Background: an optimization exercise with open tools, aiming at small area, a short achievable clock period and few clock cycles per item. Do not read the settings as production practice.
Function was checked by simulation only, so behaviour that the tests miss may differ from the original.
The series may have gaps, and a smaller design here may also do less where the tests do not look.

==> run_1/gates.png <==
Drawn at 1.5 px/µm.
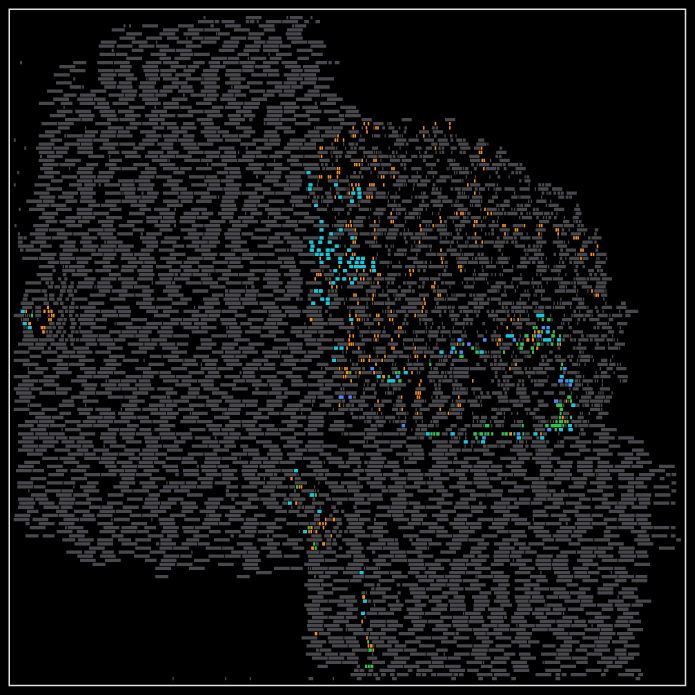
==> run_1/class_map.png <==
Drawn at 1 px/µm.
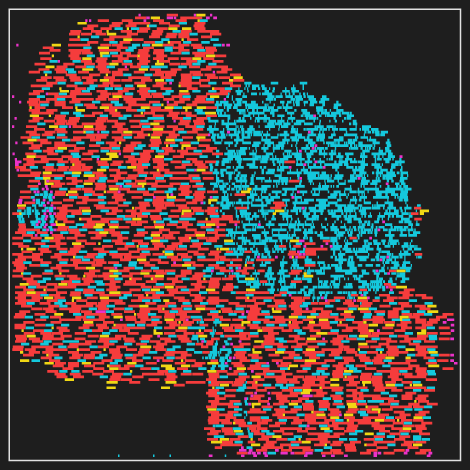
==> run_1/top_view.png <==
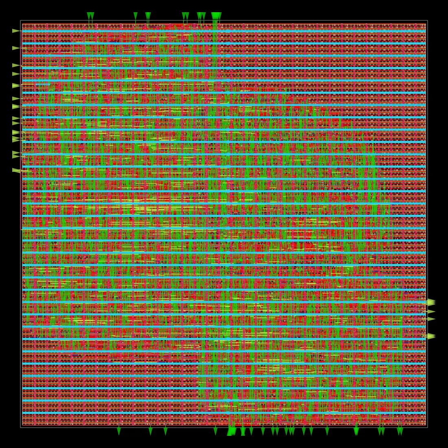
==> flow/design.v <==
`timescale 1ns / 1ps
module mat_mul #
	(
        parameter integer DIM_LOG = 2,     
        parameter integer DIM = 2**DIM_LOG,
        parameter integer SIZE = DIM*DIM,
        parameter integer SIZE_LOG = 2*DIM_LOG,
        parameter integer DATA_WIDTH = 32
    )
    (
		input wire  s00_axi_aclk,
		input wire  s00_axi_aresetn,
		output wire  s00_axis_tready,
		input wire [DATA_WIDTH-1 : 0] s00_axis_tdata,
		input wire  s00_axis_tlast,
        input wire  s00_axis_tvalid,
		output wire  m00_axis_tvalid,
        output wire [DATA_WIDTH-1 : 0] m00_axis_tdata,
        output wire [(DATA_WIDTH/8)-1 : 0] m00_axis_tstrb,
        output wire  m00_axis_tlast,
        input wire  m00_axis_tready,
        input wire sel, 
        input wire start
    );
	reg busy;               
	reg item_done;          
	reg matrix_done;        
	reg start_transfer;     
	reg transfer;           
	reg last_transfer;      
	reg mac_enable;         
    reg [DATA_WIDTH-1 : 0] mem_A [0 : SIZE-1];  
    reg [DATA_WIDTH-1 : 0] mem_B [0 : SIZE-1];  
    reg [DATA_WIDTH-1 : 0] mem_R [0 : SIZE-1];  
    reg [DATA_WIDTH-1 : 0] mat_A;    
    reg [DATA_WIDTH-1 : 0] mat_B;    
    reg [DATA_WIDTH-1 : 0] mat_R;    
    reg [SIZE_LOG-1 : 0] addr_stream_in;     
    reg [SIZE_LOG-1 : 0] addr_stream_out;    
    wire [SIZE_LOG-1 : 0] addr_A;    
    wire [SIZE_LOG-1 : 0] addr_B;    
    reg [SIZE_LOG-1 : 0] addr_R;     
    reg [DIM_LOG-1 : 0] row_cnt;     
    reg [DIM_LOG-1 : 0] col_cnt;     
    reg [DIM_LOG-1 : 0] tmp_cnt;     
    wire [DATA_WIDTH-1 : 0] mad;     
    reg [DATA_WIDTH-1 : 0] mac;      
    assign s00_axis_tready = !busy  && s00_axis_tvalid ;  
    always @ (posedge s00_axi_aclk) begin
        if (!s00_axi_aresetn || s00_axis_tlast)
            addr_stream_in <= 0;
        else if (s00_axis_tready)  
            addr_stream_in <= addr_stream_in+1 ;  
    end
    always @ (posedge s00_axi_aclk) begin 
        if (s00_axis_tvalid && !sel && s00_axis_tready)  
            mem_A [addr_stream_in] <= s00_axis_tdata;
        if (busy)  
            mat_A <= mem_A [addr_A];
    end
    always @ (posedge s00_axi_aclk) begin
        if (s00_axis_tvalid && sel && s00_axis_tready)  
            mem_B [addr_stream_in] <= s00_axis_tdata;
        if (busy)  
            mat_B <= mem_B [addr_B];
    end
    assign m00_axis_tstrb = 4'hf;    
    assign m00_axis_tdata = mat_R;   
    assign m00_axis_tlast = last_transfer;   
    assign m00_axis_tvalid =  transfer; 
    always @ (posedge s00_axi_aclk) begin
        if (!s00_axi_aresetn || matrix_done)  
            addr_stream_out <= 0;
        else if ((m00_axis_tready && transfer  || start_transfer  ))  
            addr_stream_out <=   addr_stream_out + 1;  
    end
    always @ (posedge s00_axi_aclk) begin
        if (!s00_axi_aresetn)
            start_transfer <= 0;
        else
            start_transfer <= matrix_done; 
    end
    always @ (posedge s00_axi_aclk) begin
        if (!s00_axi_aresetn || (m00_axis_tlast && m00_axis_tvalid && m00_axis_tready))  
            transfer <= 0;
        else if (start_transfer)  
            transfer <= 1; 
    end
    always @ (posedge s00_axi_aclk) begin
        if (!s00_axi_aresetn)
            last_transfer <= 0;
        else if (m00_axis_tready && transfer || start_transfer)
            last_transfer <= (addr_stream_out == SIZE-1); 
    end
    always @ (posedge s00_axi_aclk) begin
        if (item_done)  
            mem_R [addr_R] <= mad ;  
        if (m00_axis_tready && transfer || start_transfer)  
            mat_R <= mem_R [addr_stream_out];
    end
    always @ (posedge s00_axi_aclk) begin
        if (!s00_axi_aresetn || matrix_done ) 
            busy <= 0;
        else if (start )  
            busy <= 1'b1;
    end
    always @ (posedge s00_axi_aclk) begin
        if (!s00_axi_aresetn)
            item_done <= 0;
        else
            item_done <= (tmp_cnt==DIM-1 && busy) ;  
    end
    always @ (posedge s00_axi_aclk) begin
        if (!s00_axi_aresetn)
            matrix_done <= 0;
        else
            matrix_done <= (row_cnt == DIM-1) && (col_cnt == DIM-1) && (tmp_cnt==DIM-1) ;  
    end
    always @ (posedge s00_axi_aclk) begin
        if (!s00_axi_aresetn || start || tmp_cnt == DIM)  
            tmp_cnt <= 0;
        else if (busy && !matrix_done)  
            tmp_cnt <= tmp_cnt + 1;
    end
    always @ (posedge s00_axi_aclk) begin
        if (!s00_axi_aresetn || start || col_cnt==DIM)  
            col_cnt <= 0;
        else if (busy && tmp_cnt==DIM-1)  
            col_cnt <= col_cnt + 1;
    end
    always @ (posedge s00_axi_aclk) begin
        if (!s00_axi_aresetn || start || row_cnt==DIM)  
            row_cnt <= 0;
        else if (busy && col_cnt == DIM-1 && tmp_cnt==DIM-1)  
            row_cnt <= row_cnt + 1;
    end
    assign addr_A = row_cnt * (DIM) + tmp_cnt;  
    assign addr_B = tmp_cnt * (DIM) + col_cnt;
    always @ (posedge s00_axi_aclk) begin
        if (!s00_axi_aresetn || start)
            addr_R <= 0;
        else if (busy && item_done)  
            addr_R <= addr_R + 1 ;  
    end
    assign mad = mat_A * mat_B + mac;
    always @ (posedge s00_axi_aclk) begin
       if (!s00_axi_aresetn || tmp_cnt==0 )  
           mac <= 0;
       else if (mac_enable)
           mac <= mad ;  
    end
    always @ (posedge s00_axi_aclk) begin
       if (!s00_axi_aresetn)
           mac_enable <= 0;
       else if (busy)
           mac_enable <= 1;  
    end
endmodule
==> flow/run.sh <==
#!/bin/bash
# synth_recipe.tcl (not shown) runs the flow's synth.tcl, then flattens the netlist and writes it again
# the make line also repeats each setting of config.mk as NAME=value (left out here)
make -C /OpenROAD-flow-scripts/flow DESIGN_CONFIG=/design/flow/config.mk WORK_HOME=/design/flow/orfs CLKGATE_MAP_FILE= SYNTH_SCRIPT=/design/flow/synth_recipe.tcl finish
==> flow/config.mk <==
export PLATFORM = sky130hd
export DESIGN_NAME = mat_mul
export DESIGN_NICKNAME = mat_mul
export VERILOG_FILES = /design/flow/design.v
export SDC_FILE = /design/flow/constraint.sdc
export NUM_CORES = 4
export LEC_CHECK = 0
export CAP_MARGIN = 20
export CORE_MARGIN = 2
export CORE_UTILIZATION = 40
export PLACE_DENSITY = 0.6
export SLEW_MARGIN = 20
==> flow/constraint.sdc <==
create_clock -name core_clock -period 10.0 [get_ports {s00_axi_aclk}]
set_input_delay 2.0000 -clock core_clock [delete_from_list [all_inputs] [get_ports {s00_axi_aclk}]]
set_output_delay 2.0000 -clock core_clock [all_outputs]
set_load 0.01 [all_outputs]
==> flow_summary.ini, run 1 <==
[floorplan]
die_w_um = 450
rows = 163

[timing]
rsz0062_at_grt = no
timing.fmax_mhz = 112
tns_ns = 0
drv_slew = 0
tightest_slew_ns = 1.04

[global_route]
grt_pass1_vias = 41400
grtUsageTotal_pct = 18.9
grt_first_pass_wirelength_mm = 279

[synth]
syn_area_per_cell_um2 = 18.0
synth.distinct_cells = 51
synth_top_flop_cell = edfxtp_1
synth_top_cell_by_area = edfxtp_1
netlist_area_mm2 = 0.0795
synth_top_family_by_area = multiplexers

[setup_path]
r2r-start = mat_B[2]$_DFFE_PP_
arrival_ns = 9.48
r2r_cells = 23

[finish]
nNetsFinal = 5184
multi_input_comb_area_mm2 = 0.0270
regArea_mm2 = 0.0502

[routing]
drt_iter0_drc = 3437

[placement]
placed_cell_area_mm2 = 0.0840
pre_cts_ws_ns = 0.988

[flow_run]
drv_cap = 0

[run_status]
status = finished clean
Testbench counts for the RTL of run 1, summed over its fixed seeds: cycles 18,952, jobs 192.
About gates.png:
Key: cyan = xor and xnor cells [cells 97]; orange = nand cells [cells 295]; blue = non-inverting ao/oa cells [cells 22]; green = aoi and oai cells [cells 72, where middle right]

About class_map.png:
Key: cyan = remaining logic cells [cells 2503, share of their area 33%]; magenta = remaining buffers and delay cells [cells 201, share of their area 1.8%]; yellow = clock drivers and dummy loads [cells 319, share of their area 6.6%]; red = registers [cells 1689, share of their area 58%]

About top_view.png:
IO Pins: 78
drt total wl: 189 mm
Finished Core Util: 45.4%
design area: 0.0897 mm²
Die ar.: 0.202 mm²

run 1: worst max-delay path, stage by stage, from the launching register on:
cell and delay (ns):
edfxtp_1 1.05, nand2_1 0.20, fa_1 0.55, fa_1 0.50, inv_1 0.05, fa_1 0.47
inv_1 0.05, fa_1 0.53, inv_1 0.05, fa_1 0.49, inv_1 0.05, fa_1 0.55
fa_1 0.43, fa_1 0.49, inv_1 0.05, ha_1 0.39, a21oi_1 0.17, o21ai_0 0.13
a22oi_1 0.24, o211ai_1 0.23, a2111oi_0 0.98, o21ai_0 0.29, nand3_1 0.18, and2_1 0.48
run 1: logic make-up after synthesis:
group | count (synthesis)
multiplexers | 511
other | 1
adder cells (fa/ha/maj) | 575
AND/OR/NAND/NOR | 711
buffers and inverters | 728
AO/OA/AOI/OAI | 94
XOR/XNOR | 97
flip-flops | 1689
run 1: metrics by stage:
| step | hold slack (ns) |
|---|---|
| 6_report | 0.482 |
| 5_1_grt | 0.518 |
| 4_1_cts | 0.480 |
| 3_5_place_dp | 0.466 |
| 3_3_place_gp | 0.459 |
| 2_1_floorplan | 0.444 |
run 1: flip-flops by register name, indices dropped and copies added (netlist names):
register,cells
addr_stream_in,4
tmp_cnt,2
mac_enable,1
mem_A,512
col_cnt,2
busy,1
addr_stream_out,4
mac,32
matrix_done,1
mem_B,512
mat_A,32
last_transfer,1
mat_B,32
transfer,1
item_done,1
row_cnt,2
addr_R,4
start_transfer,1
mat_R,32
mem_R,512
run 1: area by class of cell:
type / instances / area share, %
Antenna cell: 8 / 0.0223
Clock buffer: 230 / 5.23
Clock inverter: 89 / 1.09
Inverter: 511 / 2.14
Multi-Input combinational cell: 1992 / 30.1
Sequential cell: 1689 / 56.0
Tap cell: 2640 / 3.68
Timing Repair Buffer: 201 / 1.78
run 1: worst min path at each step:
| stage | start | cells after the start | end |
|---|---|---|---|
| 2_1_floorplan | matrix_done$_SDFF_PN0_ | 1 | start_transfer$_SDFF_PN0_ |
| 3_3_place_gp | mac_enable$_SDFFE_PN0P_ | 1 | mac_enable$_SDFFE_PN0P_ |
| 3_5_place_dp | mac_enable$_SDFFE_PN0P_ | 1 | mac_enable$_SDFFE_PN0P_ |
| 4_1_cts | mac_enable$_SDFFE_PN0P_ | 1 | mac_enable$_SDFFE_PN0P_ |
| 5_1_grt | mac_enable$_SDFFE_PN0P_ | 1 | mac_enable$_SDFFE_PN0P_ |
| 6_report | mac_enable$_SDFFE_PN0P_ | 1 | mac_enable$_SDFFE_PN0P_ |
run 1: placed cells by master (no fill, tap or decap), types with 7 or more instances in the layout:
cell and n:
a21o_1 13, a21oi_1 31, and2_1 292, buf_2 27, buf_4 126, bufinv_16 12, clkbuf_1 48, clkbuf_16 178
clkdlybuf4s50_1 46, clkinv_1 37, clkinv_16 8, clkinv_2 19, dfxtp_1 45, dfxtp_4 7, diode_2 8, edfxtp_1 1632
fa_1 438, ha_1 137, inv_1 509, mux2i_1 31, mux4_2 480, nand2_1 265, nand2b_1 11, nand3_1 14
nor2_1 59, nor2_4 44, o21ai_0 15, xnor2_1 68, xor2_1 24
run 1: routing by layer:
layer	GRT usage [%]	wire length [µm]
met5	0	13
met4	5.00	4360
met3	3.06	9940
met2	31.1	94400
met1	26.2	80100
## Run 2: large edit since run 1, in outline
flow/design.v: 158 -> 2174 lines; modules unchanged: 0
  mat_mul: edited, 157 -> 2173 lines
--- a/flow/config.mk
+++ b/flow/config.mk
@@ -10,3 +10,4 @@
 export CORE_UTILIZATION = 40
 export PLACE_DENSITY = 0.6
+export SETUP_SLACK_MARGIN = 5
 export SLEW_MARGIN = 20
==> run_2/top_view.png <==
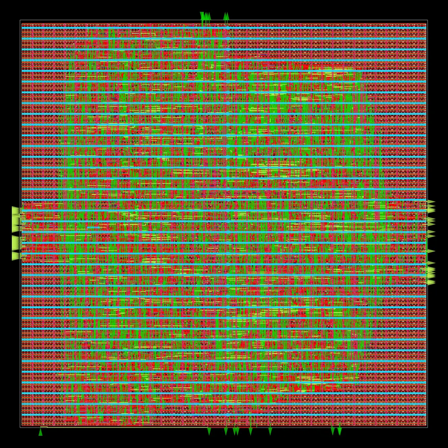
design area: 0.120 mm²
Die ar.: 0.266 mm²
Finished Core Util: 46.0%
row count: 187

==> run_2/ff_map.png <==
Drawn at 1 px/µm.
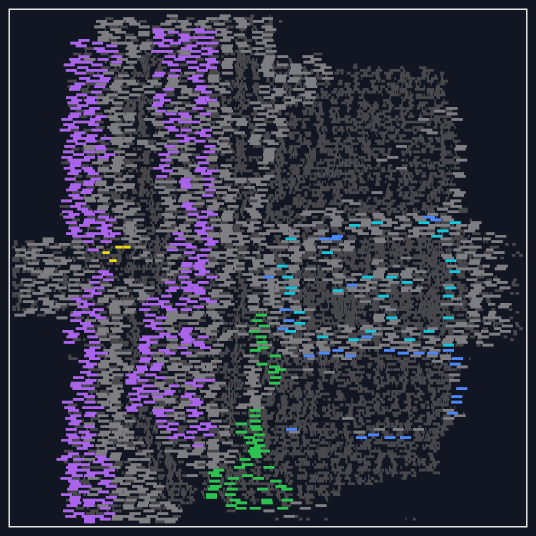
Key: yellow = `wr_addr` [sequential cells 4, where middle left]; green = `es0` [sequential cells 63, where bottom center]; purple = `mem_A` [sequential cells 512, where a column on the left]; cyan = `xi3` [sequential cells 32]; blue = `s2_0_1` [sequential cells 31]

==> run_2/closeup.png <==
Window x 109 to 149, y 367 to 407 µm. Cells in gray, sequential cells in the stronger gray; small squares are vias.
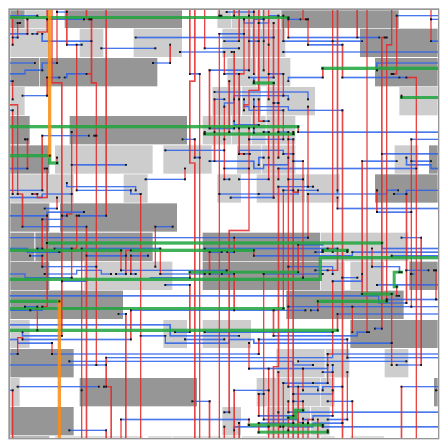
Key: green = M3; blue = M1; red = M2; orange = M4
Sequential cells in the window: 17. Netlist names of flops here include `mem_B` (12), `a3` (5). Most frequent: edfxtp_1 (17). 61 logic cells have their middle in the window.

==> flow_summary.ini, run 2 <==
[setup_path]
arrival_ns = 6.51
r2r-start = t2_j[0]$_DFFE_PN_
r2r_cells = 22

[timing]
tightest_slew_ns = 1.10
hold_violations = 0
timing.fmax_mhz = 169
rsz0062_at_grt = yes
drv_slew = 0
tns_ns = 0

[run_status]
status = finished clean

[synth]
synth_top_flop_cell = edfxtp_1
synth_top_cell_by_area = edfxtp_1
synth.distinct_cells = 72
ys_async_sr_fraction_pct = 0
synth_top_area_share_pct = 52.9
syn_area_per_cell_um2 = 14.1
yosysMostFrequentCell = edfxtp_1
netlist_area_mm2 = 0.105

[clock_tree]
cts_tree = done

[floorplan]
die_w_um = 516
ios = 78

[routing]
wl_mm = 282
firstDrtPassIters = 5
drt_iter0_drc = 5062

[global_route]
grt_pass1_vias = 63000
antenna_found_initial = 14
grt_first_pass_wirelength_mm = 417
grtUsageTotal_pct = 21.0

[finish]
mostFrequentLayoutCells = 1846 x edfxtp_1, 721 x inv_1, 534 x mux2i_1
instances_no_fill = 11300
reg.largest.list = mem_A x512, mem_B x512
layout_commonest_cell = edfxtp_1
nNetsFinal = 8389

[flow_run]
drv_cap = 0

[placement]
pre_cts_ws_ns = 2.88
placed_cell_area_mm2 = 0.110
hpwl_mm = 179

[worst_hold_path]
hold_end = l2$_DFFE_PN_
hold_depth = 0
hold_start = l1$_DFFE_PN_
Testbench counts for the RTL of run 2, summed over its fixed seeds: cycles 6,504, jobs 192.
==> run 2: area by class of cell <==
cell class                 instances  area, µm²
inverter                         741       2790
tap                             3496       4370
multi-input combinational       4323      45000
fill                           22800     141000
antenna                            3       7.51
sequential                      1906      56600
timing repair buffer             437       3990
clock buffer                     259       5410
clock inverter                   116       1380
==> run 2: critical path: stages, from the launching register on <==
cell,delay (ns)
edfxtp_1,0.39
buf_12,0.15
buf_12,0.15
buf_6,0.12
mux4_2,0.49
nand2b_4,0.16
fa_1,0.48
inv_1,0.05
fa_1,0.47
inv_1,0.05
fa_2,0.53
inv_2,0.04
ha_4,0.21
buf_4,0.15
and4_4,0.18
o311a_4,0.14
o311a_4,0.41
a2111oi_4,0.35
o21ai_2,0.16
a2111oi_4,0.40
o41ai_4,0.13
xnor2_2,0.18
mux2_4,0.28
==> run 2: repair_timing <==
item | 4_1_cts | 5_1_grt
pin swaps | 46 | 59
cloned | 3 | 3
gates resized for setup | 115 | 113
hold buffers | 0 | 0
endpoints found under the setup margin | 379 | 357
buffers inserted | 83 | 95
==> run 2: stage by stage <==
stage | util [%] | hold slack [ns]
detailed placement | 42.3 | 0.405
global route | 46.0 | 0.434
floorplan | - | 0.400
finish | 46.0 | 0.422
CTS | 45.5 | 0.419
global placement | 42.3 | 0.404
==> run 2: how the worst max path moves through the flow <==
stage	slack [ns]	endpoint	start
final	4.07	r_out[31]$_DFFE_PN_	t2_j[0]$_DFFE_PN_
after floorplan	4.35	r_out[31]$_DFFE_PN_	t2_i[0]$_DFFE_PN_
after detailed placement	2.88	r_out[31]$_DFFE_PN_	t2_i[0]$_DFFE_PN_
after global placement	3.09	r_out[31]$_DFFE_PN_	t2_i[0]$_DFFE_PN_
after CTS	4.00	r_out[31]$_DFFE_PN_	t2_j[0]$_DFFE_PN_
after global routing	3.94	r_out[31]$_DFFE_PN_	t2_j[0]$_DFFE_PN_
==> run 2: kinds of logic (layout without fill, tap and decap cells) <==
kind of cell    Yosys count  count (layout)  synth area share [%]
fa+ha+maj               741             741                  12.5
xor+xnor                237             237                  1.98
buf+inv                1211            1553                  4.43
flops                  1906            1906                  54.0
compound gates          775             775                  4.98
other cells               1               7               0.00358
simple gates           1437            1440                  7.17
mux                    1126            1126                  14.9
==> run 2: layer usage <==
| metal | vias to the layer above | track usage, % | routed length (µm) |
|---|---|---|---|
| li1 | 27000 | - | - |
| met1 | 32000 | 29.2 | 123000 |
| met2 | 1910 | 34.4 | 134000 |
| met4 | 2 | 6.49 | 9430 |
| met5 | - | 0 | 13 |
| met3 | 399 | 2.73 | 15300 |
## Run 3: what changed since run 2
--- a/flow/design.v
+++ b/flow/design.v
@@ -42,9 +42,12 @@
     reg [31:0] k_data;
     reg        v0, v1, v2;             
     reg [1:0]  t0_op, t1_op, t2_op;
+    reg [1:0]  t0_i, t1_i, t2_i;
+    reg [1:0]  t0_j, t1_j, t2_j;
     wire adv      = !k_v;
     wire any_dirty = (xi_dirty != 4'd0) || (eta_dirty != 4'd0);
-    wire do_out   = adv && active && (idx != 4'd0 || !any_dirty);
+    wire hazard   = v0 && ((t0_op == OP_XI && t0_i == idx[3:2]) || (t0_op == OP_ETA && t0_j == idx[1:0]));
+    wire do_out   = adv && active && (idx != 4'd0 || !any_dirty) && !hazard;
     wire do_aux   = adv && !do_out && any_dirty && (!active || idx == 4'd0);
     wire aux_xi   = xi_dirty != 4'd0;
     wire [1:0] xi_sel  = xi_dirty[0] ? 2'd0 : xi_dirty[1] ? 2'd1 : xi_dirty[2] ? 2'd2 : 2'd3;
@@ -94,8 +97,6 @@
         if (wr_B)
             mem_B[wr_addr] <= f_data0;
     end
-    reg [1:0]  t0_i, t1_i, t2_i;
-    reg [1:0]  t0_j, t1_j, t2_j;
     reg        l0, l1, l2;
     reg [31:0] a0, a1, a2, a3;         
     wire [1:0] iss_op = do_out ? OP_OUT : aux_xi ? OP_XI : OP_ETA;
@@ -1724,6 +1725,10 @@
   wire t2_958 = (t2_896 & t2_897) | (t2_896 & t2_839) | (t2_897 & t2_839);
   wire t2_959 = t2_898 ^ t2_899 ^ t2_843;
   wire t2_960 = (t2_898 & t2_899) | (t2_898 & t2_843) | (t2_899 & t2_843);
+    reg [31:0] xi0, xi1, xi2, xi3;
+    reg [31:0] eta0, eta1, eta2, eta3;
+    reg [31:0] c_xi, c_eta;
+    wire       is_out1 = (t1_op == OP_OUT);
     always @(posedge s00_axi_aclk) begin
         if (rst)
             v2 <= 1'b0;
@@ -1734,6 +1739,8 @@
             t2_i  <= t1_i;
             t2_j  <= t1_j;
             l2    <= l1;
+            c_xi  <= is_out1 ? ~((t1_i == 2'd0) ? xi0 : (t1_i == 2'd1) ? xi1 : (t1_i == 2'd2) ? xi2 : xi3) : 32'd0;
+            c_eta <= is_out1 ? ~((t1_j == 2'd0) ? eta0 : (t1_j == 2'd1) ? eta1 : (t1_j == 2'd2) ? eta2 : eta3) : 32'd0;
       s2_0_0[0] <= p0_pp0_0;
       s2_0_1[0] <= p0_ng0;
       s2_0_0[1] <= p0_pp0_1;
@@ -1864,13 +1871,7 @@
       s2_1_1[1] <= 1'b0;
         end
     end
-    reg [31:0] xi0, xi1, xi2, xi3;
-    reg [31:0] eta0, eta1, eta2, eta3;
     wire        is_out = (t2_op == OP_OUT);
-    wire [31:0] xi_i   = (t2_i == 2'd0) ? xi0 : (t2_i == 2'd1) ? xi1 : (t2_i == 2'd2) ? xi2 : xi3;
-    wire [31:0] eta_j  = (t2_j == 2'd0) ? eta0 : (t2_j == 2'd1) ? eta1 : (t2_j == 2'd2) ? eta2 : eta3;
-    wire [31:0] c_xi   = is_out ? ~xi_i : 32'd0;
-    wire [31:0] c_eta  = is_out ? ~eta_j : 32'd0;
     wire        c_two  = is_out;
   wire t3_1 = c_xi[0] ^ c_eta[0] ^ s2_0_0[0];
   wire t3_2 = (c_xi[0] & c_eta[0]) | (c_xi[0] & s2_0_0[0]) | (c_eta[0] & s2_0_0[0]);
==> flow_summary.ini, run 3 <==
[global_route]
grtUsageTotal_pct = 20.2
grt_pass1_vias = 61400
antenna_found_initial = 4
grt_first_pass_wirelength_mm = 410

[synth]
netlist_area_mm2 = 0.106
synth_top_area_share_pct = 53.9
ys_warn_count = 1
yosysMostFrequentCell = edfxtp_1
syn_area_per_cell_um2 = 14.3
ys_async_sr_fraction_pct = 0
synth.distinct_cells = 81
synth_top_cell_by_area = edfxtp_1
synth_commonest_cells = 1910 x edfxtp_1, 698 x inv_1, 532 x mux2i_1, 516 x fa_1, 414 x nor2b_1
synth_top_flop_cell = edfxtp_1

[setup_path]
r2r_cells = 18
r2r-start = t2_op[0]$_DFFE_PN_
reg2reg_to = r_out[19]$_DFFE_PN_
arrival_ns = 5.52
rrSetupSlack_ns = 5.05
crit_type = reg -> reg

[floorplan]
die_w_um = 520
rows = 189
ios = 78
die-area_mm2 = 0.270

[finish]
nNetsFinal = 8327
mostFrequentLayoutCells = 1910 x edfxtp_1, 694 x inv_1, 532 x mux2i_1
layout_commonest_cell = edfxtp_1
reg.largest.list = mem_A x512, mem_B x512

[worst_hold_path]
hold_end = l2$_DFFE_PN_
hold_depth = 0
hold_start = l1$_DFFE_PN_

[clock_tree]
cts_max_path_buffers = 3
root_buffer = clkbuf_16
cts_tree = done
htreeDepth = 4
hold_buffers = 0
cts.sinks = 1970

[run_status]
status = finished clean

[timing]
timing.fmax_mhz = 202
tns_ns = 0
period_minus_slack_ns = 4.95
tightest_slew_ns = 1.09
hold_violations = 0
hold_ws_ns = 0.418
drv_slew = 0

[flow_run]
drv_cap = 0

[routing]
drt_iter0_drc = 5797
firstDrtPassIters = 6
wl_mm = 277

[placement]
portBuffers = 73

[pwr]
Testbench counts for the RTL of run 3, summed over its fixed seeds: cycles 6,504, jobs 192.
==> run 3: cell types whose count changed in the layout (fill, tap and decap cells not counted), sizes merged, moves of 7 or more <==
cell,previous run,this run
o211ai,21,10
a311oi,8,1
a211o,9,16
nand2b,85,26
a21oi,141,121
buf,362,289
xor2,63,73
edfxtp,1846,1910
clkbuf,260,241
inv,748,704
nor2,200,259
clkinv,78,102
a21o,70,79
==> run 3: area by class of cell <==
class	instances	area, µm²
inverter	698	2640
fill	23300	145000
timing repair buffer	363	3370
clock buffer	241	5200
antenna	3	7.51
sequential	1970	58600
tap	3533	4420
multi-input combinational	4312	44000
clock inverter	131	1460
==> run 3: critical path, stage by stage (launching register included) <==
cell and delay (ns):
edfxtp_1 0.43, nor2_4 0.17, fa_1 0.45, fa_1 0.50, inv_2 0.04, fa_1 0.53, inv_2 0.06, ha_4 0.21
a21oi_2 0.12, and4b_1 0.22, o31a_1 0.29, o211ai_1 0.16, buf_4 0.17, a21oi_2 0.06, o41a_1 0.48, a21o_1 0.20
a21oi_4 0.20, xnor2_4 0.13, mux2_4 0.28
==> run 3: layer usage <==
layer / vias to the layer above / track usage, % / part of all wire, % / wire length [µm]
met5: - / 0 / 0 / 0
met4: 0 / 6.62 / 3.4 / 9290
met3: 387 / 2.49 / 5.4 / 14900
met2: 1804 / 31.8 / 46 / 128000
met1: 31500 / 29.2 / 45 / 125000
li1: 27100 / - / - / -
==> run 3: per-stage QoR <==
step	cell area, µm²	setup slack [ns]	util [%]	std cells
2_1_floorplan	106000	5.04	-	7454
6_report	120000	5.05	45.2	11300
5_1_grt	120000	4.88	45.2	11200
3_3_place_gp	111000	4.12	42.0	10700
4_1_cts	118000	5.00	44.7	11100
3_5_place_dp	111000	4.17	42.0	10700
==> run 3: worst max path at each step <==
stage                  startpoint                   end  slack (ns)
2_1_floorplan     s00_axis_tvalid  f_data1[0]$_DFFE_PP_        5.04
3_3_place_gp   t2_op[0]$_DFFE_PN_   r_out[30]$_DFFE_PN_        4.12
3_5_place_dp   t2_op[0]$_DFFE_PN_   r_out[30]$_DFFE_PN_        4.17
4_1_cts         es1[52]$_DFFE_PN_  s2_1_1[31]$_DFFE_PN_        5.00
5_1_grt        t2_op[0]$_DFFE_PN_   r_out[19]$_DFFE_PN_        4.88
6_report       t2_op[0]$_DFFE_PN_   r_out[19]$_DFFE_PN_        5.05
==> run 3: timing repair <==
action | 4_1_cts | 5_1_grt
cloned | 1 | 0
resized for setup | 28 | 57
pin swaps | 2 | 24
setup endpoints to repair | 284 | 123
setup buffers | 30 | 101
==> run 3: kinds of logic (layout without fill, tap and decap cells) <==
group                      count (synthesis)  in the layout  synth area share (%)
and+or+nand+nor                         1432           1432                  6.87
adders and majority gates                742            742                  12.4
muxes                                   1122           1122                  14.6
other                                      1              7               0.00352
DFF                                     1970           1970                  55.0
AOI/OAI and AO/OA                        762            762                  4.92
buffers and inverters                   1172           1433                  4.18
xor gates and xnor gates                 250            250                  2.07
==> run_3/placed.png <==
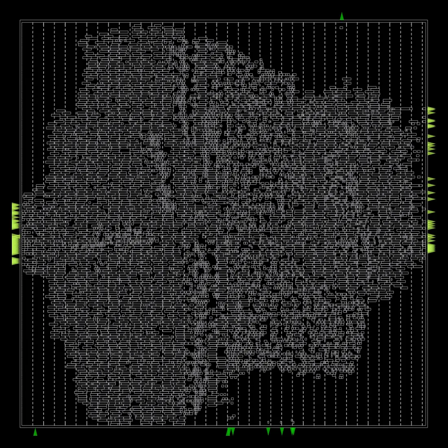
tapcells inserted: 3533
Non-Filler Instances: 11300
Finished Core Util: 45.2%

==> run_3/ff_map.png <==
Drawn at 1 px/µm.
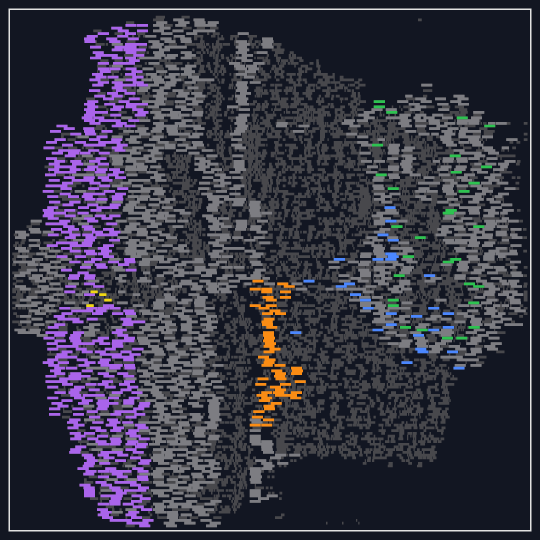
Key: orange = `es0` [sequential cells 63]; yellow = `wr_addr` [sequential cells 4, where middle left]; green = `c_xi` [sequential cells 32]; blue = `s2_0_1` [sequential cells 31, where middle right]; purple = `mem_A` [sequential cells 512, where a column on the left]
Another 1328 sequential cells are not colored.

==> run_3/closeup.png <==
Window x 110 to 150, y 370 to 410 µm. Cells in gray, sequential cells in the stronger gray; small squares are vias.
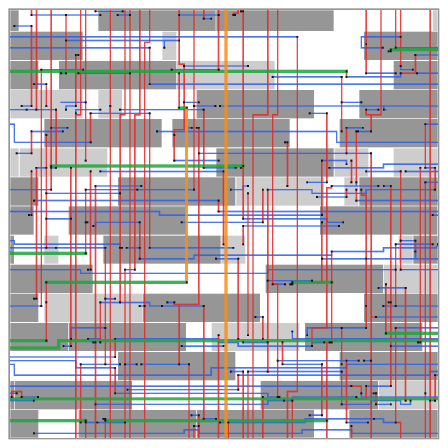
Key: orange = M4; blue = M1; green = M3; red = M2
Most frequent: edfxtp_1 (29), mux4_2 (6), clkbuf_16 (3). Netlist names of flops here include `mem_B` (20), `a2` (4), `mem_A` (4). Sequential cells in the window: 29. 45 logic cells have their middle in the window.

## Run 4: what changed since run 3
--- a/flow/config.mk
+++ b/flow/config.mk
@@ -8,6 +8,7 @@
 export CAP_MARGIN = 20
 export CORE_MARGIN = 2
 export CORE_UTILIZATION = 40
+export CTS_BUF_LIST = sky130_fd_sc_hd__clkbuf_8
 export PLACE_DENSITY = 0.6
 export SETUP_SLACK_MARGIN = 5
 export SLEW_MARGIN = 20
==> run_4/closeup.png <==
Window x 110 to 150, y 370 to 410 µm. Cells in gray, sequential cells in the stronger gray; small squares are vias.
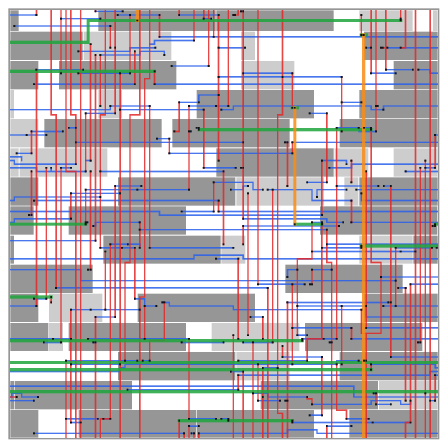
Key: red = M2; orange = M4; green = M3; blue = M1
Most frequent: edfxtp_1 (29), mux4_2 (6), clkbuf_8 (6). 47 logic cells have their middle in the window. Netlist names of flops here include `mem_B` (20), `a2` (4), `mem_A` (4). Sequential cells in the window: 29.

==> run_4/placed.png <==
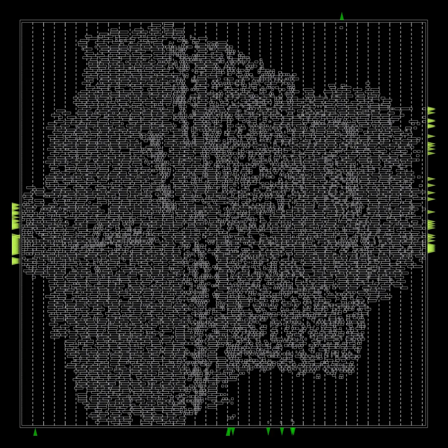
Filler cells: 23500
Non-Filler Instances: 11500

==> flow_summary.ini, run 4 <==
[timing]
hold_violations = 0
tns_ns = 0
drv_slew = 0
period_minus_slack_ns = 4.94
timing.fmax_mhz = 202
rsz0062_at_grt = yes
tightest_slew_ns = 1.18

[floorplan]
ios = 78
rows = 189
die_w_um = 520
die-area_mm2 = 0.270

[setup_path]
r2r-start = t2_op[0]$_DFFE_PN_
rrSetupSlack_ns = 5.06
crit_buf_inv = 5
crit_start = t2_op[0]$_DFFE_PN_
slowest_delay_ns = 0.53
crit_top_cell = fa_1
cp.depth = 20
arrival_ns = 5.58
crit_chain = nor2_4 -> fa_1 -> fa_1 -> inv_2 -> fa_1 -> inv_2 -> ha_4 -> a21oi_2 -> and4b_1 -> o31a_1 -> o211ai_1 -> buf_4 -> buf_6 -> a211oi_4 -> o21ai_2 -> buf_6 -> a31oi_4 -> a21oi_4 -> o21ba_4 -> xnor2_4
reg2reg_to = eta0[31]$_DFFE_PP_
endpoint = eta0[31]$_DFFE_PP_

[routing]
wl_met3_mm = 17.3
wl_met2_mm = 128
drt_iter0_drc = 5498
m1WireLength_mm = 125
drt-vias-per-instance = 5.38
firstDrtPassIters = 5

[clock_tree]
hold_buffers = 0
htreeDepth = 5
cts.sinks = 1970
root_buffer = clkbuf_8
cts_max_path_buffers = 4

[finish]
fin_util_pct = 45.1
layout_commonest_cell = edfxtp_1
nNetsFinal = 8449
mostFrequentLayoutCells = 1910 x edfxtp_1, 790 x inv_1, 532 x mux2i_1

[synth]
synth.distinct_cells = 81
ys_warn_count = 1
ys_async_sr_fraction_pct = 0
synth_top_area_share_pct = 53.9
netlist_area_mm2 = 0.106
synth_commonest_cells = 1910 x edfxtp_1, 698 x inv_1, 532 x mux2i_1, 516 x fa_1, 414 x nor2b_1
syn_area_per_cell_um2 = 14.3
yosysMostFrequentCell = edfxtp_1

[placement]
hpwl_mm = 177
dp.cells = 10700
portBuffers = 73

[global_route]
grt_first_pass_wirelength_mm = 412
grt_pass1_vias = 62500

[worst_hold_path]
hold_start = l1$_DFFE_PN_

[flow_run]
drv_cap = 0

[run_status]
status = finished clean
==> run_4/ff_map.png <==
Drawn at 1 px/µm.
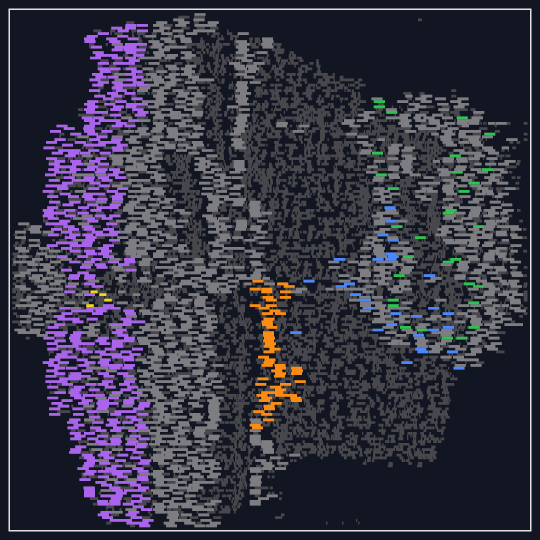
Key: yellow = `wr_addr` [sequential cells 4, where middle left]; green = `c_xi` [sequential cells 32]; blue = `s2_0_1` [sequential cells 31, where middle right]; purple = `mem_A` [sequential cells 512, where a column on the left]; orange = `es0` [sequential cells 63]
Another 1328 sequential cells are not colored.

==> run 4: cell types whose count changed in the layout (fill, tap and decap cells not counted), moves of 7 or more <==
cell / previous run / this run
clkinv_1: 47 / 64
clkbuf_16: 201 / 2
clkinv_16: 13 / 0
clkbuf_8: 2 / 339
clkbuf_1: 38 / 0
inv_1: 694 / 790
buf_4: 234 / 227
==> run 4: worst register-to-register path, delay by kind of cell (launching register included) <==
| kind | cells | cell delay [ns] |
|---|---|---|
| simple gates | 2 | 0.44 |
| fa+ha+maj | 4 | 1.75 |
| flops | 1 | 0.43 |
| buf+inv | 5 | 0.52 |
| xor+xnor | 1 | 0.16 |
| compound gates | 8 | 1.30 |
==> run 4: worst min-delay path by stage <==
stage                         endpoint  slack [ns]  cells after the start
after floorplan           l1$_DFFE_PN_        0.40                      0
after global placement    l2$_DFFE_PN_        0.41                      0
after detailed placement  l2$_DFFE_PN_        0.40                      0
after CTS                 l1$_DFFE_PN_        0.42                      0
after global routing      l1$_DFFE_PN_        0.44                      0
final                     l2$_DFFE_PN_        0.42                      0
==> run 4: repair_timing <==
action	4_1_cts	5_1_grt
hold endpoints to repair	0	0
cloned	1	2
resized for setup	31	74
setup buffers	36	91
pin swaps	4	32
setup endpoints to repair	297	197
==> run 4: cell families after synthesis <==
family	share of synthesized area (%)
XOR/XNOR	2.07
multiplexers	14.6
buffers and inverters	4.18
flip-flops	55.0
AND/OR/NAND/NOR	6.87
AO/OA/AOI/OAI	4.92
other	0.00352
adder cells (fa/ha/maj)	12.4
==> run 4: routing by layer <==
| layer | global-route usage [%] | vias to the layer above |
|---|---|---|
| li1 | - | 27300 |
| met1 | 29.2 | 31700 |
| met2 | 31.8 | 2103 |
| met3 | 2.71 | 432 |
| met4 | 6.82 | 2 |
| met5 | 0 | - |
==> run 4: area by class of cell <==
type | instances | area [µm²]
multi-input cells | 4312 | 44000
clock buffers | 338 | 4650
flip-flops and latches | 1970 | 58600
clock inverters | 238 | 1640
diodes | 4 | 10.0
fillers | 23500 | 145000
well taps | 3533 | 4420
repair buffers | 362 | 3400
inverters | 698 | 2640
==> run 4: metrics by stage <==
step	area (µm²)	worst slack (ns)	hold WS [ns]
6_report	119000	5.06	0.421
5_1_grt	119000	4.87	0.439
3_3_place_gp	111000	4.12	0.409
4_1_cts	118000	4.95	0.423
2_1_floorplan	106000	5.04	0.400
3_5_place_dp	111000	4.17	0.405
## Run 5: what changed since run 4
--- a/flow/config.mk
+++ b/flow/config.mk
@@ -7,8 +7,7 @@
 export LEC_CHECK = 0
 export CAP_MARGIN = 20
 export CORE_MARGIN = 2
-export CORE_UTILIZATION = 40
-export CTS_BUF_LIST = sky130_fd_sc_hd__clkbuf_8
-export PLACE_DENSITY = 0.6
+export CORE_UTILIZATION = 60
+export PLACE_DENSITY = 0.75
 export SETUP_SLACK_MARGIN = 5
 export SLEW_MARGIN = 20
==> run_5/class_map.png <==
Drawn at 1 px/µm.
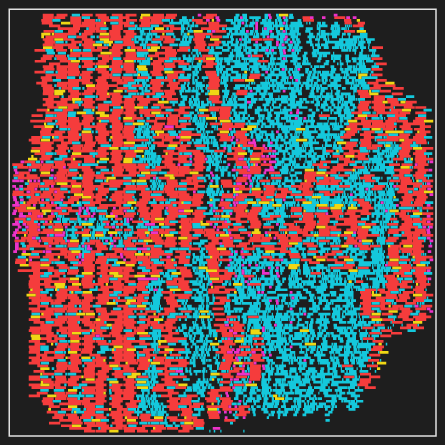
Key: red = registers [cells 1970, share of their area 51%]; yellow = clock drivers and dummy loads [cells 357, share of their area 5.7%]; cyan = remaining logic cells [cells 5012, share of their area 41%]; magenta = remaining buffers and delay cells [cells 363, share of their area 2.8%]

==> run_5/placed.png <==
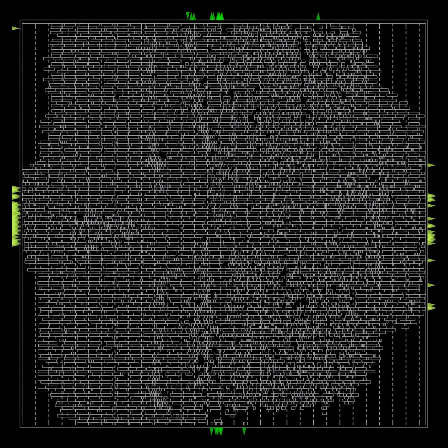
Seq area share: 49.7%
Seq Cell Count: 1970
core area: 0.176 mm²

==> run_5/ff_map.png <==
Drawn at 1 px/µm.
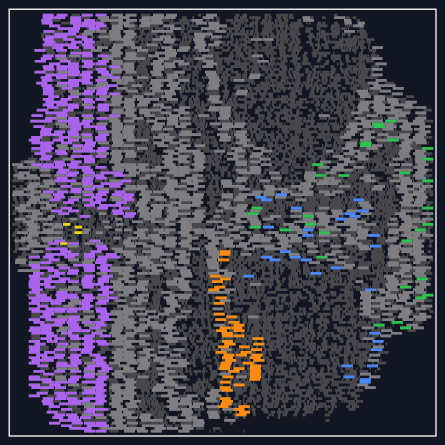
Key: green = `c_xi` [sequential cells 32, where middle right]; yellow = `wr_addr` [sequential cells 4, where middle left]; blue = `s2_0_1` [sequential cells 31]; orange = `es0` [sequential cells 63, where bottom center]; purple = `mem_A` [sequential cells 512, where a column on the left]
Another 1328 sequential cells are not colored.

==> flow_summary.ini, run 5 <==
[run_status]
status = finished clean

[finish]
reg.largest.list = mem_A x512, mem_B x512
nNetsFinal = 8320
design_area_mm2 = 0.118
mostFrequentLayoutCells = 1910 x edfxtp_1, 696 x inv_1, 532 x mux2i_1

[routing]
wl_mm = 272
drt-vias-per-instance = 6.26

[global_route]
grt_first_pass_wirelength_mm = 405
antenna_found_initial = 2
grtUsageTotal_pct = 30.1

[placement]
pre_cts_ws_ns = 4.10
hpwl_mm = 170
portBuffers = 73
placed_cell_area_mm2 = 0.110

[worst_hold_path]
hold_depth = 2

[timing]
rsz0062_at_grt = yes
tns_ns = 0
period_minus_slack_ns = 4.99
drv_slew = 0

[clock_tree]
hold_buffers = 0
cts_tree = done
htreeDepth = 4
cts_max_path_buffers = 3

[floorplan]
die-area_mm2 = 0.181
die_w_um = 425
ios = 78

[setup_path]
rrSetupSlack_ns = 5.01
r2r-start = t2_op[0]$_DFFE_PN_
crit_type = reg -> reg
crit_start = t2_op[0]$_DFFE_PN_

[synth]
synth_top_area_share_pct = 53.9
syn_area_per_cell_um2 = 14.3
synth_top_cell_by_area = edfxtp_1
netlist_area_mm2 = 0.106
-- run 5: changes by cell type in the layout (fill, tap and decap cells not counted), sizes merged --
cell | previous run | this run
inv | 810 | 704
clkbuf | 341 | 256
clkinv | 104 | 69
bufinv | 17 | 22
buf | 285 | 289
nand2b | 26 | 28
bufbuf | 1 | 0
-- run 5: cell type report --
cell class                 count  area (µm²)  share of cell area, %
tap                         2340        2930                   2.48
inverter                     698        2640                   2.24
multi-input combinational   4314       44000                   37.3
timing repair buffer         363        3190                   2.70
clock inverter               102        1250                   1.06
clock buffer                 255        5310                   4.50
sequential                  1970       58600                   49.7
antenna                        4        10.0                0.00849
-- run 5: per-layer routing --
metal	track usage, %	vias to the layer above	routed length [µm]
met3	4.12	573	21800
met5	0	-	9
met4	12.3	2	12300
met1	42.9	32200	109000
met2	47.3	3136	129000
li1	-	27000	-
-- run 5: metrics by stage --
stage / hold slack [ns] / instances
after detailed placement: 0.432 / 9567
after CTS: 0.445 / 9952
after floorplan: 0.400 / 7454
after global placement: 0.422 / 9566
final: 0.444 / 10000
after global routing: 0.467 / 10000
-- run 5: cell families after synthesis --
kind of cell    Yosys count  synth area share, %
mux                    1122                 14.6
flops                  1970                 55.0
simple gates           1432                 6.87
fa+ha+maj               742                 12.4
compound gates          762                 4.92
buf+inv                1172                 4.18
other cells               1              0.00352
xor+xnor                250                 2.07
-- run 5: critical path, stage by stage (launching register included) --
cell and delay, ns:
edfxtp_1 0.43, nor2_4 0.18, fa_1 0.44, fa_1 0.49, inv_1 0.05, fa_1 0.51
inv_1 0.08, ha_4 0.27, a21oi_2 0.05, and4b_1 0.28, o31a_1 0.25, o211ai_1 0.11
buf_4 0.17, a211oi_2 0.30, o21ai_1 0.13, a31oi_1 0.40, a21oi_2 0.14, o21ba_2 0.25
xnor2_4 0.17
-- run 5: how the worst max path moves through the flow --
stage	depth (start not counted)	endpoint	slack, ns
after floorplan	2	f_data1[0]$_DFFE_PP_	5.04
after global placement	17	r_out[30]$_DFFE_PN_	4.33
after detailed placement	17	r_out[30]$_DFFE_PN_	4.10
after CTS	18	r_out[30]$_DFFE_PN_	4.90
after global routing	18	r_out[24]$_DFFE_PN_	4.90
final	18	eta0[31]$_DFFE_PP_	5.01
-- run 5: repair_timing --
action,in CTS,in global routing
pin swaps,3,22
resized for setup,27,54
hold endpoints to repair,0,0
setup endpoints to repair,312,305
buffers inserted,28,87
cloned,0,3
==> run 6: too many edits to list; what changed since run 5 <==
flow/design.v: 2175 -> 2250 lines; modules unchanged: 0
  mat_mul: edited, 2174 -> 2249 lines
--- a/flow/config.mk
+++ b/flow/config.mk
@@ -8,6 +8,7 @@
 export CAP_MARGIN = 20
 export CORE_MARGIN = 2
-export CORE_UTILIZATION = 60
-export PLACE_DENSITY = 0.75
+export CORE_UTILIZATION = 40
+export CTS_BUF_LIST = sky130_fd_sc_hd__clkbuf_8
+export PLACE_DENSITY = 0.6
 export SETUP_SLACK_MARGIN = 5
 export SLEW_MARGIN = 20
==> flow_summary.ini, run 6 <==
[run_status]
status = finished clean

[placement]
placed_cell_area_mm2 = 0.118
portBuffers = 73
hpwl_mm = 196

[timing]
tns_ns = 0
finalWorstSetupSlack_ns = 5.32
hold_violations = 0

[clock_tree]
cts.sinks = 2162
cts_tree = done
hold_buffers = 0
htreeDepth = 5

[setup_path]
arrival_ns = 5.35
crit_type = reg -> reg
crit_start = idx[1]$_SDFFE_PP0P_

[routing]
drt-vias-per-instance = 5.45
drt_iter0_drc = 6090
wl_mm = 304

[finish]
fillCellCount = 24600
layout_commonest_cell = edfxtp_1
regArea_mm2 = 0.0643
multi_input_comb_area_mm2 = 0.0442
instances_no_fill = 11800
nNetsFinal = 8530
reg.largest.list = mem_A x512, mem_B x512
mostFrequentLayoutCells = 2103 x edfxtp_1, 747 x inv_1, 543 x nor2b_1

[global_route]
antenna_found_initial = 8
grt_first_pass_wirelength_mm = 447
grt_pass1_vias = 66000

[floorplan]
die_w_um = 535
ios = 78
core-area_mm2 = 0.280
die-area_mm2 = 0.286

[synth]
yosysMostFrequentCell = edfxtp_1
synth_commonest_cells = 2103 x edfxtp_1, 632 x inv_1, 543 x nor2b_1, 537 x mux2i_1, 515 x fa_1
synth_top_cell_by_area = edfxtp_1
ys_warn_count = 1
synth_top_flop_cell = edfxtp_1

[worst_hold_path]
hold_start = l0$_DFFE_PN_
Testbench counts for the RTL of run 6, summed over its fixed seeds: cycles 6,512, jobs 192.
-- run 6: cell count changes after synthesis, sizes merged, moves of 18 or more --
| cell | change |
|---|---|
| edfxtp | +193 |
| and2 | -125 |
| buf | +22 |
| clkbuf | -18 |
| inv | -65 |
| nor2b | +129 |
| or2 | +55 |
| nor2 | -80 |
-- run 6: worst max-delay path, cell delays in order (launching register included) --
cell       delay (ns)
dfxtp_1          0.44
inv_1            0.13
ha_1             0.29
nand2_1          0.13
o2111ai_2        0.68
inv_2            0.30
nor2_4           0.63
buf_4            0.63
buf_4            0.78
nor2b_1          0.21
-- run 6: timing repair --
action | in CTS | in global routing
gates cloned | 1 | 0
pin swaps | 1 | 0
gates resized for setup | 0 | 3
endpoints found under the setup margin | 18 | 59
-- run 6: area by class of cell --
type                       instances  share of cell area, %
multi-input combinational       4334                   35.5
tap                             3724                   3.74
sequential                      2162                   51.7
timing repair buffer             261                   1.84
antenna                            4                0.00804
clock buffer                     367                   4.06
inverter                         634                   1.92
clock inverter                   280                   1.30
-- run 6: final timing paths --
path                                        endpoint  slack [ns]  depth (start not counted)
worst max register to register  b0[31]$_SDFFCE_PN0N_        5.32                          9
worst min register to register          l1$_DFFE_PN_        0.42                          0
worst min-delay path                    l1$_DFFE_PN_        0.42                          0
worst max-delay path            b0[31]$_SDFFCE_PN0N_        5.32                          9
-- run 6: metrics by stage --
| step | hold slack (ns) |
|---|---|
| after floorplan | 0.400 |
| after global placement | 0.403 |
| after detailed placement | 0.405 |
| after CTS | 0.423 |
| after global routing | 0.433 |
| final | 0.423 |
-- run 6: cells by family (layout without fill, tap and decap cells) --
group / Yosys count / after routing / share of synthesized area (%)
and+or+nand+nor: 1427 / 1427 / 6.66
other: 1 / 8 / 0.00333
muxes: 1121 / 1121 / 13.8
AOI/OAI and AO/OA: 793 / 794 / 4.91
adders and majority gates: 739 / 739 / 11.6
buffers and inverters: 1112 / 1542 / 3.94
xor gates and xnor gates: 249 / 249 / 1.98
DFF: 2162 / 2162 / 57.1
-- run 6: layer usage --
metal  global-route usage (%)  part of all wire [%]  vias up
met5                        0                     0        -
met4                     7.94                   3.8        0
met3                     3.08                   6.2      519
met2                     33.7                    47     2330
met1                     29.3                    43    33200
li1                         -                     -    28000
==> run_6/class_map.png <==
Drawn at 1 px/µm.
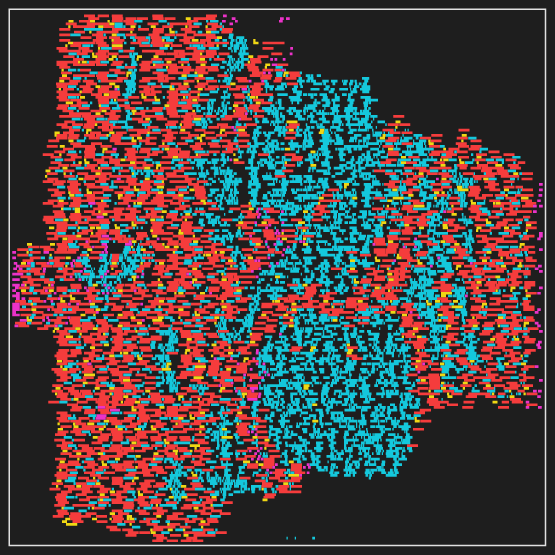
Key: magenta = remaining buffers and delay cells [cells 261, share of their area 1.9%]; cyan = remaining logic cells [cells 4968, share of their area 39%]; yellow = clock drivers and dummy loads [cells 647, share of their area 5.6%]; red = registers [cells 2162, share of their area 54%]

==> run_6/closeup.png <==
Window x 114 to 154, y 381 to 421 µm. Cells in gray, sequential cells in the stronger gray; small squares are vias.
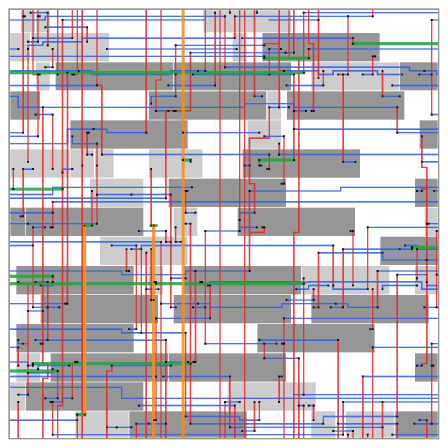
Key: red = M2; orange = M4; green = M3; blue = M1
Netlist names of flops here include `mem_A` (11), `mem_B` (6), `a2` (2). Most frequent: edfxtp_1 (21), mux4_2 (6), inv_1 (6). 46 logic cells have their middle in the window. Sequential cells in the window: 21.

==> run_6/ff_map.png <==
Drawn at 1 px/µm.
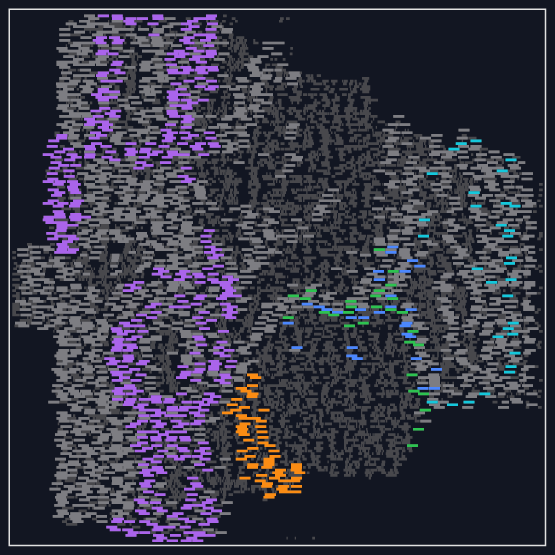
Key: blue = `s2_0_1` [sequential cells 31]; green = `s2_0_2` [sequential cells 29]; purple = `mem_A` [sequential cells 512]; cyan = `xi3` [sequential cells 32]; orange = `es0` [sequential cells 63, where bottom center]
Another 1495 sequential cells are not colored.

==> run_6/placed.png <==
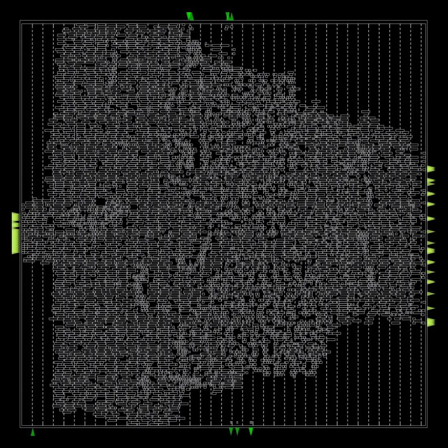

## Run 7: what changed since run 6
==> flow/flow/run.sh (new file) <==
#!/bin/bash
# Standard layout (standard.sh, unchanged synthesis) with timing repair
# aimed below the 10 ns clock: repair_timing works until the setup slack
# reaches SETUP_SLACK_MARGIN, so the layout gets faster than the clock asks.
set -euo pipefail
export SETUP_SLACK_MARGIN=6
bash standard.sh > standard_make.log 2>&1
==> flow/standard.sh (new file) <==
#!/bin/bash
# synth_recipe.tcl (not shown) runs the flow's synth.tcl, then flattens the netlist and writes it again
# the make line also repeats each setting of config.mk as NAME=value (left out here)
make -C /OpenROAD-flow-scripts/flow DESIGN_CONFIG=/design/flow/config.mk WORK_HOME=/design/flow/orfs CLKGATE_MAP_FILE= SYNTH_SCRIPT=/design/flow/synth_recipe.tcl "${@:-finish}"
--- a/flow/config.mk
+++ b/flow/config.mk
@@ -10,5 +10,4 @@
 export CORE_UTILIZATION = 40
 export CTS_BUF_LIST = sky130_fd_sc_hd__clkbuf_8
 export PLACE_DENSITY = 0.6
-export SETUP_SLACK_MARGIN = 5
 export SLEW_MARGIN = 20
removed: flow/run.sh
==> run_7/placed.png <==
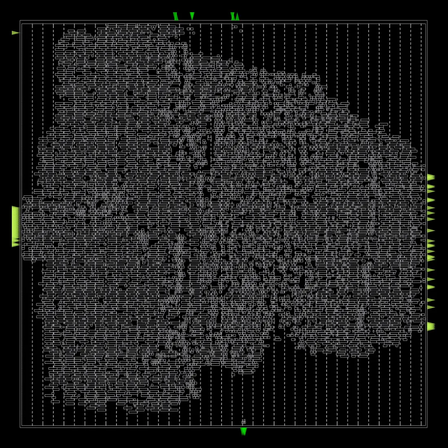
tapcells inserted: 3724
Filler cells: 24400

==> run_7/class_map.png <==
Drawn at 1 px/µm.
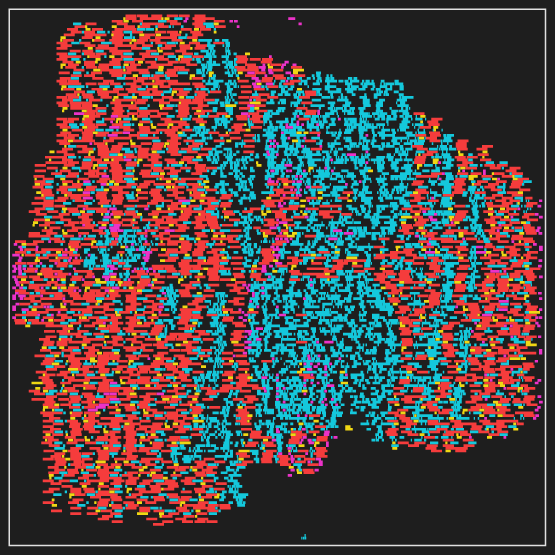
Key: cyan = remaining logic cells [cells 4969, share of their area 38%]; red = registers [cells 2162, share of their area 52%]; yellow = clock drivers and dummy loads [cells 650, share of their area 5.6%]; magenta = remaining buffers and delay cells [cells 438, share of their area 3.8%]

==> run_7/ff_map.png <==
Drawn at 1 px/µm.
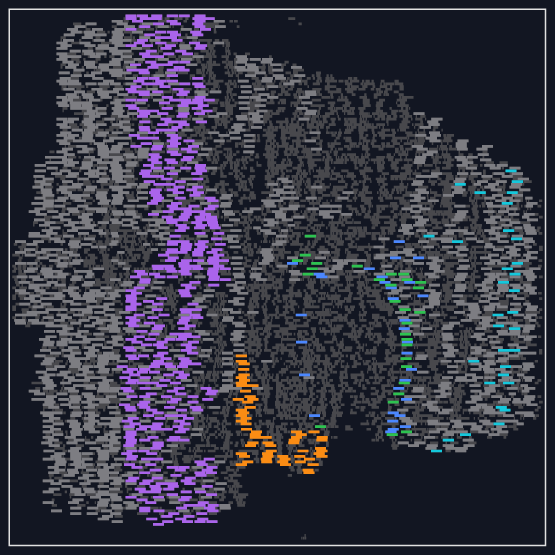
Key: green = `s2_0_2` [sequential cells 29, where middle right]; purple = `mem_A` [sequential cells 512]; orange = `es0` [sequential cells 63, where bottom center]; cyan = `xi3` [sequential cells 32]; blue = `s2_0_1` [sequential cells 31]

==> flow_summary.ini, run 7 <==
[run_status]
status = finished clean

[global_route]
antenna_found_initial = 14
grt_first_pass_wirelength_mm = 447
grt_pass1_vias = 65700

[finish]
reg.largest.list = mem_A x512, mem_B x512
mostFrequentLayoutCells = 2103 x edfxtp_1, 731 x inv_1, 542 x nor2b_1
instances_no_fill = 11900
nNetsFinal = 8710

[setup_path]
crit_type = reg -> reg
crit_buf_inv = 4
crit_chain = buf_6 -> buf_16 -> buf_4 -> mux4_2 -> or2_2 -> fa_2 -> fa_1 -> fa_1 -> inv_1 -> fa_1
critPathTopFamily = adder cells
slowest_delay_ns = 0.57

[synth]
synth_top_flop_cell = edfxtp_1
netlist_area_mm2 = 0.113
synth_top_cell_by_area = edfxtp_1
ys_async_sr_fraction_pct = 0
synth_commonest_cells = 2103 x edfxtp_1, 632 x inv_1, 543 x nor2b_1, 537 x mux2i_1, 515 x fa_1
synth_top_area_share_pct = 56.0

[routing]
wl_mm = 306

[clock_tree]
cts_tree = done
root_buffer = clkbuf_8

[floorplan]
die-area_mm2 = 0.286
ios = 78

[timing]
drv_slew = 0
period_minus_slack_ns = 3.99
tns_ns = 0

[placement]
hpwl_mm = 196
dp.cells = 11100

[flow_run]
drv_cap = 0
## run 7: worst paths after layout
kind | start | endpoint | slack [ns] | cells past startpoint
max | t2_i[0]$_DFFE_PN_ | s3_b[24]$_DFFE_PN_ | 6.01 | 10
min | l1$_DFFE_PN_ | l2$_DFFE_PN_ | 0.42 | 0
max reg2reg | t2_i[0]$_DFFE_PN_ | s3_b[24]$_DFFE_PN_ | 6.01 | 10
min reg2reg | l1$_DFFE_PN_ | l2$_DFFE_PN_ | 0.42 | 0
## run 7: per-layer routing
layer	GRT usage, %	vias to the layer above	wire length, µm
met5	0	-	12
met4	7.25	2	11200
met3	3.62	563	20900
met2	32.9	2426	140000
met1	29.8	33600	134000
li1	-	28400	-
## run 7: per-stage QoR
step	setup WS, ns	hold WS (ns)	util, %	instance area [µm²]
floorplan	5.92	0.400	-	113000
global route	5.93	0.434	45.6	128000
global placement	5.24	0.407	42.0	118000
detailed placement	5.16	0.408	42.1	118000
finish	6.01	0.420	45.6	128000
CTS	5.76	0.423	45.0	126000
## run 7: worst reg2reg max path: cells and delay by family, from the launching register on
| family | cells | cell delay (ns) |
|---|---|---|
| and+or+nand+nor | 1 | 0.34 |
| DFF | 1 | 0.37 |
| adders and majority gates | 4 | 2.01 |
| muxes | 1 | 0.49 |
| buffers and inverters | 4 | 0.50 |
## run 7: logic make-up (layout without fill, tap and decap cells)
logic type      Yosys count  count (layout)  share of synthesized area, %
other cells               1               6                       0.00333
flops                  2162            2162                          57.1
simple gates           1427            1429                          6.66
compound gates          793             793                          4.91
xor+xnor                249             249                          1.98
fa+ha+maj               739             739                          11.6
mux                    1121            1121                          13.8
buf+inv                1112            1722                          3.94
## run 7: area by class of cell
type	count	area, µm²
Antenna cell	2	5.00
Clock buffer	371	5110
Clock inverter	279	1770
Fill cell	24400	152000
Inverter	634	2390
Multi-Input combinational cell	4335	44600
Sequential cell	2162	64300
Tap cell	3724	4660
Timing Repair Buffer	438	4660
## run 7: repair_timing
action / 4_1_cts / 5_1_grt
resized for setup: 84 / 142
hold buffers: 0 / 0
endpoints found under the setup margin: 1124 / 1063
pin swaps: 12 / 54
setup buffers: 89 / 87
cloned: 6 / 7
## Run 8: what changed since run 7
==> flow/flow/run.sh (replaced) <==
#!/bin/bash
# Standard layout (standard.sh, unchanged synthesis) with timing repair
# aimed below the 10 ns clock: repair_timing works until the setup slack
# reaches SETUP_SLACK_MARGIN, so the layout gets faster than the clock asks.
set -euo pipefail
export SETUP_SLACK_MARGIN=6.3
bash standard.sh > standard_make.log 2>&1
==> flow_summary.ini, run 8 <==
[setup_path]
r2r_cells = 11
crit_type = reg -> reg
crit_chain = buf_6 -> buf_16 -> buf_12 -> buf_12 -> mux4_2 -> or2_4 -> fa_2 -> fa_2 -> fa_1 -> inv_2 -> fa_2
slowest_delay_ns = 0.53
critPathTopFamily = adder cells
cpMaxStageDelayCell = fa_2
rrSetupSlack_ns = 6.05
crit_top_cell = fa_2
r2r-start = t2_i[0]$_DFFE_PN_

[worst_hold_path]
hold_depth = 0
hold_start = l0$_DFFE_PN_

[finish]
reg.largest.list = mem_A x512, mem_B x512
nNetsFinal = 8891
design_area_mm2 = 0.131
layout_commonest_cell = edfxtp_1
mostFrequentLayoutCells = 2103 x edfxtp_1, 735 x inv_1, 540 x nor2b_1

[clock_tree]
htreeDepth = 5
cts.sinks = 2162
cts_max_path_buffers = 4
root_buffer = clkbuf_8

[floorplan]
core-area_mm2 = 0.280
die_w_um = 535
die-area_mm2 = 0.286

[run_status]
status = finished clean

[routing]
wl_met2_mm = 149
m1WireLength_mm = 137
firstDrtPassIters = 6
wl_mm = 326
top_layer_used = met5
wl_met3_mm = 23.6
drt-vias-per-instance = 5.51
drt_iter0_drc = 6590

[synth]
ys_warn_count = 1
synth.distinct_cells = 97
synth_top_cell_by_area = edfxtp_1
synth_top_area_share_pct = 56.0
synth_commonest_cells = 2103 x edfxtp_1, 632 x inv_1, 543 x nor2b_1, 537 x mux2i_1, 515 x fa_1
netlist_area_mm2 = 0.113
synth_top_flop_cell = edfxtp_1

[timing]
tns_ns = 0
hold_violations = 0
timing.fmax_mhz = 253
drv_slew = 0

[global_route]
grt_pass1_vias = 68100
grt_first_pass_wirelength_mm = 468

[placement]
placed_cell_area_mm2 = 0.118

[flow_run]
drv_cap = 0
-- run 8: cell count changes in the layout (fill, tap and decap cells not counted), sizes merged --
| cell | delta |
|---|---|
| bufbuf | +20 |
| clkinvlp | -2 |
| clkinv | -37 |
| clkbuf | +2 |
| dlygate4sd2 | -14 |
| inv | +33 |
| clkdlybuf4s15 | +27 |
| nor2 | +10 |
| bufinv | -3 |
| diode | +2 |
| and2 | +10 |
| clkdlybuf4s50 | -20 |
| buf | +150 |
-- run 8: cells by family after synthesis --
kind of cell             after synthesis  synth area share, %
flip-flops                          2162                 57.1
AND/OR/NAND/NOR                     1427                 6.66
multiplexers                        1121                 13.8
buffers and inverters               1112                 3.94
AO/OA/AOI/OAI                        793                 4.91
adder cells (fa/ha/maj)              739                 11.6
XOR/XNOR                             249                 1.98
other                                  1              0.00333
-- run 8: repair_timing --
item,in CTS,in global routing
buffers inserted,267,69
pin swaps,173,93
endpoints found under the setup margin,1655,1134
gates cloned,42,15
gates resized for setup,474,171
-- run 8: worst max path at each step --
stage,start,end,slack (ns)
after detailed placement,s00_axis_tvalid,f_data0[22]$_DFFE_PP_,5.23
after CTS,t2_i[0]$_DFFE_PN_,s3_b[9]$_DFFE_PN_,6.05
after floorplan,wr_addr[2]$_SDFFE_PN0N_,mem_B[13][0]$_DFFE_PP_,6.07
after global placement,s00_axis_tvalid,f_data0[8]$_DFFE_PP_,5.20
final,t2_i[0]$_DFFE_PN_,s3_b[9]$_DFFE_PN_,6.05
after global routing,t2_i[0]$_DFFE_PN_,s3_b[21]$_DFFE_PN_,5.97
-- run 8: area by class of cell --
class | count | area, µm²
Timing Repair Buffer | 601 | 7230
Inverter | 634 | 2390
Antenna cell | 4 | 10.0
Multi-Input combinational cell | 4355 | 45600
Fill cell | 24000 | 149000
Tap cell | 3724 | 4660
Clock inverter | 270 | 1580
Sequential cell | 2162 | 64300
Clock buffer | 373 | 5130
-- run 8: per-stage QoR --
| step | cells | util, % | hold slack [ns] | setup WS, ns |
|---|---|---|---|---|
| floorplan | 7607 | - | 0.400 | 6.07 |
| global placement | 11100 | 42.0 | 0.405 | 5.20 |
| detailed placement | 11100 | 42.0 | 0.410 | 5.23 |
| CTS | 12000 | 46.3 | 0.424 | 6.05 |
| global route | 12100 | 46.8 | 0.428 | 5.97 |
| finish | 12100 | 46.8 | 0.423 | 6.05 |
-- run 8: worst reg2reg max path, cell delays in order (launching register included) --
cell      delay [ns]
edfxtp_1        0.42
buf_6           0.18
buf_16          0.14
buf_12          0.13
buf_12          0.12
mux4_2          0.49
or2_4           0.28
fa_2            0.53
fa_2            0.43
fa_1            0.51
inv_2           0.04
fa_2            0.41
-- run 8: routing by layer --
layer	up-vias	global-route usage, %
met4	2	9.99
met5	-	0
li1	28800	-
met3	668	3.70
met2	2820	34.6
met1	34500	30.8
==> run_8/closeup.png <==
Window x 114 to 154, y 381 to 421 µm. Cells in gray, sequential cells in the stronger gray; small squares are vias.
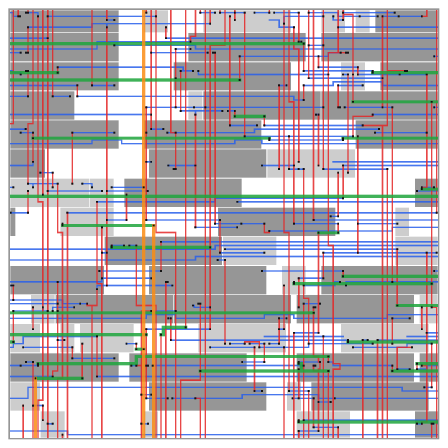
Key: red = M2; green = M3; blue = M1; orange = M4
Most frequent: edfxtp_1 (28), nor2b_1 (8). Netlist names of flops here include `mem_A` (15), `mem_B` (5), `b2` (3). Sequential cells in the window: 28. 52 logic cells have their middle in the window.

==> run_8/placed.png <==
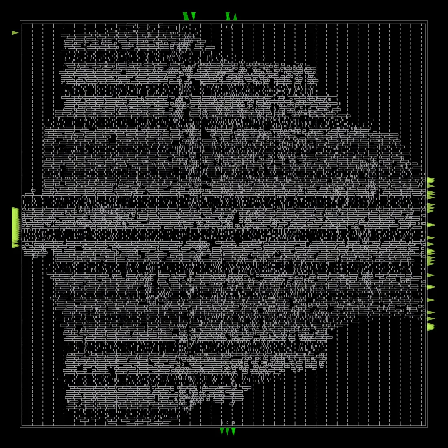
row count: 194
Non-Filler Instances: 12100
Seq Cell Count: 2162
Finished Core Util: 46.8%

==> run_8/class_map.png <==
Drawn at 1 px/µm.
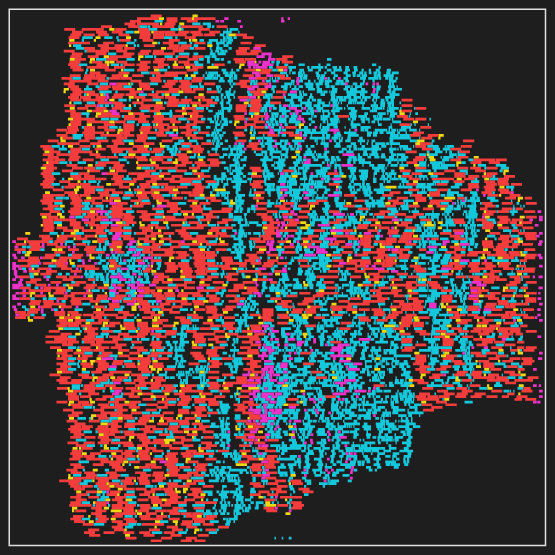
Key: red = registers [cells 2162, share of their area 51%]; magenta = remaining buffers and delay cells [cells 601, share of their area 5.7%]; cyan = remaining logic cells [cells 4989, share of their area 38%]; yellow = clock drivers and dummy loads [cells 643, share of their area 5.3%]

## Run 9: what changed since run 8
==> flow/flow/run.sh (replaced) <==
#!/bin/bash
# Standard layout (standard.sh, unchanged synthesis) with timing repair
# aimed below the 10 ns clock: repair_timing works until the setup slack
# reaches SETUP_SLACK_MARGIN, so the layout gets faster than the clock asks.
set -euo pipefail
export SETUP_SLACK_MARGIN=6
bash standard.sh > standard_make.log 2>&1
--- a/flow/config.mk
+++ b/flow/config.mk
@@ -8,6 +8,8 @@
 export CAP_MARGIN = 20
 export CORE_MARGIN = 2
 export CORE_UTILIZATION = 40
-export CTS_BUF_LIST = sky130_fd_sc_hd__clkbuf_8
+export CTS_BUF_LIST = sky130_fd_sc_hd__clkbuf_16
+export CTS_CLUSTER_DIAMETER = 60
+export CTS_CLUSTER_SIZE = 16
 export PLACE_DENSITY = 0.6
 export SLEW_MARGIN = 20
==> run_9/ff_map.png <==
Drawn at 1 px/µm.
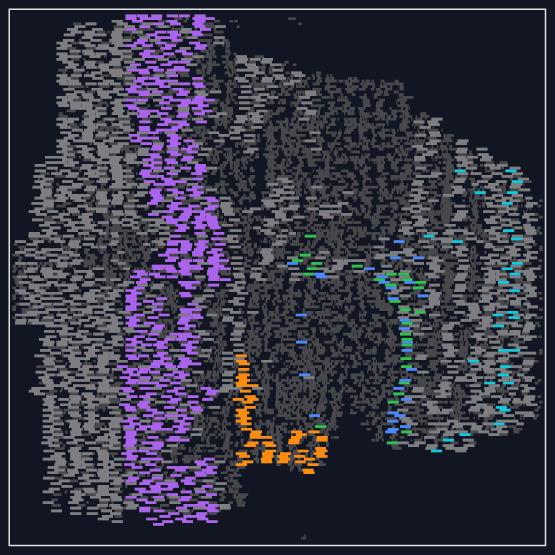
Key: green = `s2_0_2` [sequential cells 29, where middle right]; cyan = `xi3` [sequential cells 32]; orange = `es0` [sequential cells 63, where bottom center]; purple = `mem_A` [sequential cells 512]; blue = `s2_0_1` [sequential cells 31]
Another 1495 sequential cells are not colored.

==> run_9/top_view.png <==
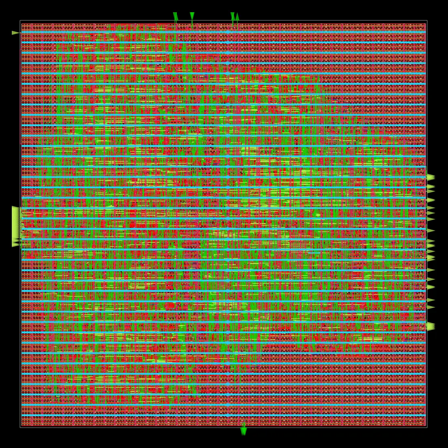
design area: 0.127 mm²
drt total wl: 306 mm
Die Ht: 535 µm
Finished Core Util: 45.2%

==> flow_summary.ini, run 9 <==
[timing]
drv_slew = 0
rsz0062_at_grt = yes
timing.fmax_mhz = 250
tightest_slew_ns = 1.09
period_minus_slack_ns = 4.01

[finish]
nNetsFinal = 8549
layout_commonest_cell = edfxtp_1
mostFrequentLayoutCells = 2103 x edfxtp_1, 667 x inv_1, 542 x nor2b_1
reg.largest.list = mem_A x512, mem_B x512

[synth]
yosysMostFrequentCell = edfxtp_1
netlist_area_mm2 = 0.113
ys_async_sr_fraction_pct = 0
synth_top_area_share_pct = 56.0
ys_warn_count = 1
syn_area_per_cell_um2 = 14.8

[worst_hold_path]
hold_end = l2$_DFFE_PN_
hold_depth = 0
hold_start = l1$_DFFE_PN_

[clock_tree]
cts_tree = done
cts_max_path_buffers = 4

[routing]
drt_iter0_drc = 6643
drt-vias-per-instance = 5.55

[setup_path]
r2r-start = xi_dirty[0]$_SDFF_PN1_
rrSetupSlack_ns = 5.99
reg2reg_to = mem_B[3][30]$_DFFE_PP_

[placement]
portBuffers = 73
hpwl_mm = 196

[run_status]
status = finished clean

[global_route]
antenna_found_initial = 14
grt_pass1_vias = 64200
==> run_9/placed.png <==
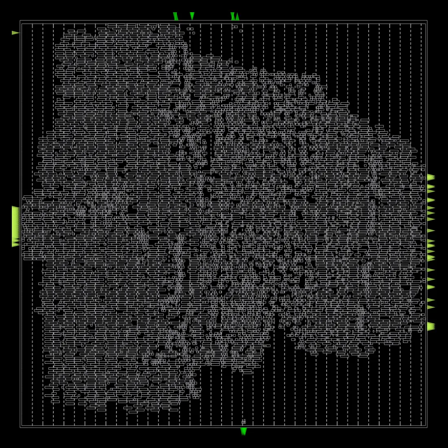
core area: 0.280 mm²
Non-Filler Instances: 11600
Seq area share: 50.8%
Filler cells: 24200

[run 9: cell counts after synthesis]
Identical to the previous run, type by type.
[run 9: cell type report]
type                       instances  area share, %
sequential                      2162           50.8
tap                             3724           3.68
timing repair buffer             445           3.82
clock inverter                    99          0.693
antenna                            1        0.00198
multi-input combinational       4340           35.3
inverter                         634           1.89
clock buffer                     191           3.78
[run 9: repair_timing]
| action | in CTS | in global routing |
|---|---|---|
| gates cloned | 8 | 13 |
| pin swaps | 22 | 79 |
| endpoints found under the setup margin | 1062 | 881 |
| setup buffers | 92 | 89 |
| gates resized for setup | 80 | 166 |
| hold buffers | 0 | 0 |
[run 9: worst max-delay path by stage]
stage | start | endpoint | slack, ns | depth (start not counted)
floorplan | k_v$_SDFF_PN0_ | r_out[31]$_DFFE_PN_ | 5.92 | 5
global placement | idx[0]$_SDFFE_PP0P_ | a0[1]$_SDFFCE_PN0P_ | 5.24 | 10
detailed placement | idx[0]$_SDFFE_PP0P_ | b2[4]$_SDFFCE_PN0N_ | 5.16 | 10
CTS | xi_dirty[0]$_SDFF_PN1_ | mem_B[9][0]$_DFFE_PP_ | 5.79 | 9
global route | xi_dirty[0]$_SDFF_PN1_ | mem_B[3][22]$_DFFE_PP_ | 5.80 | 10
finish | xi_dirty[0]$_SDFF_PN1_ | mem_B[3][30]$_DFFE_PP_ | 5.99 | 10
[run 9: cell families (layout without fill, tap and decap cells)]
family	Yosys count	in the layout	synth area share, %
flops	2162	2162	57.1
fa+ha+maj	739	739	11.6
buf+inv	1112	1369	3.94
other cells	1	5	0.00333
mux	1121	1121	13.8
simple gates	1427	1434	6.66
xor+xnor	249	249	1.98
compound gates	793	793	4.91
[run 9: worst max-delay path: stages, from the launching register on]
cell and delay [ns]:
dfxtp_1 0.37, nor4_4 0.44, nand2_1 0.13, nor3_2 0.24, o2111ai_4 0.32, a211oi_2 0.40, o22ai_2 0.23, inv_1 0.21
nand3_1 0.50, nor3_4 0.28, buf_4 0.48
[run 9: stage by stage]
step           utilization (%)  cells  worst slack [ns]  cell area (µm²)
4_1_cts                   44.6  11500              5.79           125000
5_1_grt                   45.2  11600              5.80           127000
3_5_place_dp              42.1  11100              5.16           118000
2_1_floorplan                -   7607              5.92           113000
6_report                  45.2  11600              5.99           127000
3_3_place_gp              42.0  11100              5.24           118000
[run 9: metal layers]
| layer | vias to the layer above | GRT usage (%) | share of wire [%] |
|---|---|---|---|
| li1 | 27900 | - | - |
| met1 | 33400 | 30.1 | 43 |
| met5 | - | 0 | 0.0042 |
| met4 | 2 | 6.67 | 3.6 |
| met2 | 2530 | 32.9 | 46 |
| met3 | 512 | 2.97 | 7.0 |
==> run 10: too many edits to list; what changed since run 9 <==
flow/design.v: 2250 -> 2250 lines; modules unchanged: 0
  mat_mul: edited, 2249 -> 2249 lines
--- a/flow/config.mk
+++ b/flow/config.mk
@@ -9,7 +9,5 @@
 export CORE_MARGIN = 2
 export CORE_UTILIZATION = 40
-export CTS_BUF_LIST = sky130_fd_sc_hd__clkbuf_16
-export CTS_CLUSTER_DIAMETER = 60
-export CTS_CLUSTER_SIZE = 16
+export CTS_BUF_LIST = sky130_fd_sc_hd__clkbuf_8
 export PLACE_DENSITY = 0.6
 export SLEW_MARGIN = 20
==> run_10/class_map.png <==
Drawn at 1 px/µm.
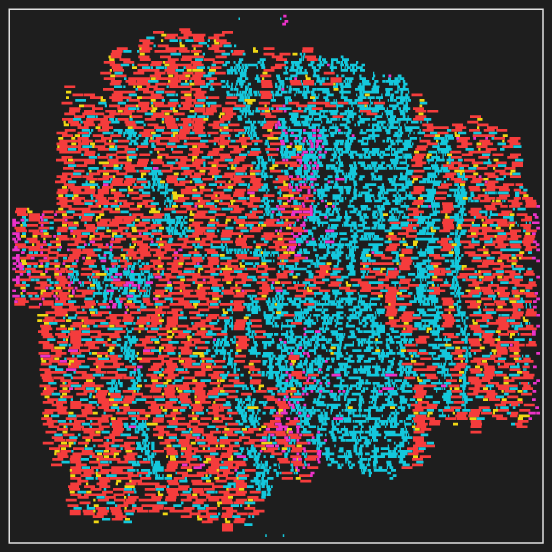
Key: red = registers [cells 2162, share of their area 53%]; magenta = remaining buffers and delay cells [cells 404, share of their area 3.2%]; yellow = clock drivers and dummy loads [cells 642, share of their area 5.6%]; cyan = remaining logic cells [cells 4773, share of their area 38%]

==> run_10/top_view.png <==
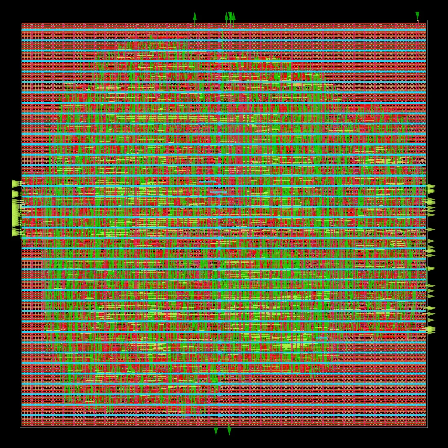
drt total wl: 298 mm
Die W: 532 µm
row count: 193
Non-Filler Instances: 11700

==> flow_summary.ini, run 10 <==
[synth]
synth_top_flop_cell = edfxtp_1
synth_commonest_cells = 2103 x edfxtp_1, 576 x nor2b_1, 516 x fa_1, 503 x inv_1, 460 x mux2i_1
ys_warn_count = 1
synth.distinct_cells = 96
ys_async_sr_fraction_pct = 0
synth_top_cell_by_area = edfxtp_1

[setup_path]
crit_top_cell = fa_1
reg2reg_to = s2_0_2[28]$_DFFE_PN_
crit_type = reg -> reg
r2r-start = xs0[25]$_DFFE_PN_
rrSetupSlack_ns = 6.05
crit_chain = buf_4 -> mux2_4 -> a211oi_4 -> fa_1 -> fa_1 -> fa_2 -> fa_1 -> inv_1 -> fa_1

[routing]
firstDrtPassIters = 6
drt_iter0_drc = 5855
drt-vias-per-instance = 5.42

[floorplan]
core-area_mm2 = 0.277

[finish]
layout_commonest_cell = edfxtp_1
mostFrequentLayoutCells = 2103 x edfxtp_1, 621 x inv_1, 576 x nor2b_1

[run_status]
status = finished clean

[timing]
period_minus_slack_ns = 3.95
hold_violations = 0
tightest_slew_ns = 1.11

[placement]
portBuffers = 73
hpwl_mm = 186

[worst_hold_path]
hold_depth = 0

[clock_tree]
cts.sinks = 2162
Testbench counts for the RTL of run 10, summed over its fixed seeds: cycles 6,512, jobs 192.
==> run_10/ff_map.png <==
Drawn at 1 px/µm.
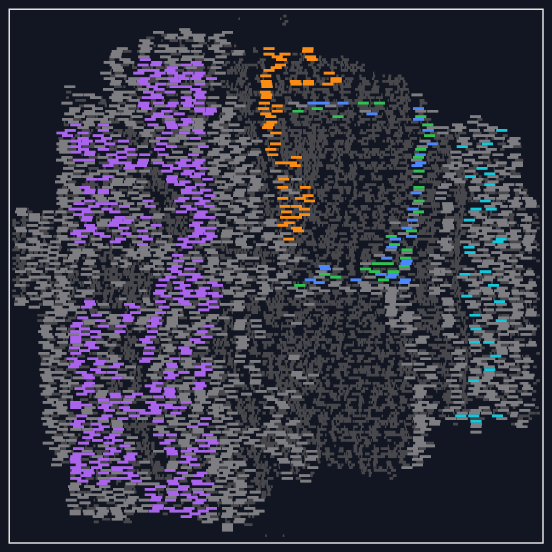
Key: orange = `es0` [sequential cells 63, where top center]; cyan = `xi3` [sequential cells 32, where middle right]; blue = `s2_0_1` [sequential cells 31, where middle right]; purple = `mem_A` [sequential cells 512, where a column on the left]; green = `s2_0_2` [sequential cells 29]
Another 1495 sequential cells are not colored.

## run 10: kinds of logic after synthesis
family,after synthesis,share of synthesized area (%)
AO/OA/AOI/OAI,765,4.81
XOR/XNOR,255,2.01
adder cells (fa/ha/maj),740,11.8
buffers and inverters,981,3.48
flip-flops,2162,57.6
multiplexers,1069,13.5
other,1,0.00336
AND/OR/NAND/NOR,1419,6.83
## run 10: repair_timing
item	4_1_cts	5_1_grt
resized for setup	88	97
setup buffers	109	47
cloned	8	14
setup endpoints to repair	693	727
pin swaps	8	43
hold endpoints to repair	0	0
## run 10: worst min-delay path by stage
stage	from	to	slack, ns
5_1_grt	l0$_DFFE_PN_	l1$_DFFE_PN_	0.42
2_1_floorplan	l0$_DFFE_PN_	l1$_DFFE_PN_	0.40
4_1_cts	t1_i[0]$_DFFE_PN_	t2_i[0]$_DFFE_PN_	0.41
6_report	t1_i[0]$_DFFE_PN_	t2_i[0]$_DFFE_PN_	0.41
3_5_place_dp	l1$_DFFE_PN_	l2$_DFFE_PN_	0.41
3_3_place_gp	l1$_DFFE_PN_	l2$_DFFE_PN_	0.41
## run 10: layer usage
metal  routed length (µm)  vias up  GRT usage [%]
met5                   54        -              0
met4                10400        6           6.87
met3                19900      519           3.46
met2               139000     2347           32.4
met1               128000    32800           28.8
li1                     -    27700              -
## run 10: cell type report
cell class / instances / area (µm²) / share of cell area, %
sequential: 2162 / 64300 / 51.1
multi-input combinational: 4266 / 44300 / 35.1
clock buffer: 380 / 5230 / 4.15
tap: 3705 / 4640 / 3.68
timing repair buffer: 404 / 3910 / 3.10
inverter: 506 / 1910 / 1.52
clock inverter: 262 / 1620 / 1.28
antenna: 5 / 12.5 / 0.00994
timing repair inverter: 1 / 5.00 / 0.00398
## run 10: worst max-delay path: cells and delay by family (launching register included)
family,cells,cell delay (ns)
buf+inv,2,0.26
flops,1,0.51
mux,1,0.30
compound gates,1,0.17
fa+ha+maj,5,2.38
## run 10: per-stage QoR
| step | hold slack (ns) | cell area, µm² | worst slack (ns) | utilization (%) |
|---|---|---|---|---|
| after floorplan | 0.400 | 112000 | 6.01 | - |
| after global placement | 0.408 | 117000 | 5.44 | 42.1 |
| after detailed placement | 0.406 | 117000 | 5.39 | 42.1 |
| after CTS | 0.415 | 125000 | 5.82 | 45.1 |
| after global routing | 0.422 | 126000 | 5.90 | 45.5 |
| final | 0.407 | 126000 | 6.05 | 45.5 |
## Run 11: what changed since run 10
==> flow/flow/run.sh (replaced) <==
#!/bin/bash
# Standard layout (standard.sh, unchanged synthesis) with timing repair
# aimed below the 10 ns clock: repair_timing works until the setup slack
# reaches SETUP_SLACK_MARGIN, so the layout gets faster than the clock asks.
set -euo pipefail
export SETUP_SLACK_MARGIN=6.3
bash standard.sh > standard_make.log 2>&1
==> run_11/class_map.png <==
Drawn at 1 px/µm.
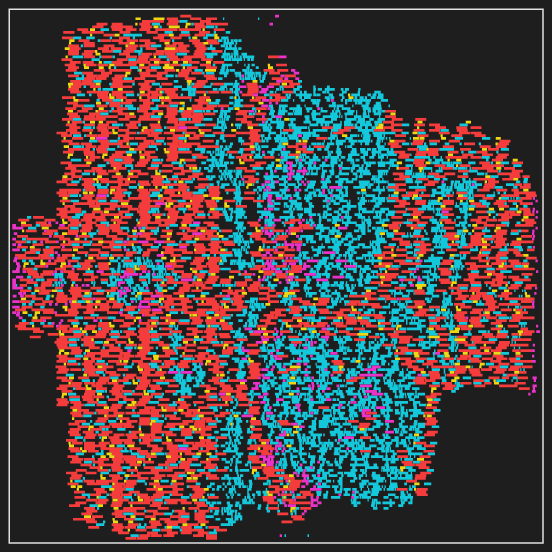
Key: cyan = remaining logic cells [cells 4770, share of their area 38%]; red = registers [cells 2162, share of their area 52%]; yellow = clock drivers and dummy loads [cells 649, share of their area 5.5%]; magenta = remaining buffers and delay cells [cells 491, share of their area 4.5%]

==> run_11/closeup.png <==
Window x 113 to 153, y 379 to 419 µm. Cells in gray, sequential cells in the stronger gray; small squares are vias.
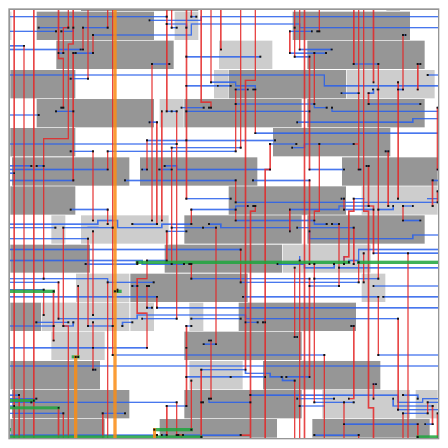
Key: blue = M1; orange = M4; red = M2; green = M3
Netlist names of flops here include `mem_B` (17), `mem_A` (8), `a1` (3). 48 logic cells have their middle in the window. Sequential cells in the window: 30. Most frequent: edfxtp_1 (30), mux4_2 (6), nor2b_1 (5).

==> run_11/top_view.png <==
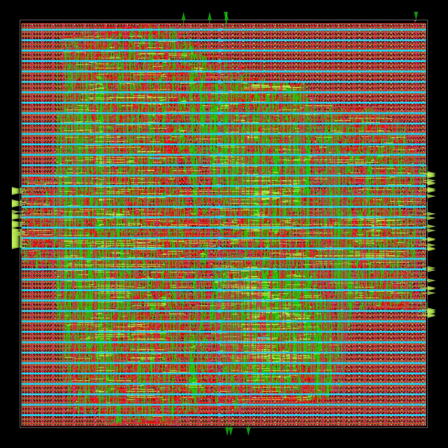
Finished Core Util: 46.3%
Die Ht: 532 µm
design area: 0.128 mm²
drt total wl: 308 mm
Die ar.: 0.283 mm²

==> flow_summary.ini, run 11 <==
[run_status]
status = finished clean

[timing]
skew_ns = 0.0873
tightest_slew_ns = 1.09
timing.fmax_mhz = 262
rsz0062_at_grt = yes
tns_ns = 0
period_minus_slack_ns = 3.82
hold_violations = 0

[floorplan]
core-area_mm2 = 0.277
rows = 193
die_w_um = 532
ios = 78

[placement]
placed_cell_area_mm2 = 0.117
hpwl_mm = 185
portBuffers = 73

[synth]
synth_top_flop_cell = edfxtp_1
netlist_area_mm2 = 0.112
ys_warn_count = 1
synth_top_cell_by_area = edfxtp_1
syn_area_per_cell_um2 = 15.1
synth_commonest_cells = 2103 x edfxtp_1, 576 x nor2b_1, 516 x fa_1, 503 x inv_1, 460 x mux2i_1
yosysMostFrequentCell = edfxtp_1
synth_top_area_share_pct = 56.6

[clock_tree]
htreeDepth = 5
cts_tree = done
insertion_delay_ns = 1.05
hold_buffers = 0
cts_max_path_buffers = 4

[flow_run]
drv_cap = 0

[global_route]
grt_first_pass_wirelength_mm = 445
grt_pass1_vias = 64900
antenna_found_initial = 12

[routing]
drt_iter0_drc = 6005
drt-vias-per-instance = 5.43
firstDrtPassIters = 5

[finish]
nNetsFinal = 8564
fillCellCount = 24000
mostFrequentLayoutCells = 2103 x edfxtp_1, 615 x inv_1, 575 x nor2b_1
layout_commonest_cell = edfxtp_1
reg.largest.list = mem_A x512, mem_B x512

[setup_path]
cp-end-kind = flop
crit_type = reg -> reg
## run 11: cell counts after synthesis
No cell type changed its count.
## run 11: path summary, 6_finish.rpt
| check | startpoint | endpoint | slack (ns) | depth (start not counted) |
|---|---|---|---|---|
| worst max register to register | es1[50]$_DFFE_PN_ | s2_1_2[30]$_DFFE_PN_ | 6.18 | 9 |
| worst min-delay path | l1$_DFFE_PN_ | l2$_DFFE_PN_ | 0.38 | 0 |
| worst max-delay path | es1[50]$_DFFE_PN_ | s2_1_2[30]$_DFFE_PN_ | 6.18 | 9 |
| worst min register to register | l1$_DFFE_PN_ | l2$_DFFE_PN_ | 0.38 | 0 |
## run 11: layout make-up
class	count	area [µm²]	share of cell area [%]
Sequential cell	2162	64300	50.2
Multi-Input combinational cell	4263	45000	35.1
Timing Repair Buffer	491	5590	4.36
Clock buffer	376	5170	4.03
Tap cell	3705	4640	3.61
Inverter	506	1920	1.50
Clock inverter	273	1640	1.28
Antenna cell	3	7.51	0.00585
Timing Repair inverter	1	5.00	0.00390
## run 11: per-layer routing
metal / track usage (%) / vias to the layer above / part of all wire [%]
li1: - / 27900 / -
met1: 29.4 / 33100 / 43
met2: 33.4 / 2411 / 46
met3: 3.28 / 576 / 6.5
met4: 8.39 / 4 / 4.2
met5: 0 / - / 0.0078
## run 11: timing repair
action / 4_1_cts / 5_1_grt
gates cloned: 30 / 10
setup buffers: 157 / 53
endpoints found under the hold margin: 0 / 0
resized for setup: 431 / 169
endpoints found under the setup margin: 1140 / 742
pin swaps: 97 / 89
## run 11: cell families (layout without fill, tap and decap cells)
kind of cell             Yosys count  in the layout  share of synthesized area [%]
flip-flops                      2162           2162                           57.6
AND/OR/NAND/NOR                 1419           1429                           6.83
multiplexers                    1069           1069                           13.5
buffers and inverters            981           1647                           3.48
AO/OA/AOI/OAI                    765            766                           4.81
adder cells (fa/ha/maj)          740            740                           11.8
XOR/XNOR                         255            255                           2.01
other                              1              7                        0.00336
## run 11: critical path: stages (launching register included)
cell and delay [ns]:
edfxtp_1 0.41, buf_12 0.18, nor2b_2 0.21, a211oi_4 0.21
fa_1 0.47, fa_1 0.54, fa_2 0.41, fa_1 0.51
inv_2 0.05, fa_2 0.44
## run 11: stage by stage
step	worst slack (ns)	cells	hold WS, ns
3_3_place_gp	4.86	10900	0.403
4_1_cts	6.11	11700	0.413
5_1_grt	6.11	11800	0.437
6_report	6.18	11800	0.380
2_1_floorplan	6.29	7395	0.400
3_5_place_dp	4.83	10900	0.406
==> run 12: too many edits to list; what changed since run 11 <==
flow/design.v: 2250 -> 2315 lines; modules unchanged: 0
  mat_mul: edited, 2249 -> 2314 lines
==> flow_summary.ini, run 12 <==
[routing]
wl_mm = 314
firstDrtPassIters = 5
drt_iter0_drc = 6036
drt-vias-per-instance = 5.45
m1WireLength_mm = 133
wl_met2_mm = 148
top_layer_used = met4

[run_status]
status = finished clean

[clock_tree]
cts.sinks = 2280
insertion_delay_ns = 1.09
htreeDepth = 5
cts_max_path_buffers = 4
cts_tree = done
root_buffer = clkbuf_8

[synth]
synth.distinct_cells = 106
synthMuxAreaShare_pct = 13.6
ys_warn_count = 1
synth_top_family_by_area = multiplexers
ys_async_sr_fraction_pct = 0
netlist_area_mm2 = 0.115
synth_adder_area_share_pct = 11.4
post_synth_and_or_nand_nor_area_fraction_pct = 5.81
synth_top_flop_cell = edfxtp_1
synth_top_area_share_pct = 57.9
synthXorXnorAreaFrac_pct = 1.95
yosysMostFrequentCell = edfxtp_1
synth_top_cell_by_area = edfxtp_1
syn_area_per_cell_um2 = 15.0

[finish]
layout_commonest_cell = edfxtp_1
fin_util_pct = 45.0
mostFrequentLayoutCells = 2221 x edfxtp_1, 908 x mux2i_1, 606 x inv_1
nNetsFinal = 8760
reg.largest.list = mem_A x512, mem_B x512

[global_route]
grt_first_pass_wirelength_mm = 456
grtUsageTotal_pct = 21.1

[setup_path]
crit_type = reg -> out
endpoint = m00_axis_tdata[31]
r2r_cells = 8
crit_chain = buf_2
slowest_delay_ns = 0.58
rrSetupSlack_ns = 6.30
arrival_ns = 1.81
reg2reg_to = s2_0_3[28]$_DFFE_PN_
cp-end-kind = primary output
crit_buf_inv = 1

[placement]
dp.cells = 11300
portBuffers = 73
hpwl_mm = 194

[floorplan]
die-area_mm2 = 0.292
core-area_mm2 = 0.287

[flow_run]
drv_cap = 0

[timing]
period_minus_slack_ns = 3.81
finalWorstSetupSlack_ns = 6.19
drv_slew = 0
timing.fmax_mhz = 262
tightest_slew_ns = 1.15
rsz0062_at_grt = yes
tns_ns = 0
Testbench counts for the RTL of run 12, summed over its fixed seeds: cycles 6,512, jobs 192.
## run 12: cell types whose count changed in the layout (fill, tap and decap cells not counted), sizes merged, moves of 23 or more
cell    previous run  this run
mux2i            460       908
mux4             320       192
nor2             186       241
o21ai            113       142
mux2             289       203
xor2              73        50
o22ai              1       132
buf              414       297
edfxtp          2103      2221
nand2b            77        25
nand2            330       438
a211oi           281       185
nor2b            577       345
## run 12: final cells by class
cell class	instances	area, µm²
diodes	5	12.5
clock buffers	399	5490
clock inverters	292	1700
fillers	25000	158000
inverters	468	1760
multi-input cells	4485	44200
flip-flops and latches	2280	67900
well taps	3781	4730
repair buffers	364	3560
## run 12: layer usage
metal | up-vias | global-route usage (%)
met5 | - | 0
met1 | 34000 | 28.5
met2 | 2278 | 33.9
met3 | 557 | 3.04
li1 | 29000 | -
met4 | 0 | 9.40
## run 12: worst min path at each step
stage	to	startpoint	cells past startpoint
final	l2$_DFFE_PN_	l1$_DFFE_PN_	0
after global routing	l2$_DFFE_PN_	l1$_DFFE_PN_	0
after CTS	l2$_DFFE_PN_	l1$_DFFE_PN_	0
after detailed placement	l1$_DFFE_PN_	l0$_DFFE_PN_	0
after global placement	l1$_DFFE_PN_	l0$_DFFE_PN_	0
after floorplan	l1$_DFFE_PN_	l0$_DFFE_PN_	0
## run 12: cells by family after synthesis
group / after synthesis
adder cells (fa/ha/maj): 738
XOR/XNOR: 249
other: 1
flip-flops: 2280
buffers and inverters: 942
AO/OA/AOI/OAI: 850
AND/OR/NAND/NOR: 1339
multiplexers: 1303
## run 12: what timing repair did
item | 4_1_cts | 5_1_grt
cloned | 6 | 3
resized for setup | 185 | 81
pin swaps | 7 | 11
setup endpoints to repair | 1042 | 795
buffers inserted | 69 | 15
## run 12: stage by stage
stage          instance area [µm²]  hold WS (ns)
6_report                    129000         0.385
5_1_grt                     129000         0.395
4_1_cts                     129000         0.397
3_5_place_dp                121000         0.405
3_3_place_gp                121000         0.401
2_1_floorplan               115000         0.400
==> run_12/ff_map.png <==
Drawn at 1 px/µm.
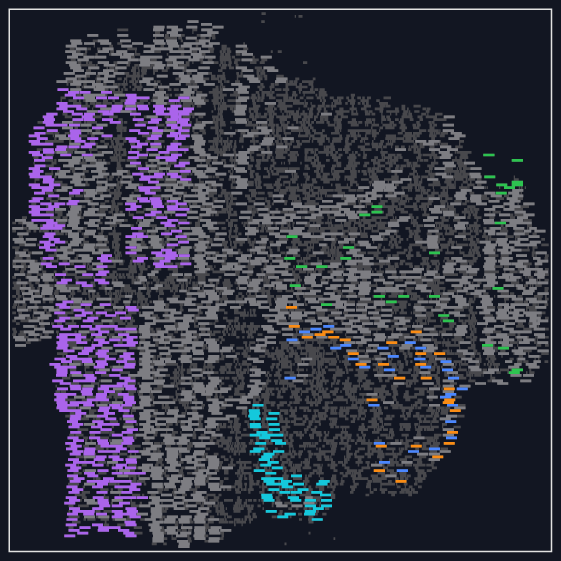
Key: blue = `s2_0_1` [sequential cells 31]; orange = `s2_0_2` [sequential cells 29]; cyan = `es0` [sequential cells 63, where bottom center]; purple = `mem_A` [sequential cells 512, where a column on the left]; green = `c_xi` [sequential cells 32]
Another 1613 sequential cells are not colored.

==> run_12/top_view.png <==
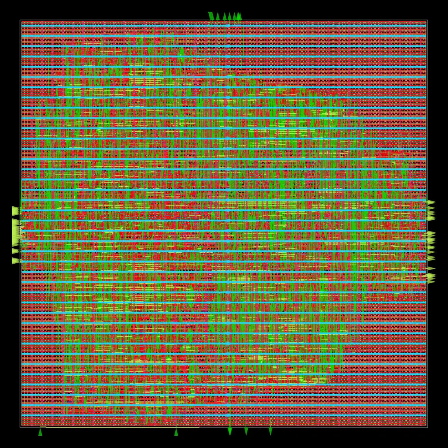
row count: 197
Non-Filler Instances: 12100
Die W: 541 µm

==> run_12/closeup.png <==
Window x 115 to 155, y 386 to 426 µm. Cells in gray, sequential cells in the stronger gray; small squares are vias.
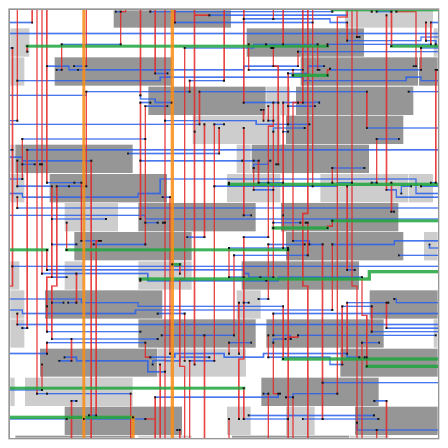
Key: blue = M1; green = M3; red = M2; orange = M4
41 logic cells have their middle in the window. Sequential cells in the window: 24. Netlist names of flops here include `mem_A` (19), `a2` (3), `mem_B` (2). Most frequent: edfxtp_1 (24), nor2b_1 (4), mux4_2 (4).

## Run 13: what changed since run 12
==> flow/flow/run.sh (replaced) <==
#!/bin/bash
# Standard layout (standard.sh, unchanged synthesis) with timing repair
# aimed below the 10 ns clock: repair_timing works until the setup slack
# reaches SETUP_SLACK_MARGIN, so the layout gets faster than the clock asks.
set -euo pipefail
export SETUP_SLACK_MARGIN=6.6
bash standard.sh > standard_make.log 2>&1
==> flow_summary.ini, run 13 <==
[synth]
synthXorXnorAreaFrac_pct = 1.95
synth_adder_area_share_pct = 11.4
yosysMostFrequentCell = edfxtp_1
synth_top_cell_by_area = edfxtp_1
syn_area_per_cell_um2 = 15.0
synth_top_family_by_area = multiplexers
synth_compound_area_share_pct = 5.10
ys_async_sr_fraction_pct = 0
synthMuxAreaShare_pct = 13.6
post_synth_and_or_nand_nor_area_fraction_pct = 5.81

[setup_path]
arrival_ns = 1.90
critPathTopFamily = flip-flops
cpMaxStageDelayCell = edfxtp_1

[clock_tree]
cts_max_path_buffers = 4
root_buffer = clkbuf_8
hold_buffers = 0
cts_tree = done

[global_route]
antenna_found_initial = 8
grt_pass1_vias = 68300
grtUsageTotal_pct = 21.9

[timing]
rsz0062_at_grt = yes
hold_violations = 0

[finish]
design_area_mm2 = 0.133
mostFrequentLayoutCells = 2221 x edfxtp_1, 908 x mux2i_1, 570 x inv_1
nNetsFinal = 8896

[flow_run]
drv_cap = 0

[run_status]
status = finished clean

[routing]
drt-vias-per-instance = 5.51
## run 13: cell type report
type / count / area, µm²
antenna: 7 / 17.5
clock buffer: 386 / 5310
clock inverter: 297 / 1790
fill: 24800 / 155000
inverter: 468 / 1780
multi-input combinational: 4488 / 45200
sequential: 2280 / 67900
tap: 3781 / 4730
timing repair buffer: 503 / 5820
timing repair inverter: 1 / 5.00
## run 13: logic make-up (layout without fill, tap and decap cells)
logic type | Yosys count | in the layout
XOR/XNOR | 249 | 249
buffers and inverters | 942 | 1655
AO/OA/AOI/OAI | 850 | 852
multiplexers | 1303 | 1303
AND/OR/NAND/NOR | 1339 | 1342
other | 1 | 11
flip-flops | 2280 | 2280
adder cells (fa/ha/maj) | 738 | 738
## run 13: path summary, 6_finish.rpt
path                        from                    to  slack, ns  cells past startpoint
min            t2_j[0]$_DFFE_PN_     t3_j[0]$_DFFE_PN_       0.42                      0
max          r_out[31]$_DFFE_PN_    m00_axis_tdata[31]       6.10                      1
max reg2reg    xs0[22]$_DFFE_PN_  s2_0_3[29]$_DFFE_PN_       6.49                      8
min reg2reg    t2_j[0]$_DFFE_PN_     t3_j[0]$_DFFE_PN_       0.42                      0
## run 13: routing by layer
metal	routed length [µm]	up-vias	global-route usage [%]	share of wire (%)
met4	16400	2	10.4	5.0
met2	152000	2673	34.6	46
met5	13	-	0	0.0040
li1	-	29300	-	-
met3	22000	671	3.35	6.7
met1	138000	34700	29.7	42
## run 13: stage by stage
| step | utilization [%] | hold slack, ns | setup WS, ns | cells |
|---|---|---|---|---|
| floorplan | - | 0.400 | 6.43 | 7705 |
| global placement | 42.0 | 0.401 | 5.24 | 11300 |
| detailed placement | 42.0 | 0.406 | 5.25 | 11300 |
| CTS | 45.6 | 0.419 | 5.99 | 12100 |
| global route | 46.1 | 0.429 | 6.05 | 12200 |
| finish | 46.1 | 0.421 | 6.10 | 12200 |
## run 13: repair_timing
| action | CTS | global route |
|---|---|---|
| gates cloned | 34 | 9 |
| setup endpoints to repair | 1497 | 973 |
| hold endpoints to repair | 0 | 0 |
| setup buffers | 150 | 47 |
| pin swaps | 101 | 79 |
| resized for setup | 476 | 197 |
==> run_13/placed.png <==
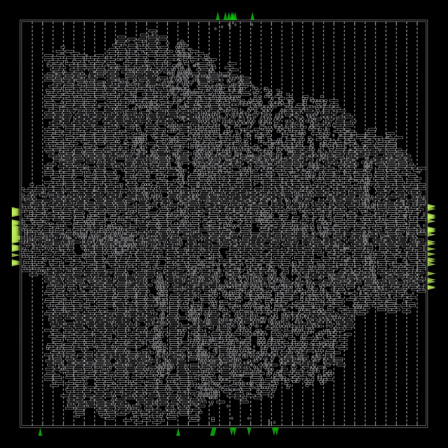
Filler cells: 24800
tapcells inserted: 3781
Non-Filler Instances: 12200

==> run_13/closeup.png <==
Window x 115 to 155, y 386 to 426 µm. Cells in gray, sequential cells in the stronger gray; small squares are vias.
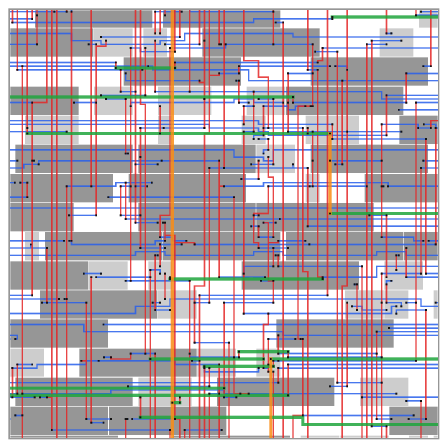
Key: blue = M1; orange = M4; red = M2; green = M3
Netlist names of flops here include `mem_B` (23), `b2` (4), `a3` (2). Sequential cells in the window: 30. Most frequent: edfxtp_1 (30), mux2i_1 (9). 54 logic cells have their middle in the window.

==> run_13/top_view.png <==
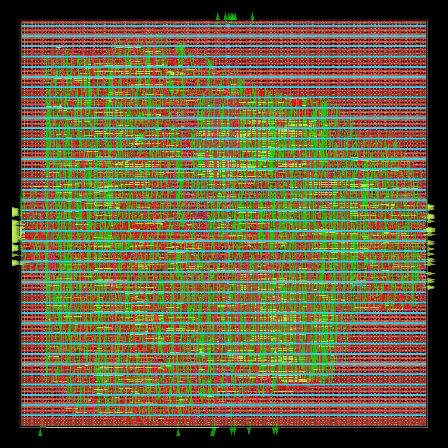
Die ar.: 0.292 mm²
Die Ht: 541 µm
Finished Core Util: 46.1%

## Run 14: what changed since run 13
==> flow/flow/run.sh (replaced) <==
#!/bin/bash
# Standard layout (standard.sh, unchanged synthesis) with timing repair
# aimed below the 10 ns clock: repair_timing works until the setup slack
# reaches SETUP_SLACK_MARGIN, so the layout gets faster than the clock asks.
set -euo pipefail
export SETUP_SLACK_MARGIN=6.3
bash standard.sh > standard_make.log 2>&1
--- a/flow/config.mk
+++ b/flow/config.mk
@@ -8,6 +8,8 @@
 export CAP_MARGIN = 20
 export CORE_MARGIN = 2
 export CORE_UTILIZATION = 40
-export CTS_BUF_LIST = sky130_fd_sc_hd__clkbuf_8
+export CTS_BUF_LIST = sky130_fd_sc_hd__clkbuf_16
+export CTS_CLUSTER_DIAMETER = 60
+export CTS_CLUSTER_SIZE = 16
 export PLACE_DENSITY = 0.6
 export SLEW_MARGIN = 20
==> flow_summary.ini, run 14 <==
[synth]
yosysMostFrequentCell = edfxtp_1
syn_area_per_cell_um2 = 15.0
synth_top_flop_cell = edfxtp_1

[worst_hold_path]
hold_start = t2_j[1]$_DFFE_PN_
hold_end = t3_j[1]$_DFFE_PN_
hold_depth = 0

[timing]
tns_ns = 0
timing.fmax_mhz = 274
tightest_slew_ns = 1.15
period_minus_slack_ns = 3.65
skew_ns = 0.113
rsz0062_at_grt = yes

[setup_path]
crit_chain = buf_2
cpMaxStageDelayCell = edfxtp_1
reg2reg_to = r_out[25]$_DFFE_PN_
crit_buf_inv = 1
rrSetupSlack_ns = 6.36

[placement]
hpwl_mm = 194
portBuffers = 73
dp.cells = 11300

[floorplan]
core-area_mm2 = 0.287
ios = 78
rows = 197
die_h_um = 541
die_w_um = 541

[finish]
nNetsFinal = 8577
fillCellCount = 25000
reg.largest.list = mem_A x512, mem_B x512

[clock_tree]
cts_tree = done
cts.sinks = 2280

[run_status]
status = finished clean
-- run 14: cell types whose count changed in the layout (fill, tap and decap cells not counted), moves of 33 or more --
cell	change
clkbuf_8	-388
clkbuf_16	+197
clkinv_1	-78
inv_1	-55
buf_12	-46
a211oi_1	+38
buf_4	-36
a211oi_2	-34
fa_1	+34
fa_2	-34
dlygate4sd2_1	+33
-- run 14: through the flow --
stage          instance area, µm²  hold slack (ns)  setup slack (ns)
2_1_floorplan              115000            0.400              6.29
3_3_place_gp               121000            0.401              5.06
3_5_place_dp               121000            0.405              5.09
4_1_cts                    128000            0.422              6.27
5_1_grt                    129000            0.429              6.22
6_report                   129000            0.423              6.35
-- run 14: final cells by class --
| cell class | count | area, µm² | area share [%] |
|---|---|---|---|
| diodes | 6 | 15.0 | 0.0117 |
| clock buffers | 202 | 5050 | 3.93 |
| clock inverters | 134 | 1310 | 1.02 |
| inverters | 468 | 1760 | 1.37 |
| multi-input cells | 4485 | 44300 | 34.4 |
| flip-flops and latches | 2280 | 67900 | 52.8 |
| well taps | 3781 | 4730 | 3.68 |
| repair buffers | 366 | 3520 | 2.74 |
-- run 14: how the worst max path moves through the flow --
stage / to / slack [ns] / cells after the start
2_1_floorplan: f_data0[0]$_DFFE_PP_ / 6.29 / 5
3_3_place_gp: a0[5]$_SDFFCE_PN0P_ / 5.06 / 9
3_5_place_dp: a0[7]$_SDFFCE_PN0P_ / 5.09 / 10
4_1_cts: m00_axis_tdata[31] / 6.27 / 1
5_1_grt: mem_A[0][16]$_DFFE_PP_ / 6.22 / 11
6_report: m00_axis_tdata[31] / 6.35 / 1
-- run 14: kinds of logic after synthesis --
kind of cell               after synthesis  synth area share [%]
buffers and inverters                  942                  3.25
other                                    1               0.00325
and+or+nand+nor                       1339                  5.81
xor gates and xnor gates               249                  1.95
AOI/OAI and AO/OA                      850                  5.10
muxes                                 1303                  13.6
DFF                                   2280                  58.9
adders and majority gates              738                  11.4
-- run 14: per-layer routing --
| layer | global-route usage, % | part of all wire [%] | vias to the layer above |
|---|---|---|---|
| met3 | 2.56 | 6.0 | 523 |
| met2 | 33.9 | 47 | 2200 |
| met5 | 0 | 0 | - |
| li1 | - | - | 28500 |
| met1 | 28.6 | 42 | 33500 |
| met4 | 8.62 | 4.4 | 0 |
-- run 14: timing repair --
item	4_1_cts	5_1_grt
setup buffers	73	13
gates cloned	5	4
hold buffers	0	0
pin swaps	9	19
gates resized for setup	131	95
setup endpoints to repair	1043	759
-- run 14: worst register-to-register path: stages (launching register included) --
cell       delay, ns
edfxtp_1        0.40
ha_1            0.33
a211oi_1        0.38
o211ai_1        0.17
and3_1          0.24
a21o_4          0.26
a2111oi_4       0.42
o21bai_1        0.14
a21oi_1         0.22
xnor2_1         0.33
mux2_2          0.48
==> run_14/ff_map.png <==
Drawn at 1 px/µm.
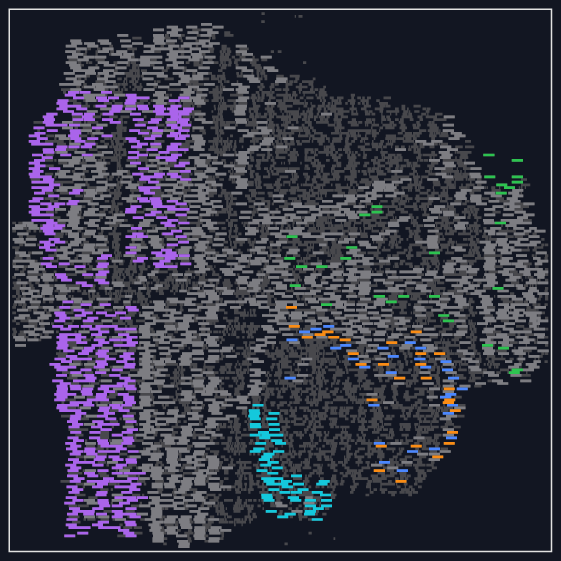
Key: blue = `s2_0_1` [sequential cells 31]; orange = `s2_0_2` [sequential cells 29]; cyan = `es0` [sequential cells 63, where bottom center]; purple = `mem_A` [sequential cells 512, where a column on the left]; green = `c_xi` [sequential cells 32]
Another 1613 sequential cells are not colored.

==> run_14/top_view.png <==
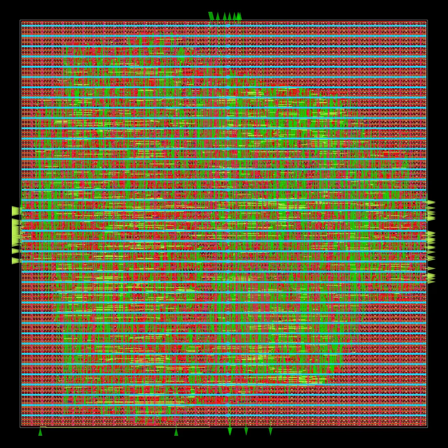
Finished Core Util: 44.7%
Non-Filler Instances: 11700
drt total wl: 311 mm
design area: 0.129 mm²

==> run_14/class_map.png <==
Drawn at 1 px/µm.
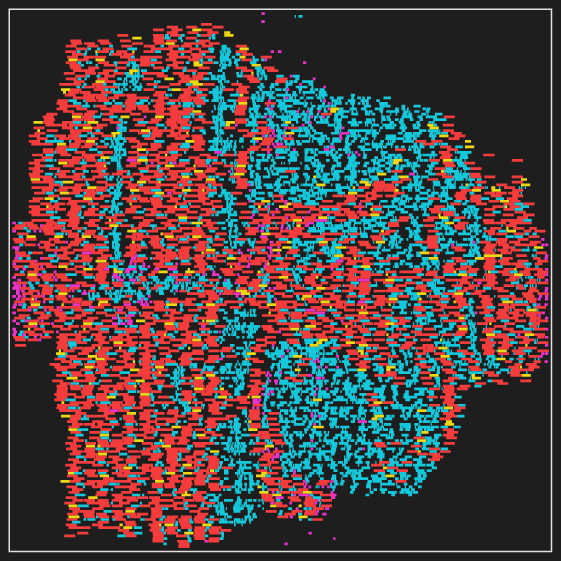
Key: red = registers [cells 2280, share of their area 55%]; cyan = remaining logic cells [cells 4953, share of their area 37%]; yellow = clock drivers and dummy loads [cells 336, share of their area 5.1%]; magenta = remaining buffers and delay cells [cells 366, share of their area 2.8%]


==> gallery <==
Full-chip view from the flow's report step.
image #1
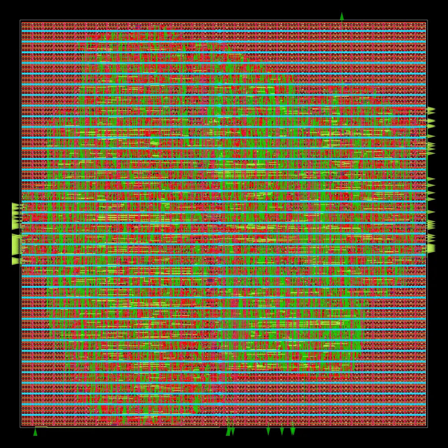
image #2
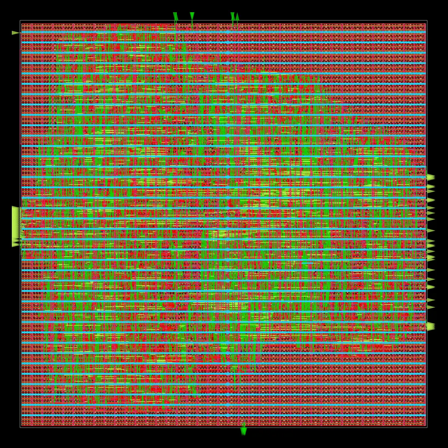
image #3
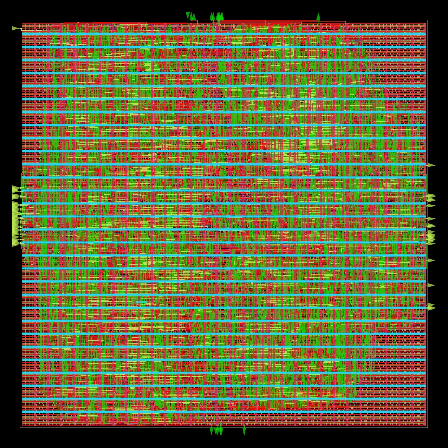
- highest utilization: image #3
run 5 -> image #3
run 7 -> image #2
run 3 -> image #1


==> layout pictures side by side <==
Cell placement.
picture 1
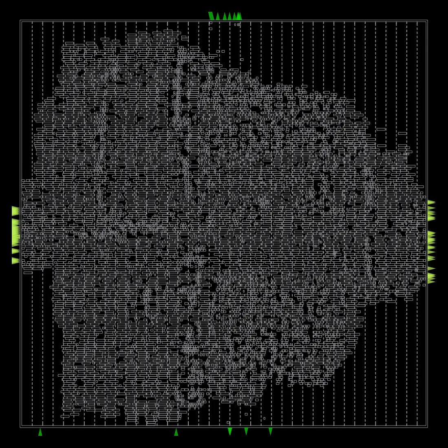
picture 2
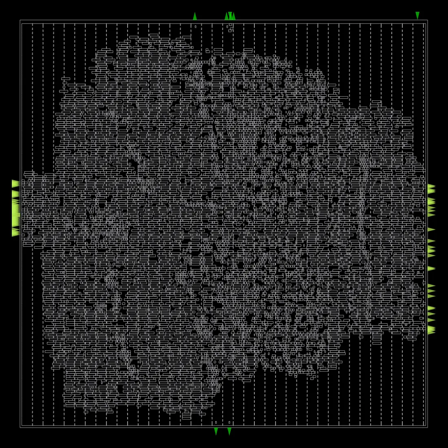
picture 3
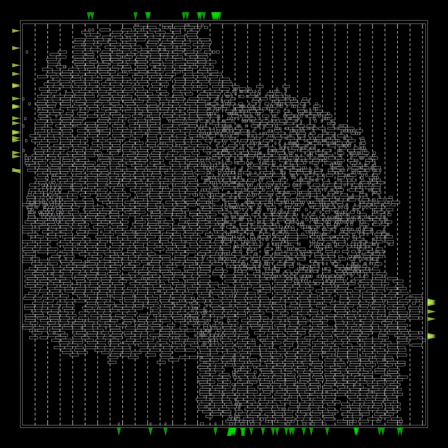
Run 14 is picture 1.
Run 1 is picture 3.
Run 10 is picture 2.
The one with the fewest sequential cells is picture 3.
The one with the fewest cells is picture 3.

-- re-timing with driven ports --
The flow's constraints put no driver on any port. The routed layouts listed below were extracted and timed again, unchanged, in two steps.
Step 1 sets driving cells, clkbuf_16 on the clock port and buf_2 on the other inputs (assumed; they add their load-dependent delay and slew).
Step 2 adds t to the input delays and takes it off the output delays; t is the mean of the earliest and latest rising clock arrival at the registers after step 1. Input paths then give back, and output paths get back, about the clock's delay inside the block.
Slacks: ideal ports / drivers / drivers and shift; pairs: ideal ports / drivers.
run | t, ns | setup slack, ns | hold WS [ns] | worst setup path at the end | pins driven straight from the clock port
run 1 | 0.900 | 1.068 / 1.068 / 1.068 | 0.482 / 0.482 / 0.482 | register to register | 1
run 2 | 0.932 | 4.069 / 4.069 / 4.069 | 0.422 / 0.422 / 0.422 | register to register | 1
run 3 | 0.934 | 5.053 / 5.053 / 5.053 | 0.418 / 0.418 / 0.418 | register to register | 1
run 4 | 1.079 | 5.062 / 5.062 / 5.062 | 0.421 / 0.421 / 0.421 | register to register | 1
run 5 | 0.915 | 5.013 / 5.013 / 5.013 | 0.444 / 0.444 / 0.444 | register to register | 1
run 6 | 1.085 | 5.316 / 5.316 / 5.316 | 0.423 / 0.423 / 0.423 | register to register | 1
run 7 | 1.123 | 6.014 / 6.014 / 5.302 | 0.420 / 0.420 / 0.420 | input to register | 1
run 8 | 1.089 | 6.049 / 6.049 / 5.524 | 0.423 / 0.423 / 0.423 | input to register | 1
run 9 | 0.935 | 5.993 / 5.993 / 5.549 | 0.420 / 0.420 / 0.420 | input to register | 1
run 10 | 1.082 | 6.052 / 6.051 / 6.052 | 0.407 / 0.407 / 0.407 | register to register | 1
run 11 | 1.113 | 6.179 / 6.150 / 5.898 | 0.380 / 0.380 / 0.380 | input to register | 1
run 12 | 1.114 | 6.186 / 6.101 / 5.937 | 0.385 / 0.385 / 0.385 | input to register | 1
run 13 | 1.111 | 6.097 / 6.008 / 6.010 | 0.421 / 0.421 / 0.421 | input to register | 1
run 14 | 0.952 | 6.354 / 6.263 / 5.966 | 0.423 / 0.423 / 0.423 | input to register | 1
After both steps setup and hold are still met in every run listed. The setup slack of run 7, which loses most, moves by 0.000 ns with the drivers and by -0.712 ns with both steps.
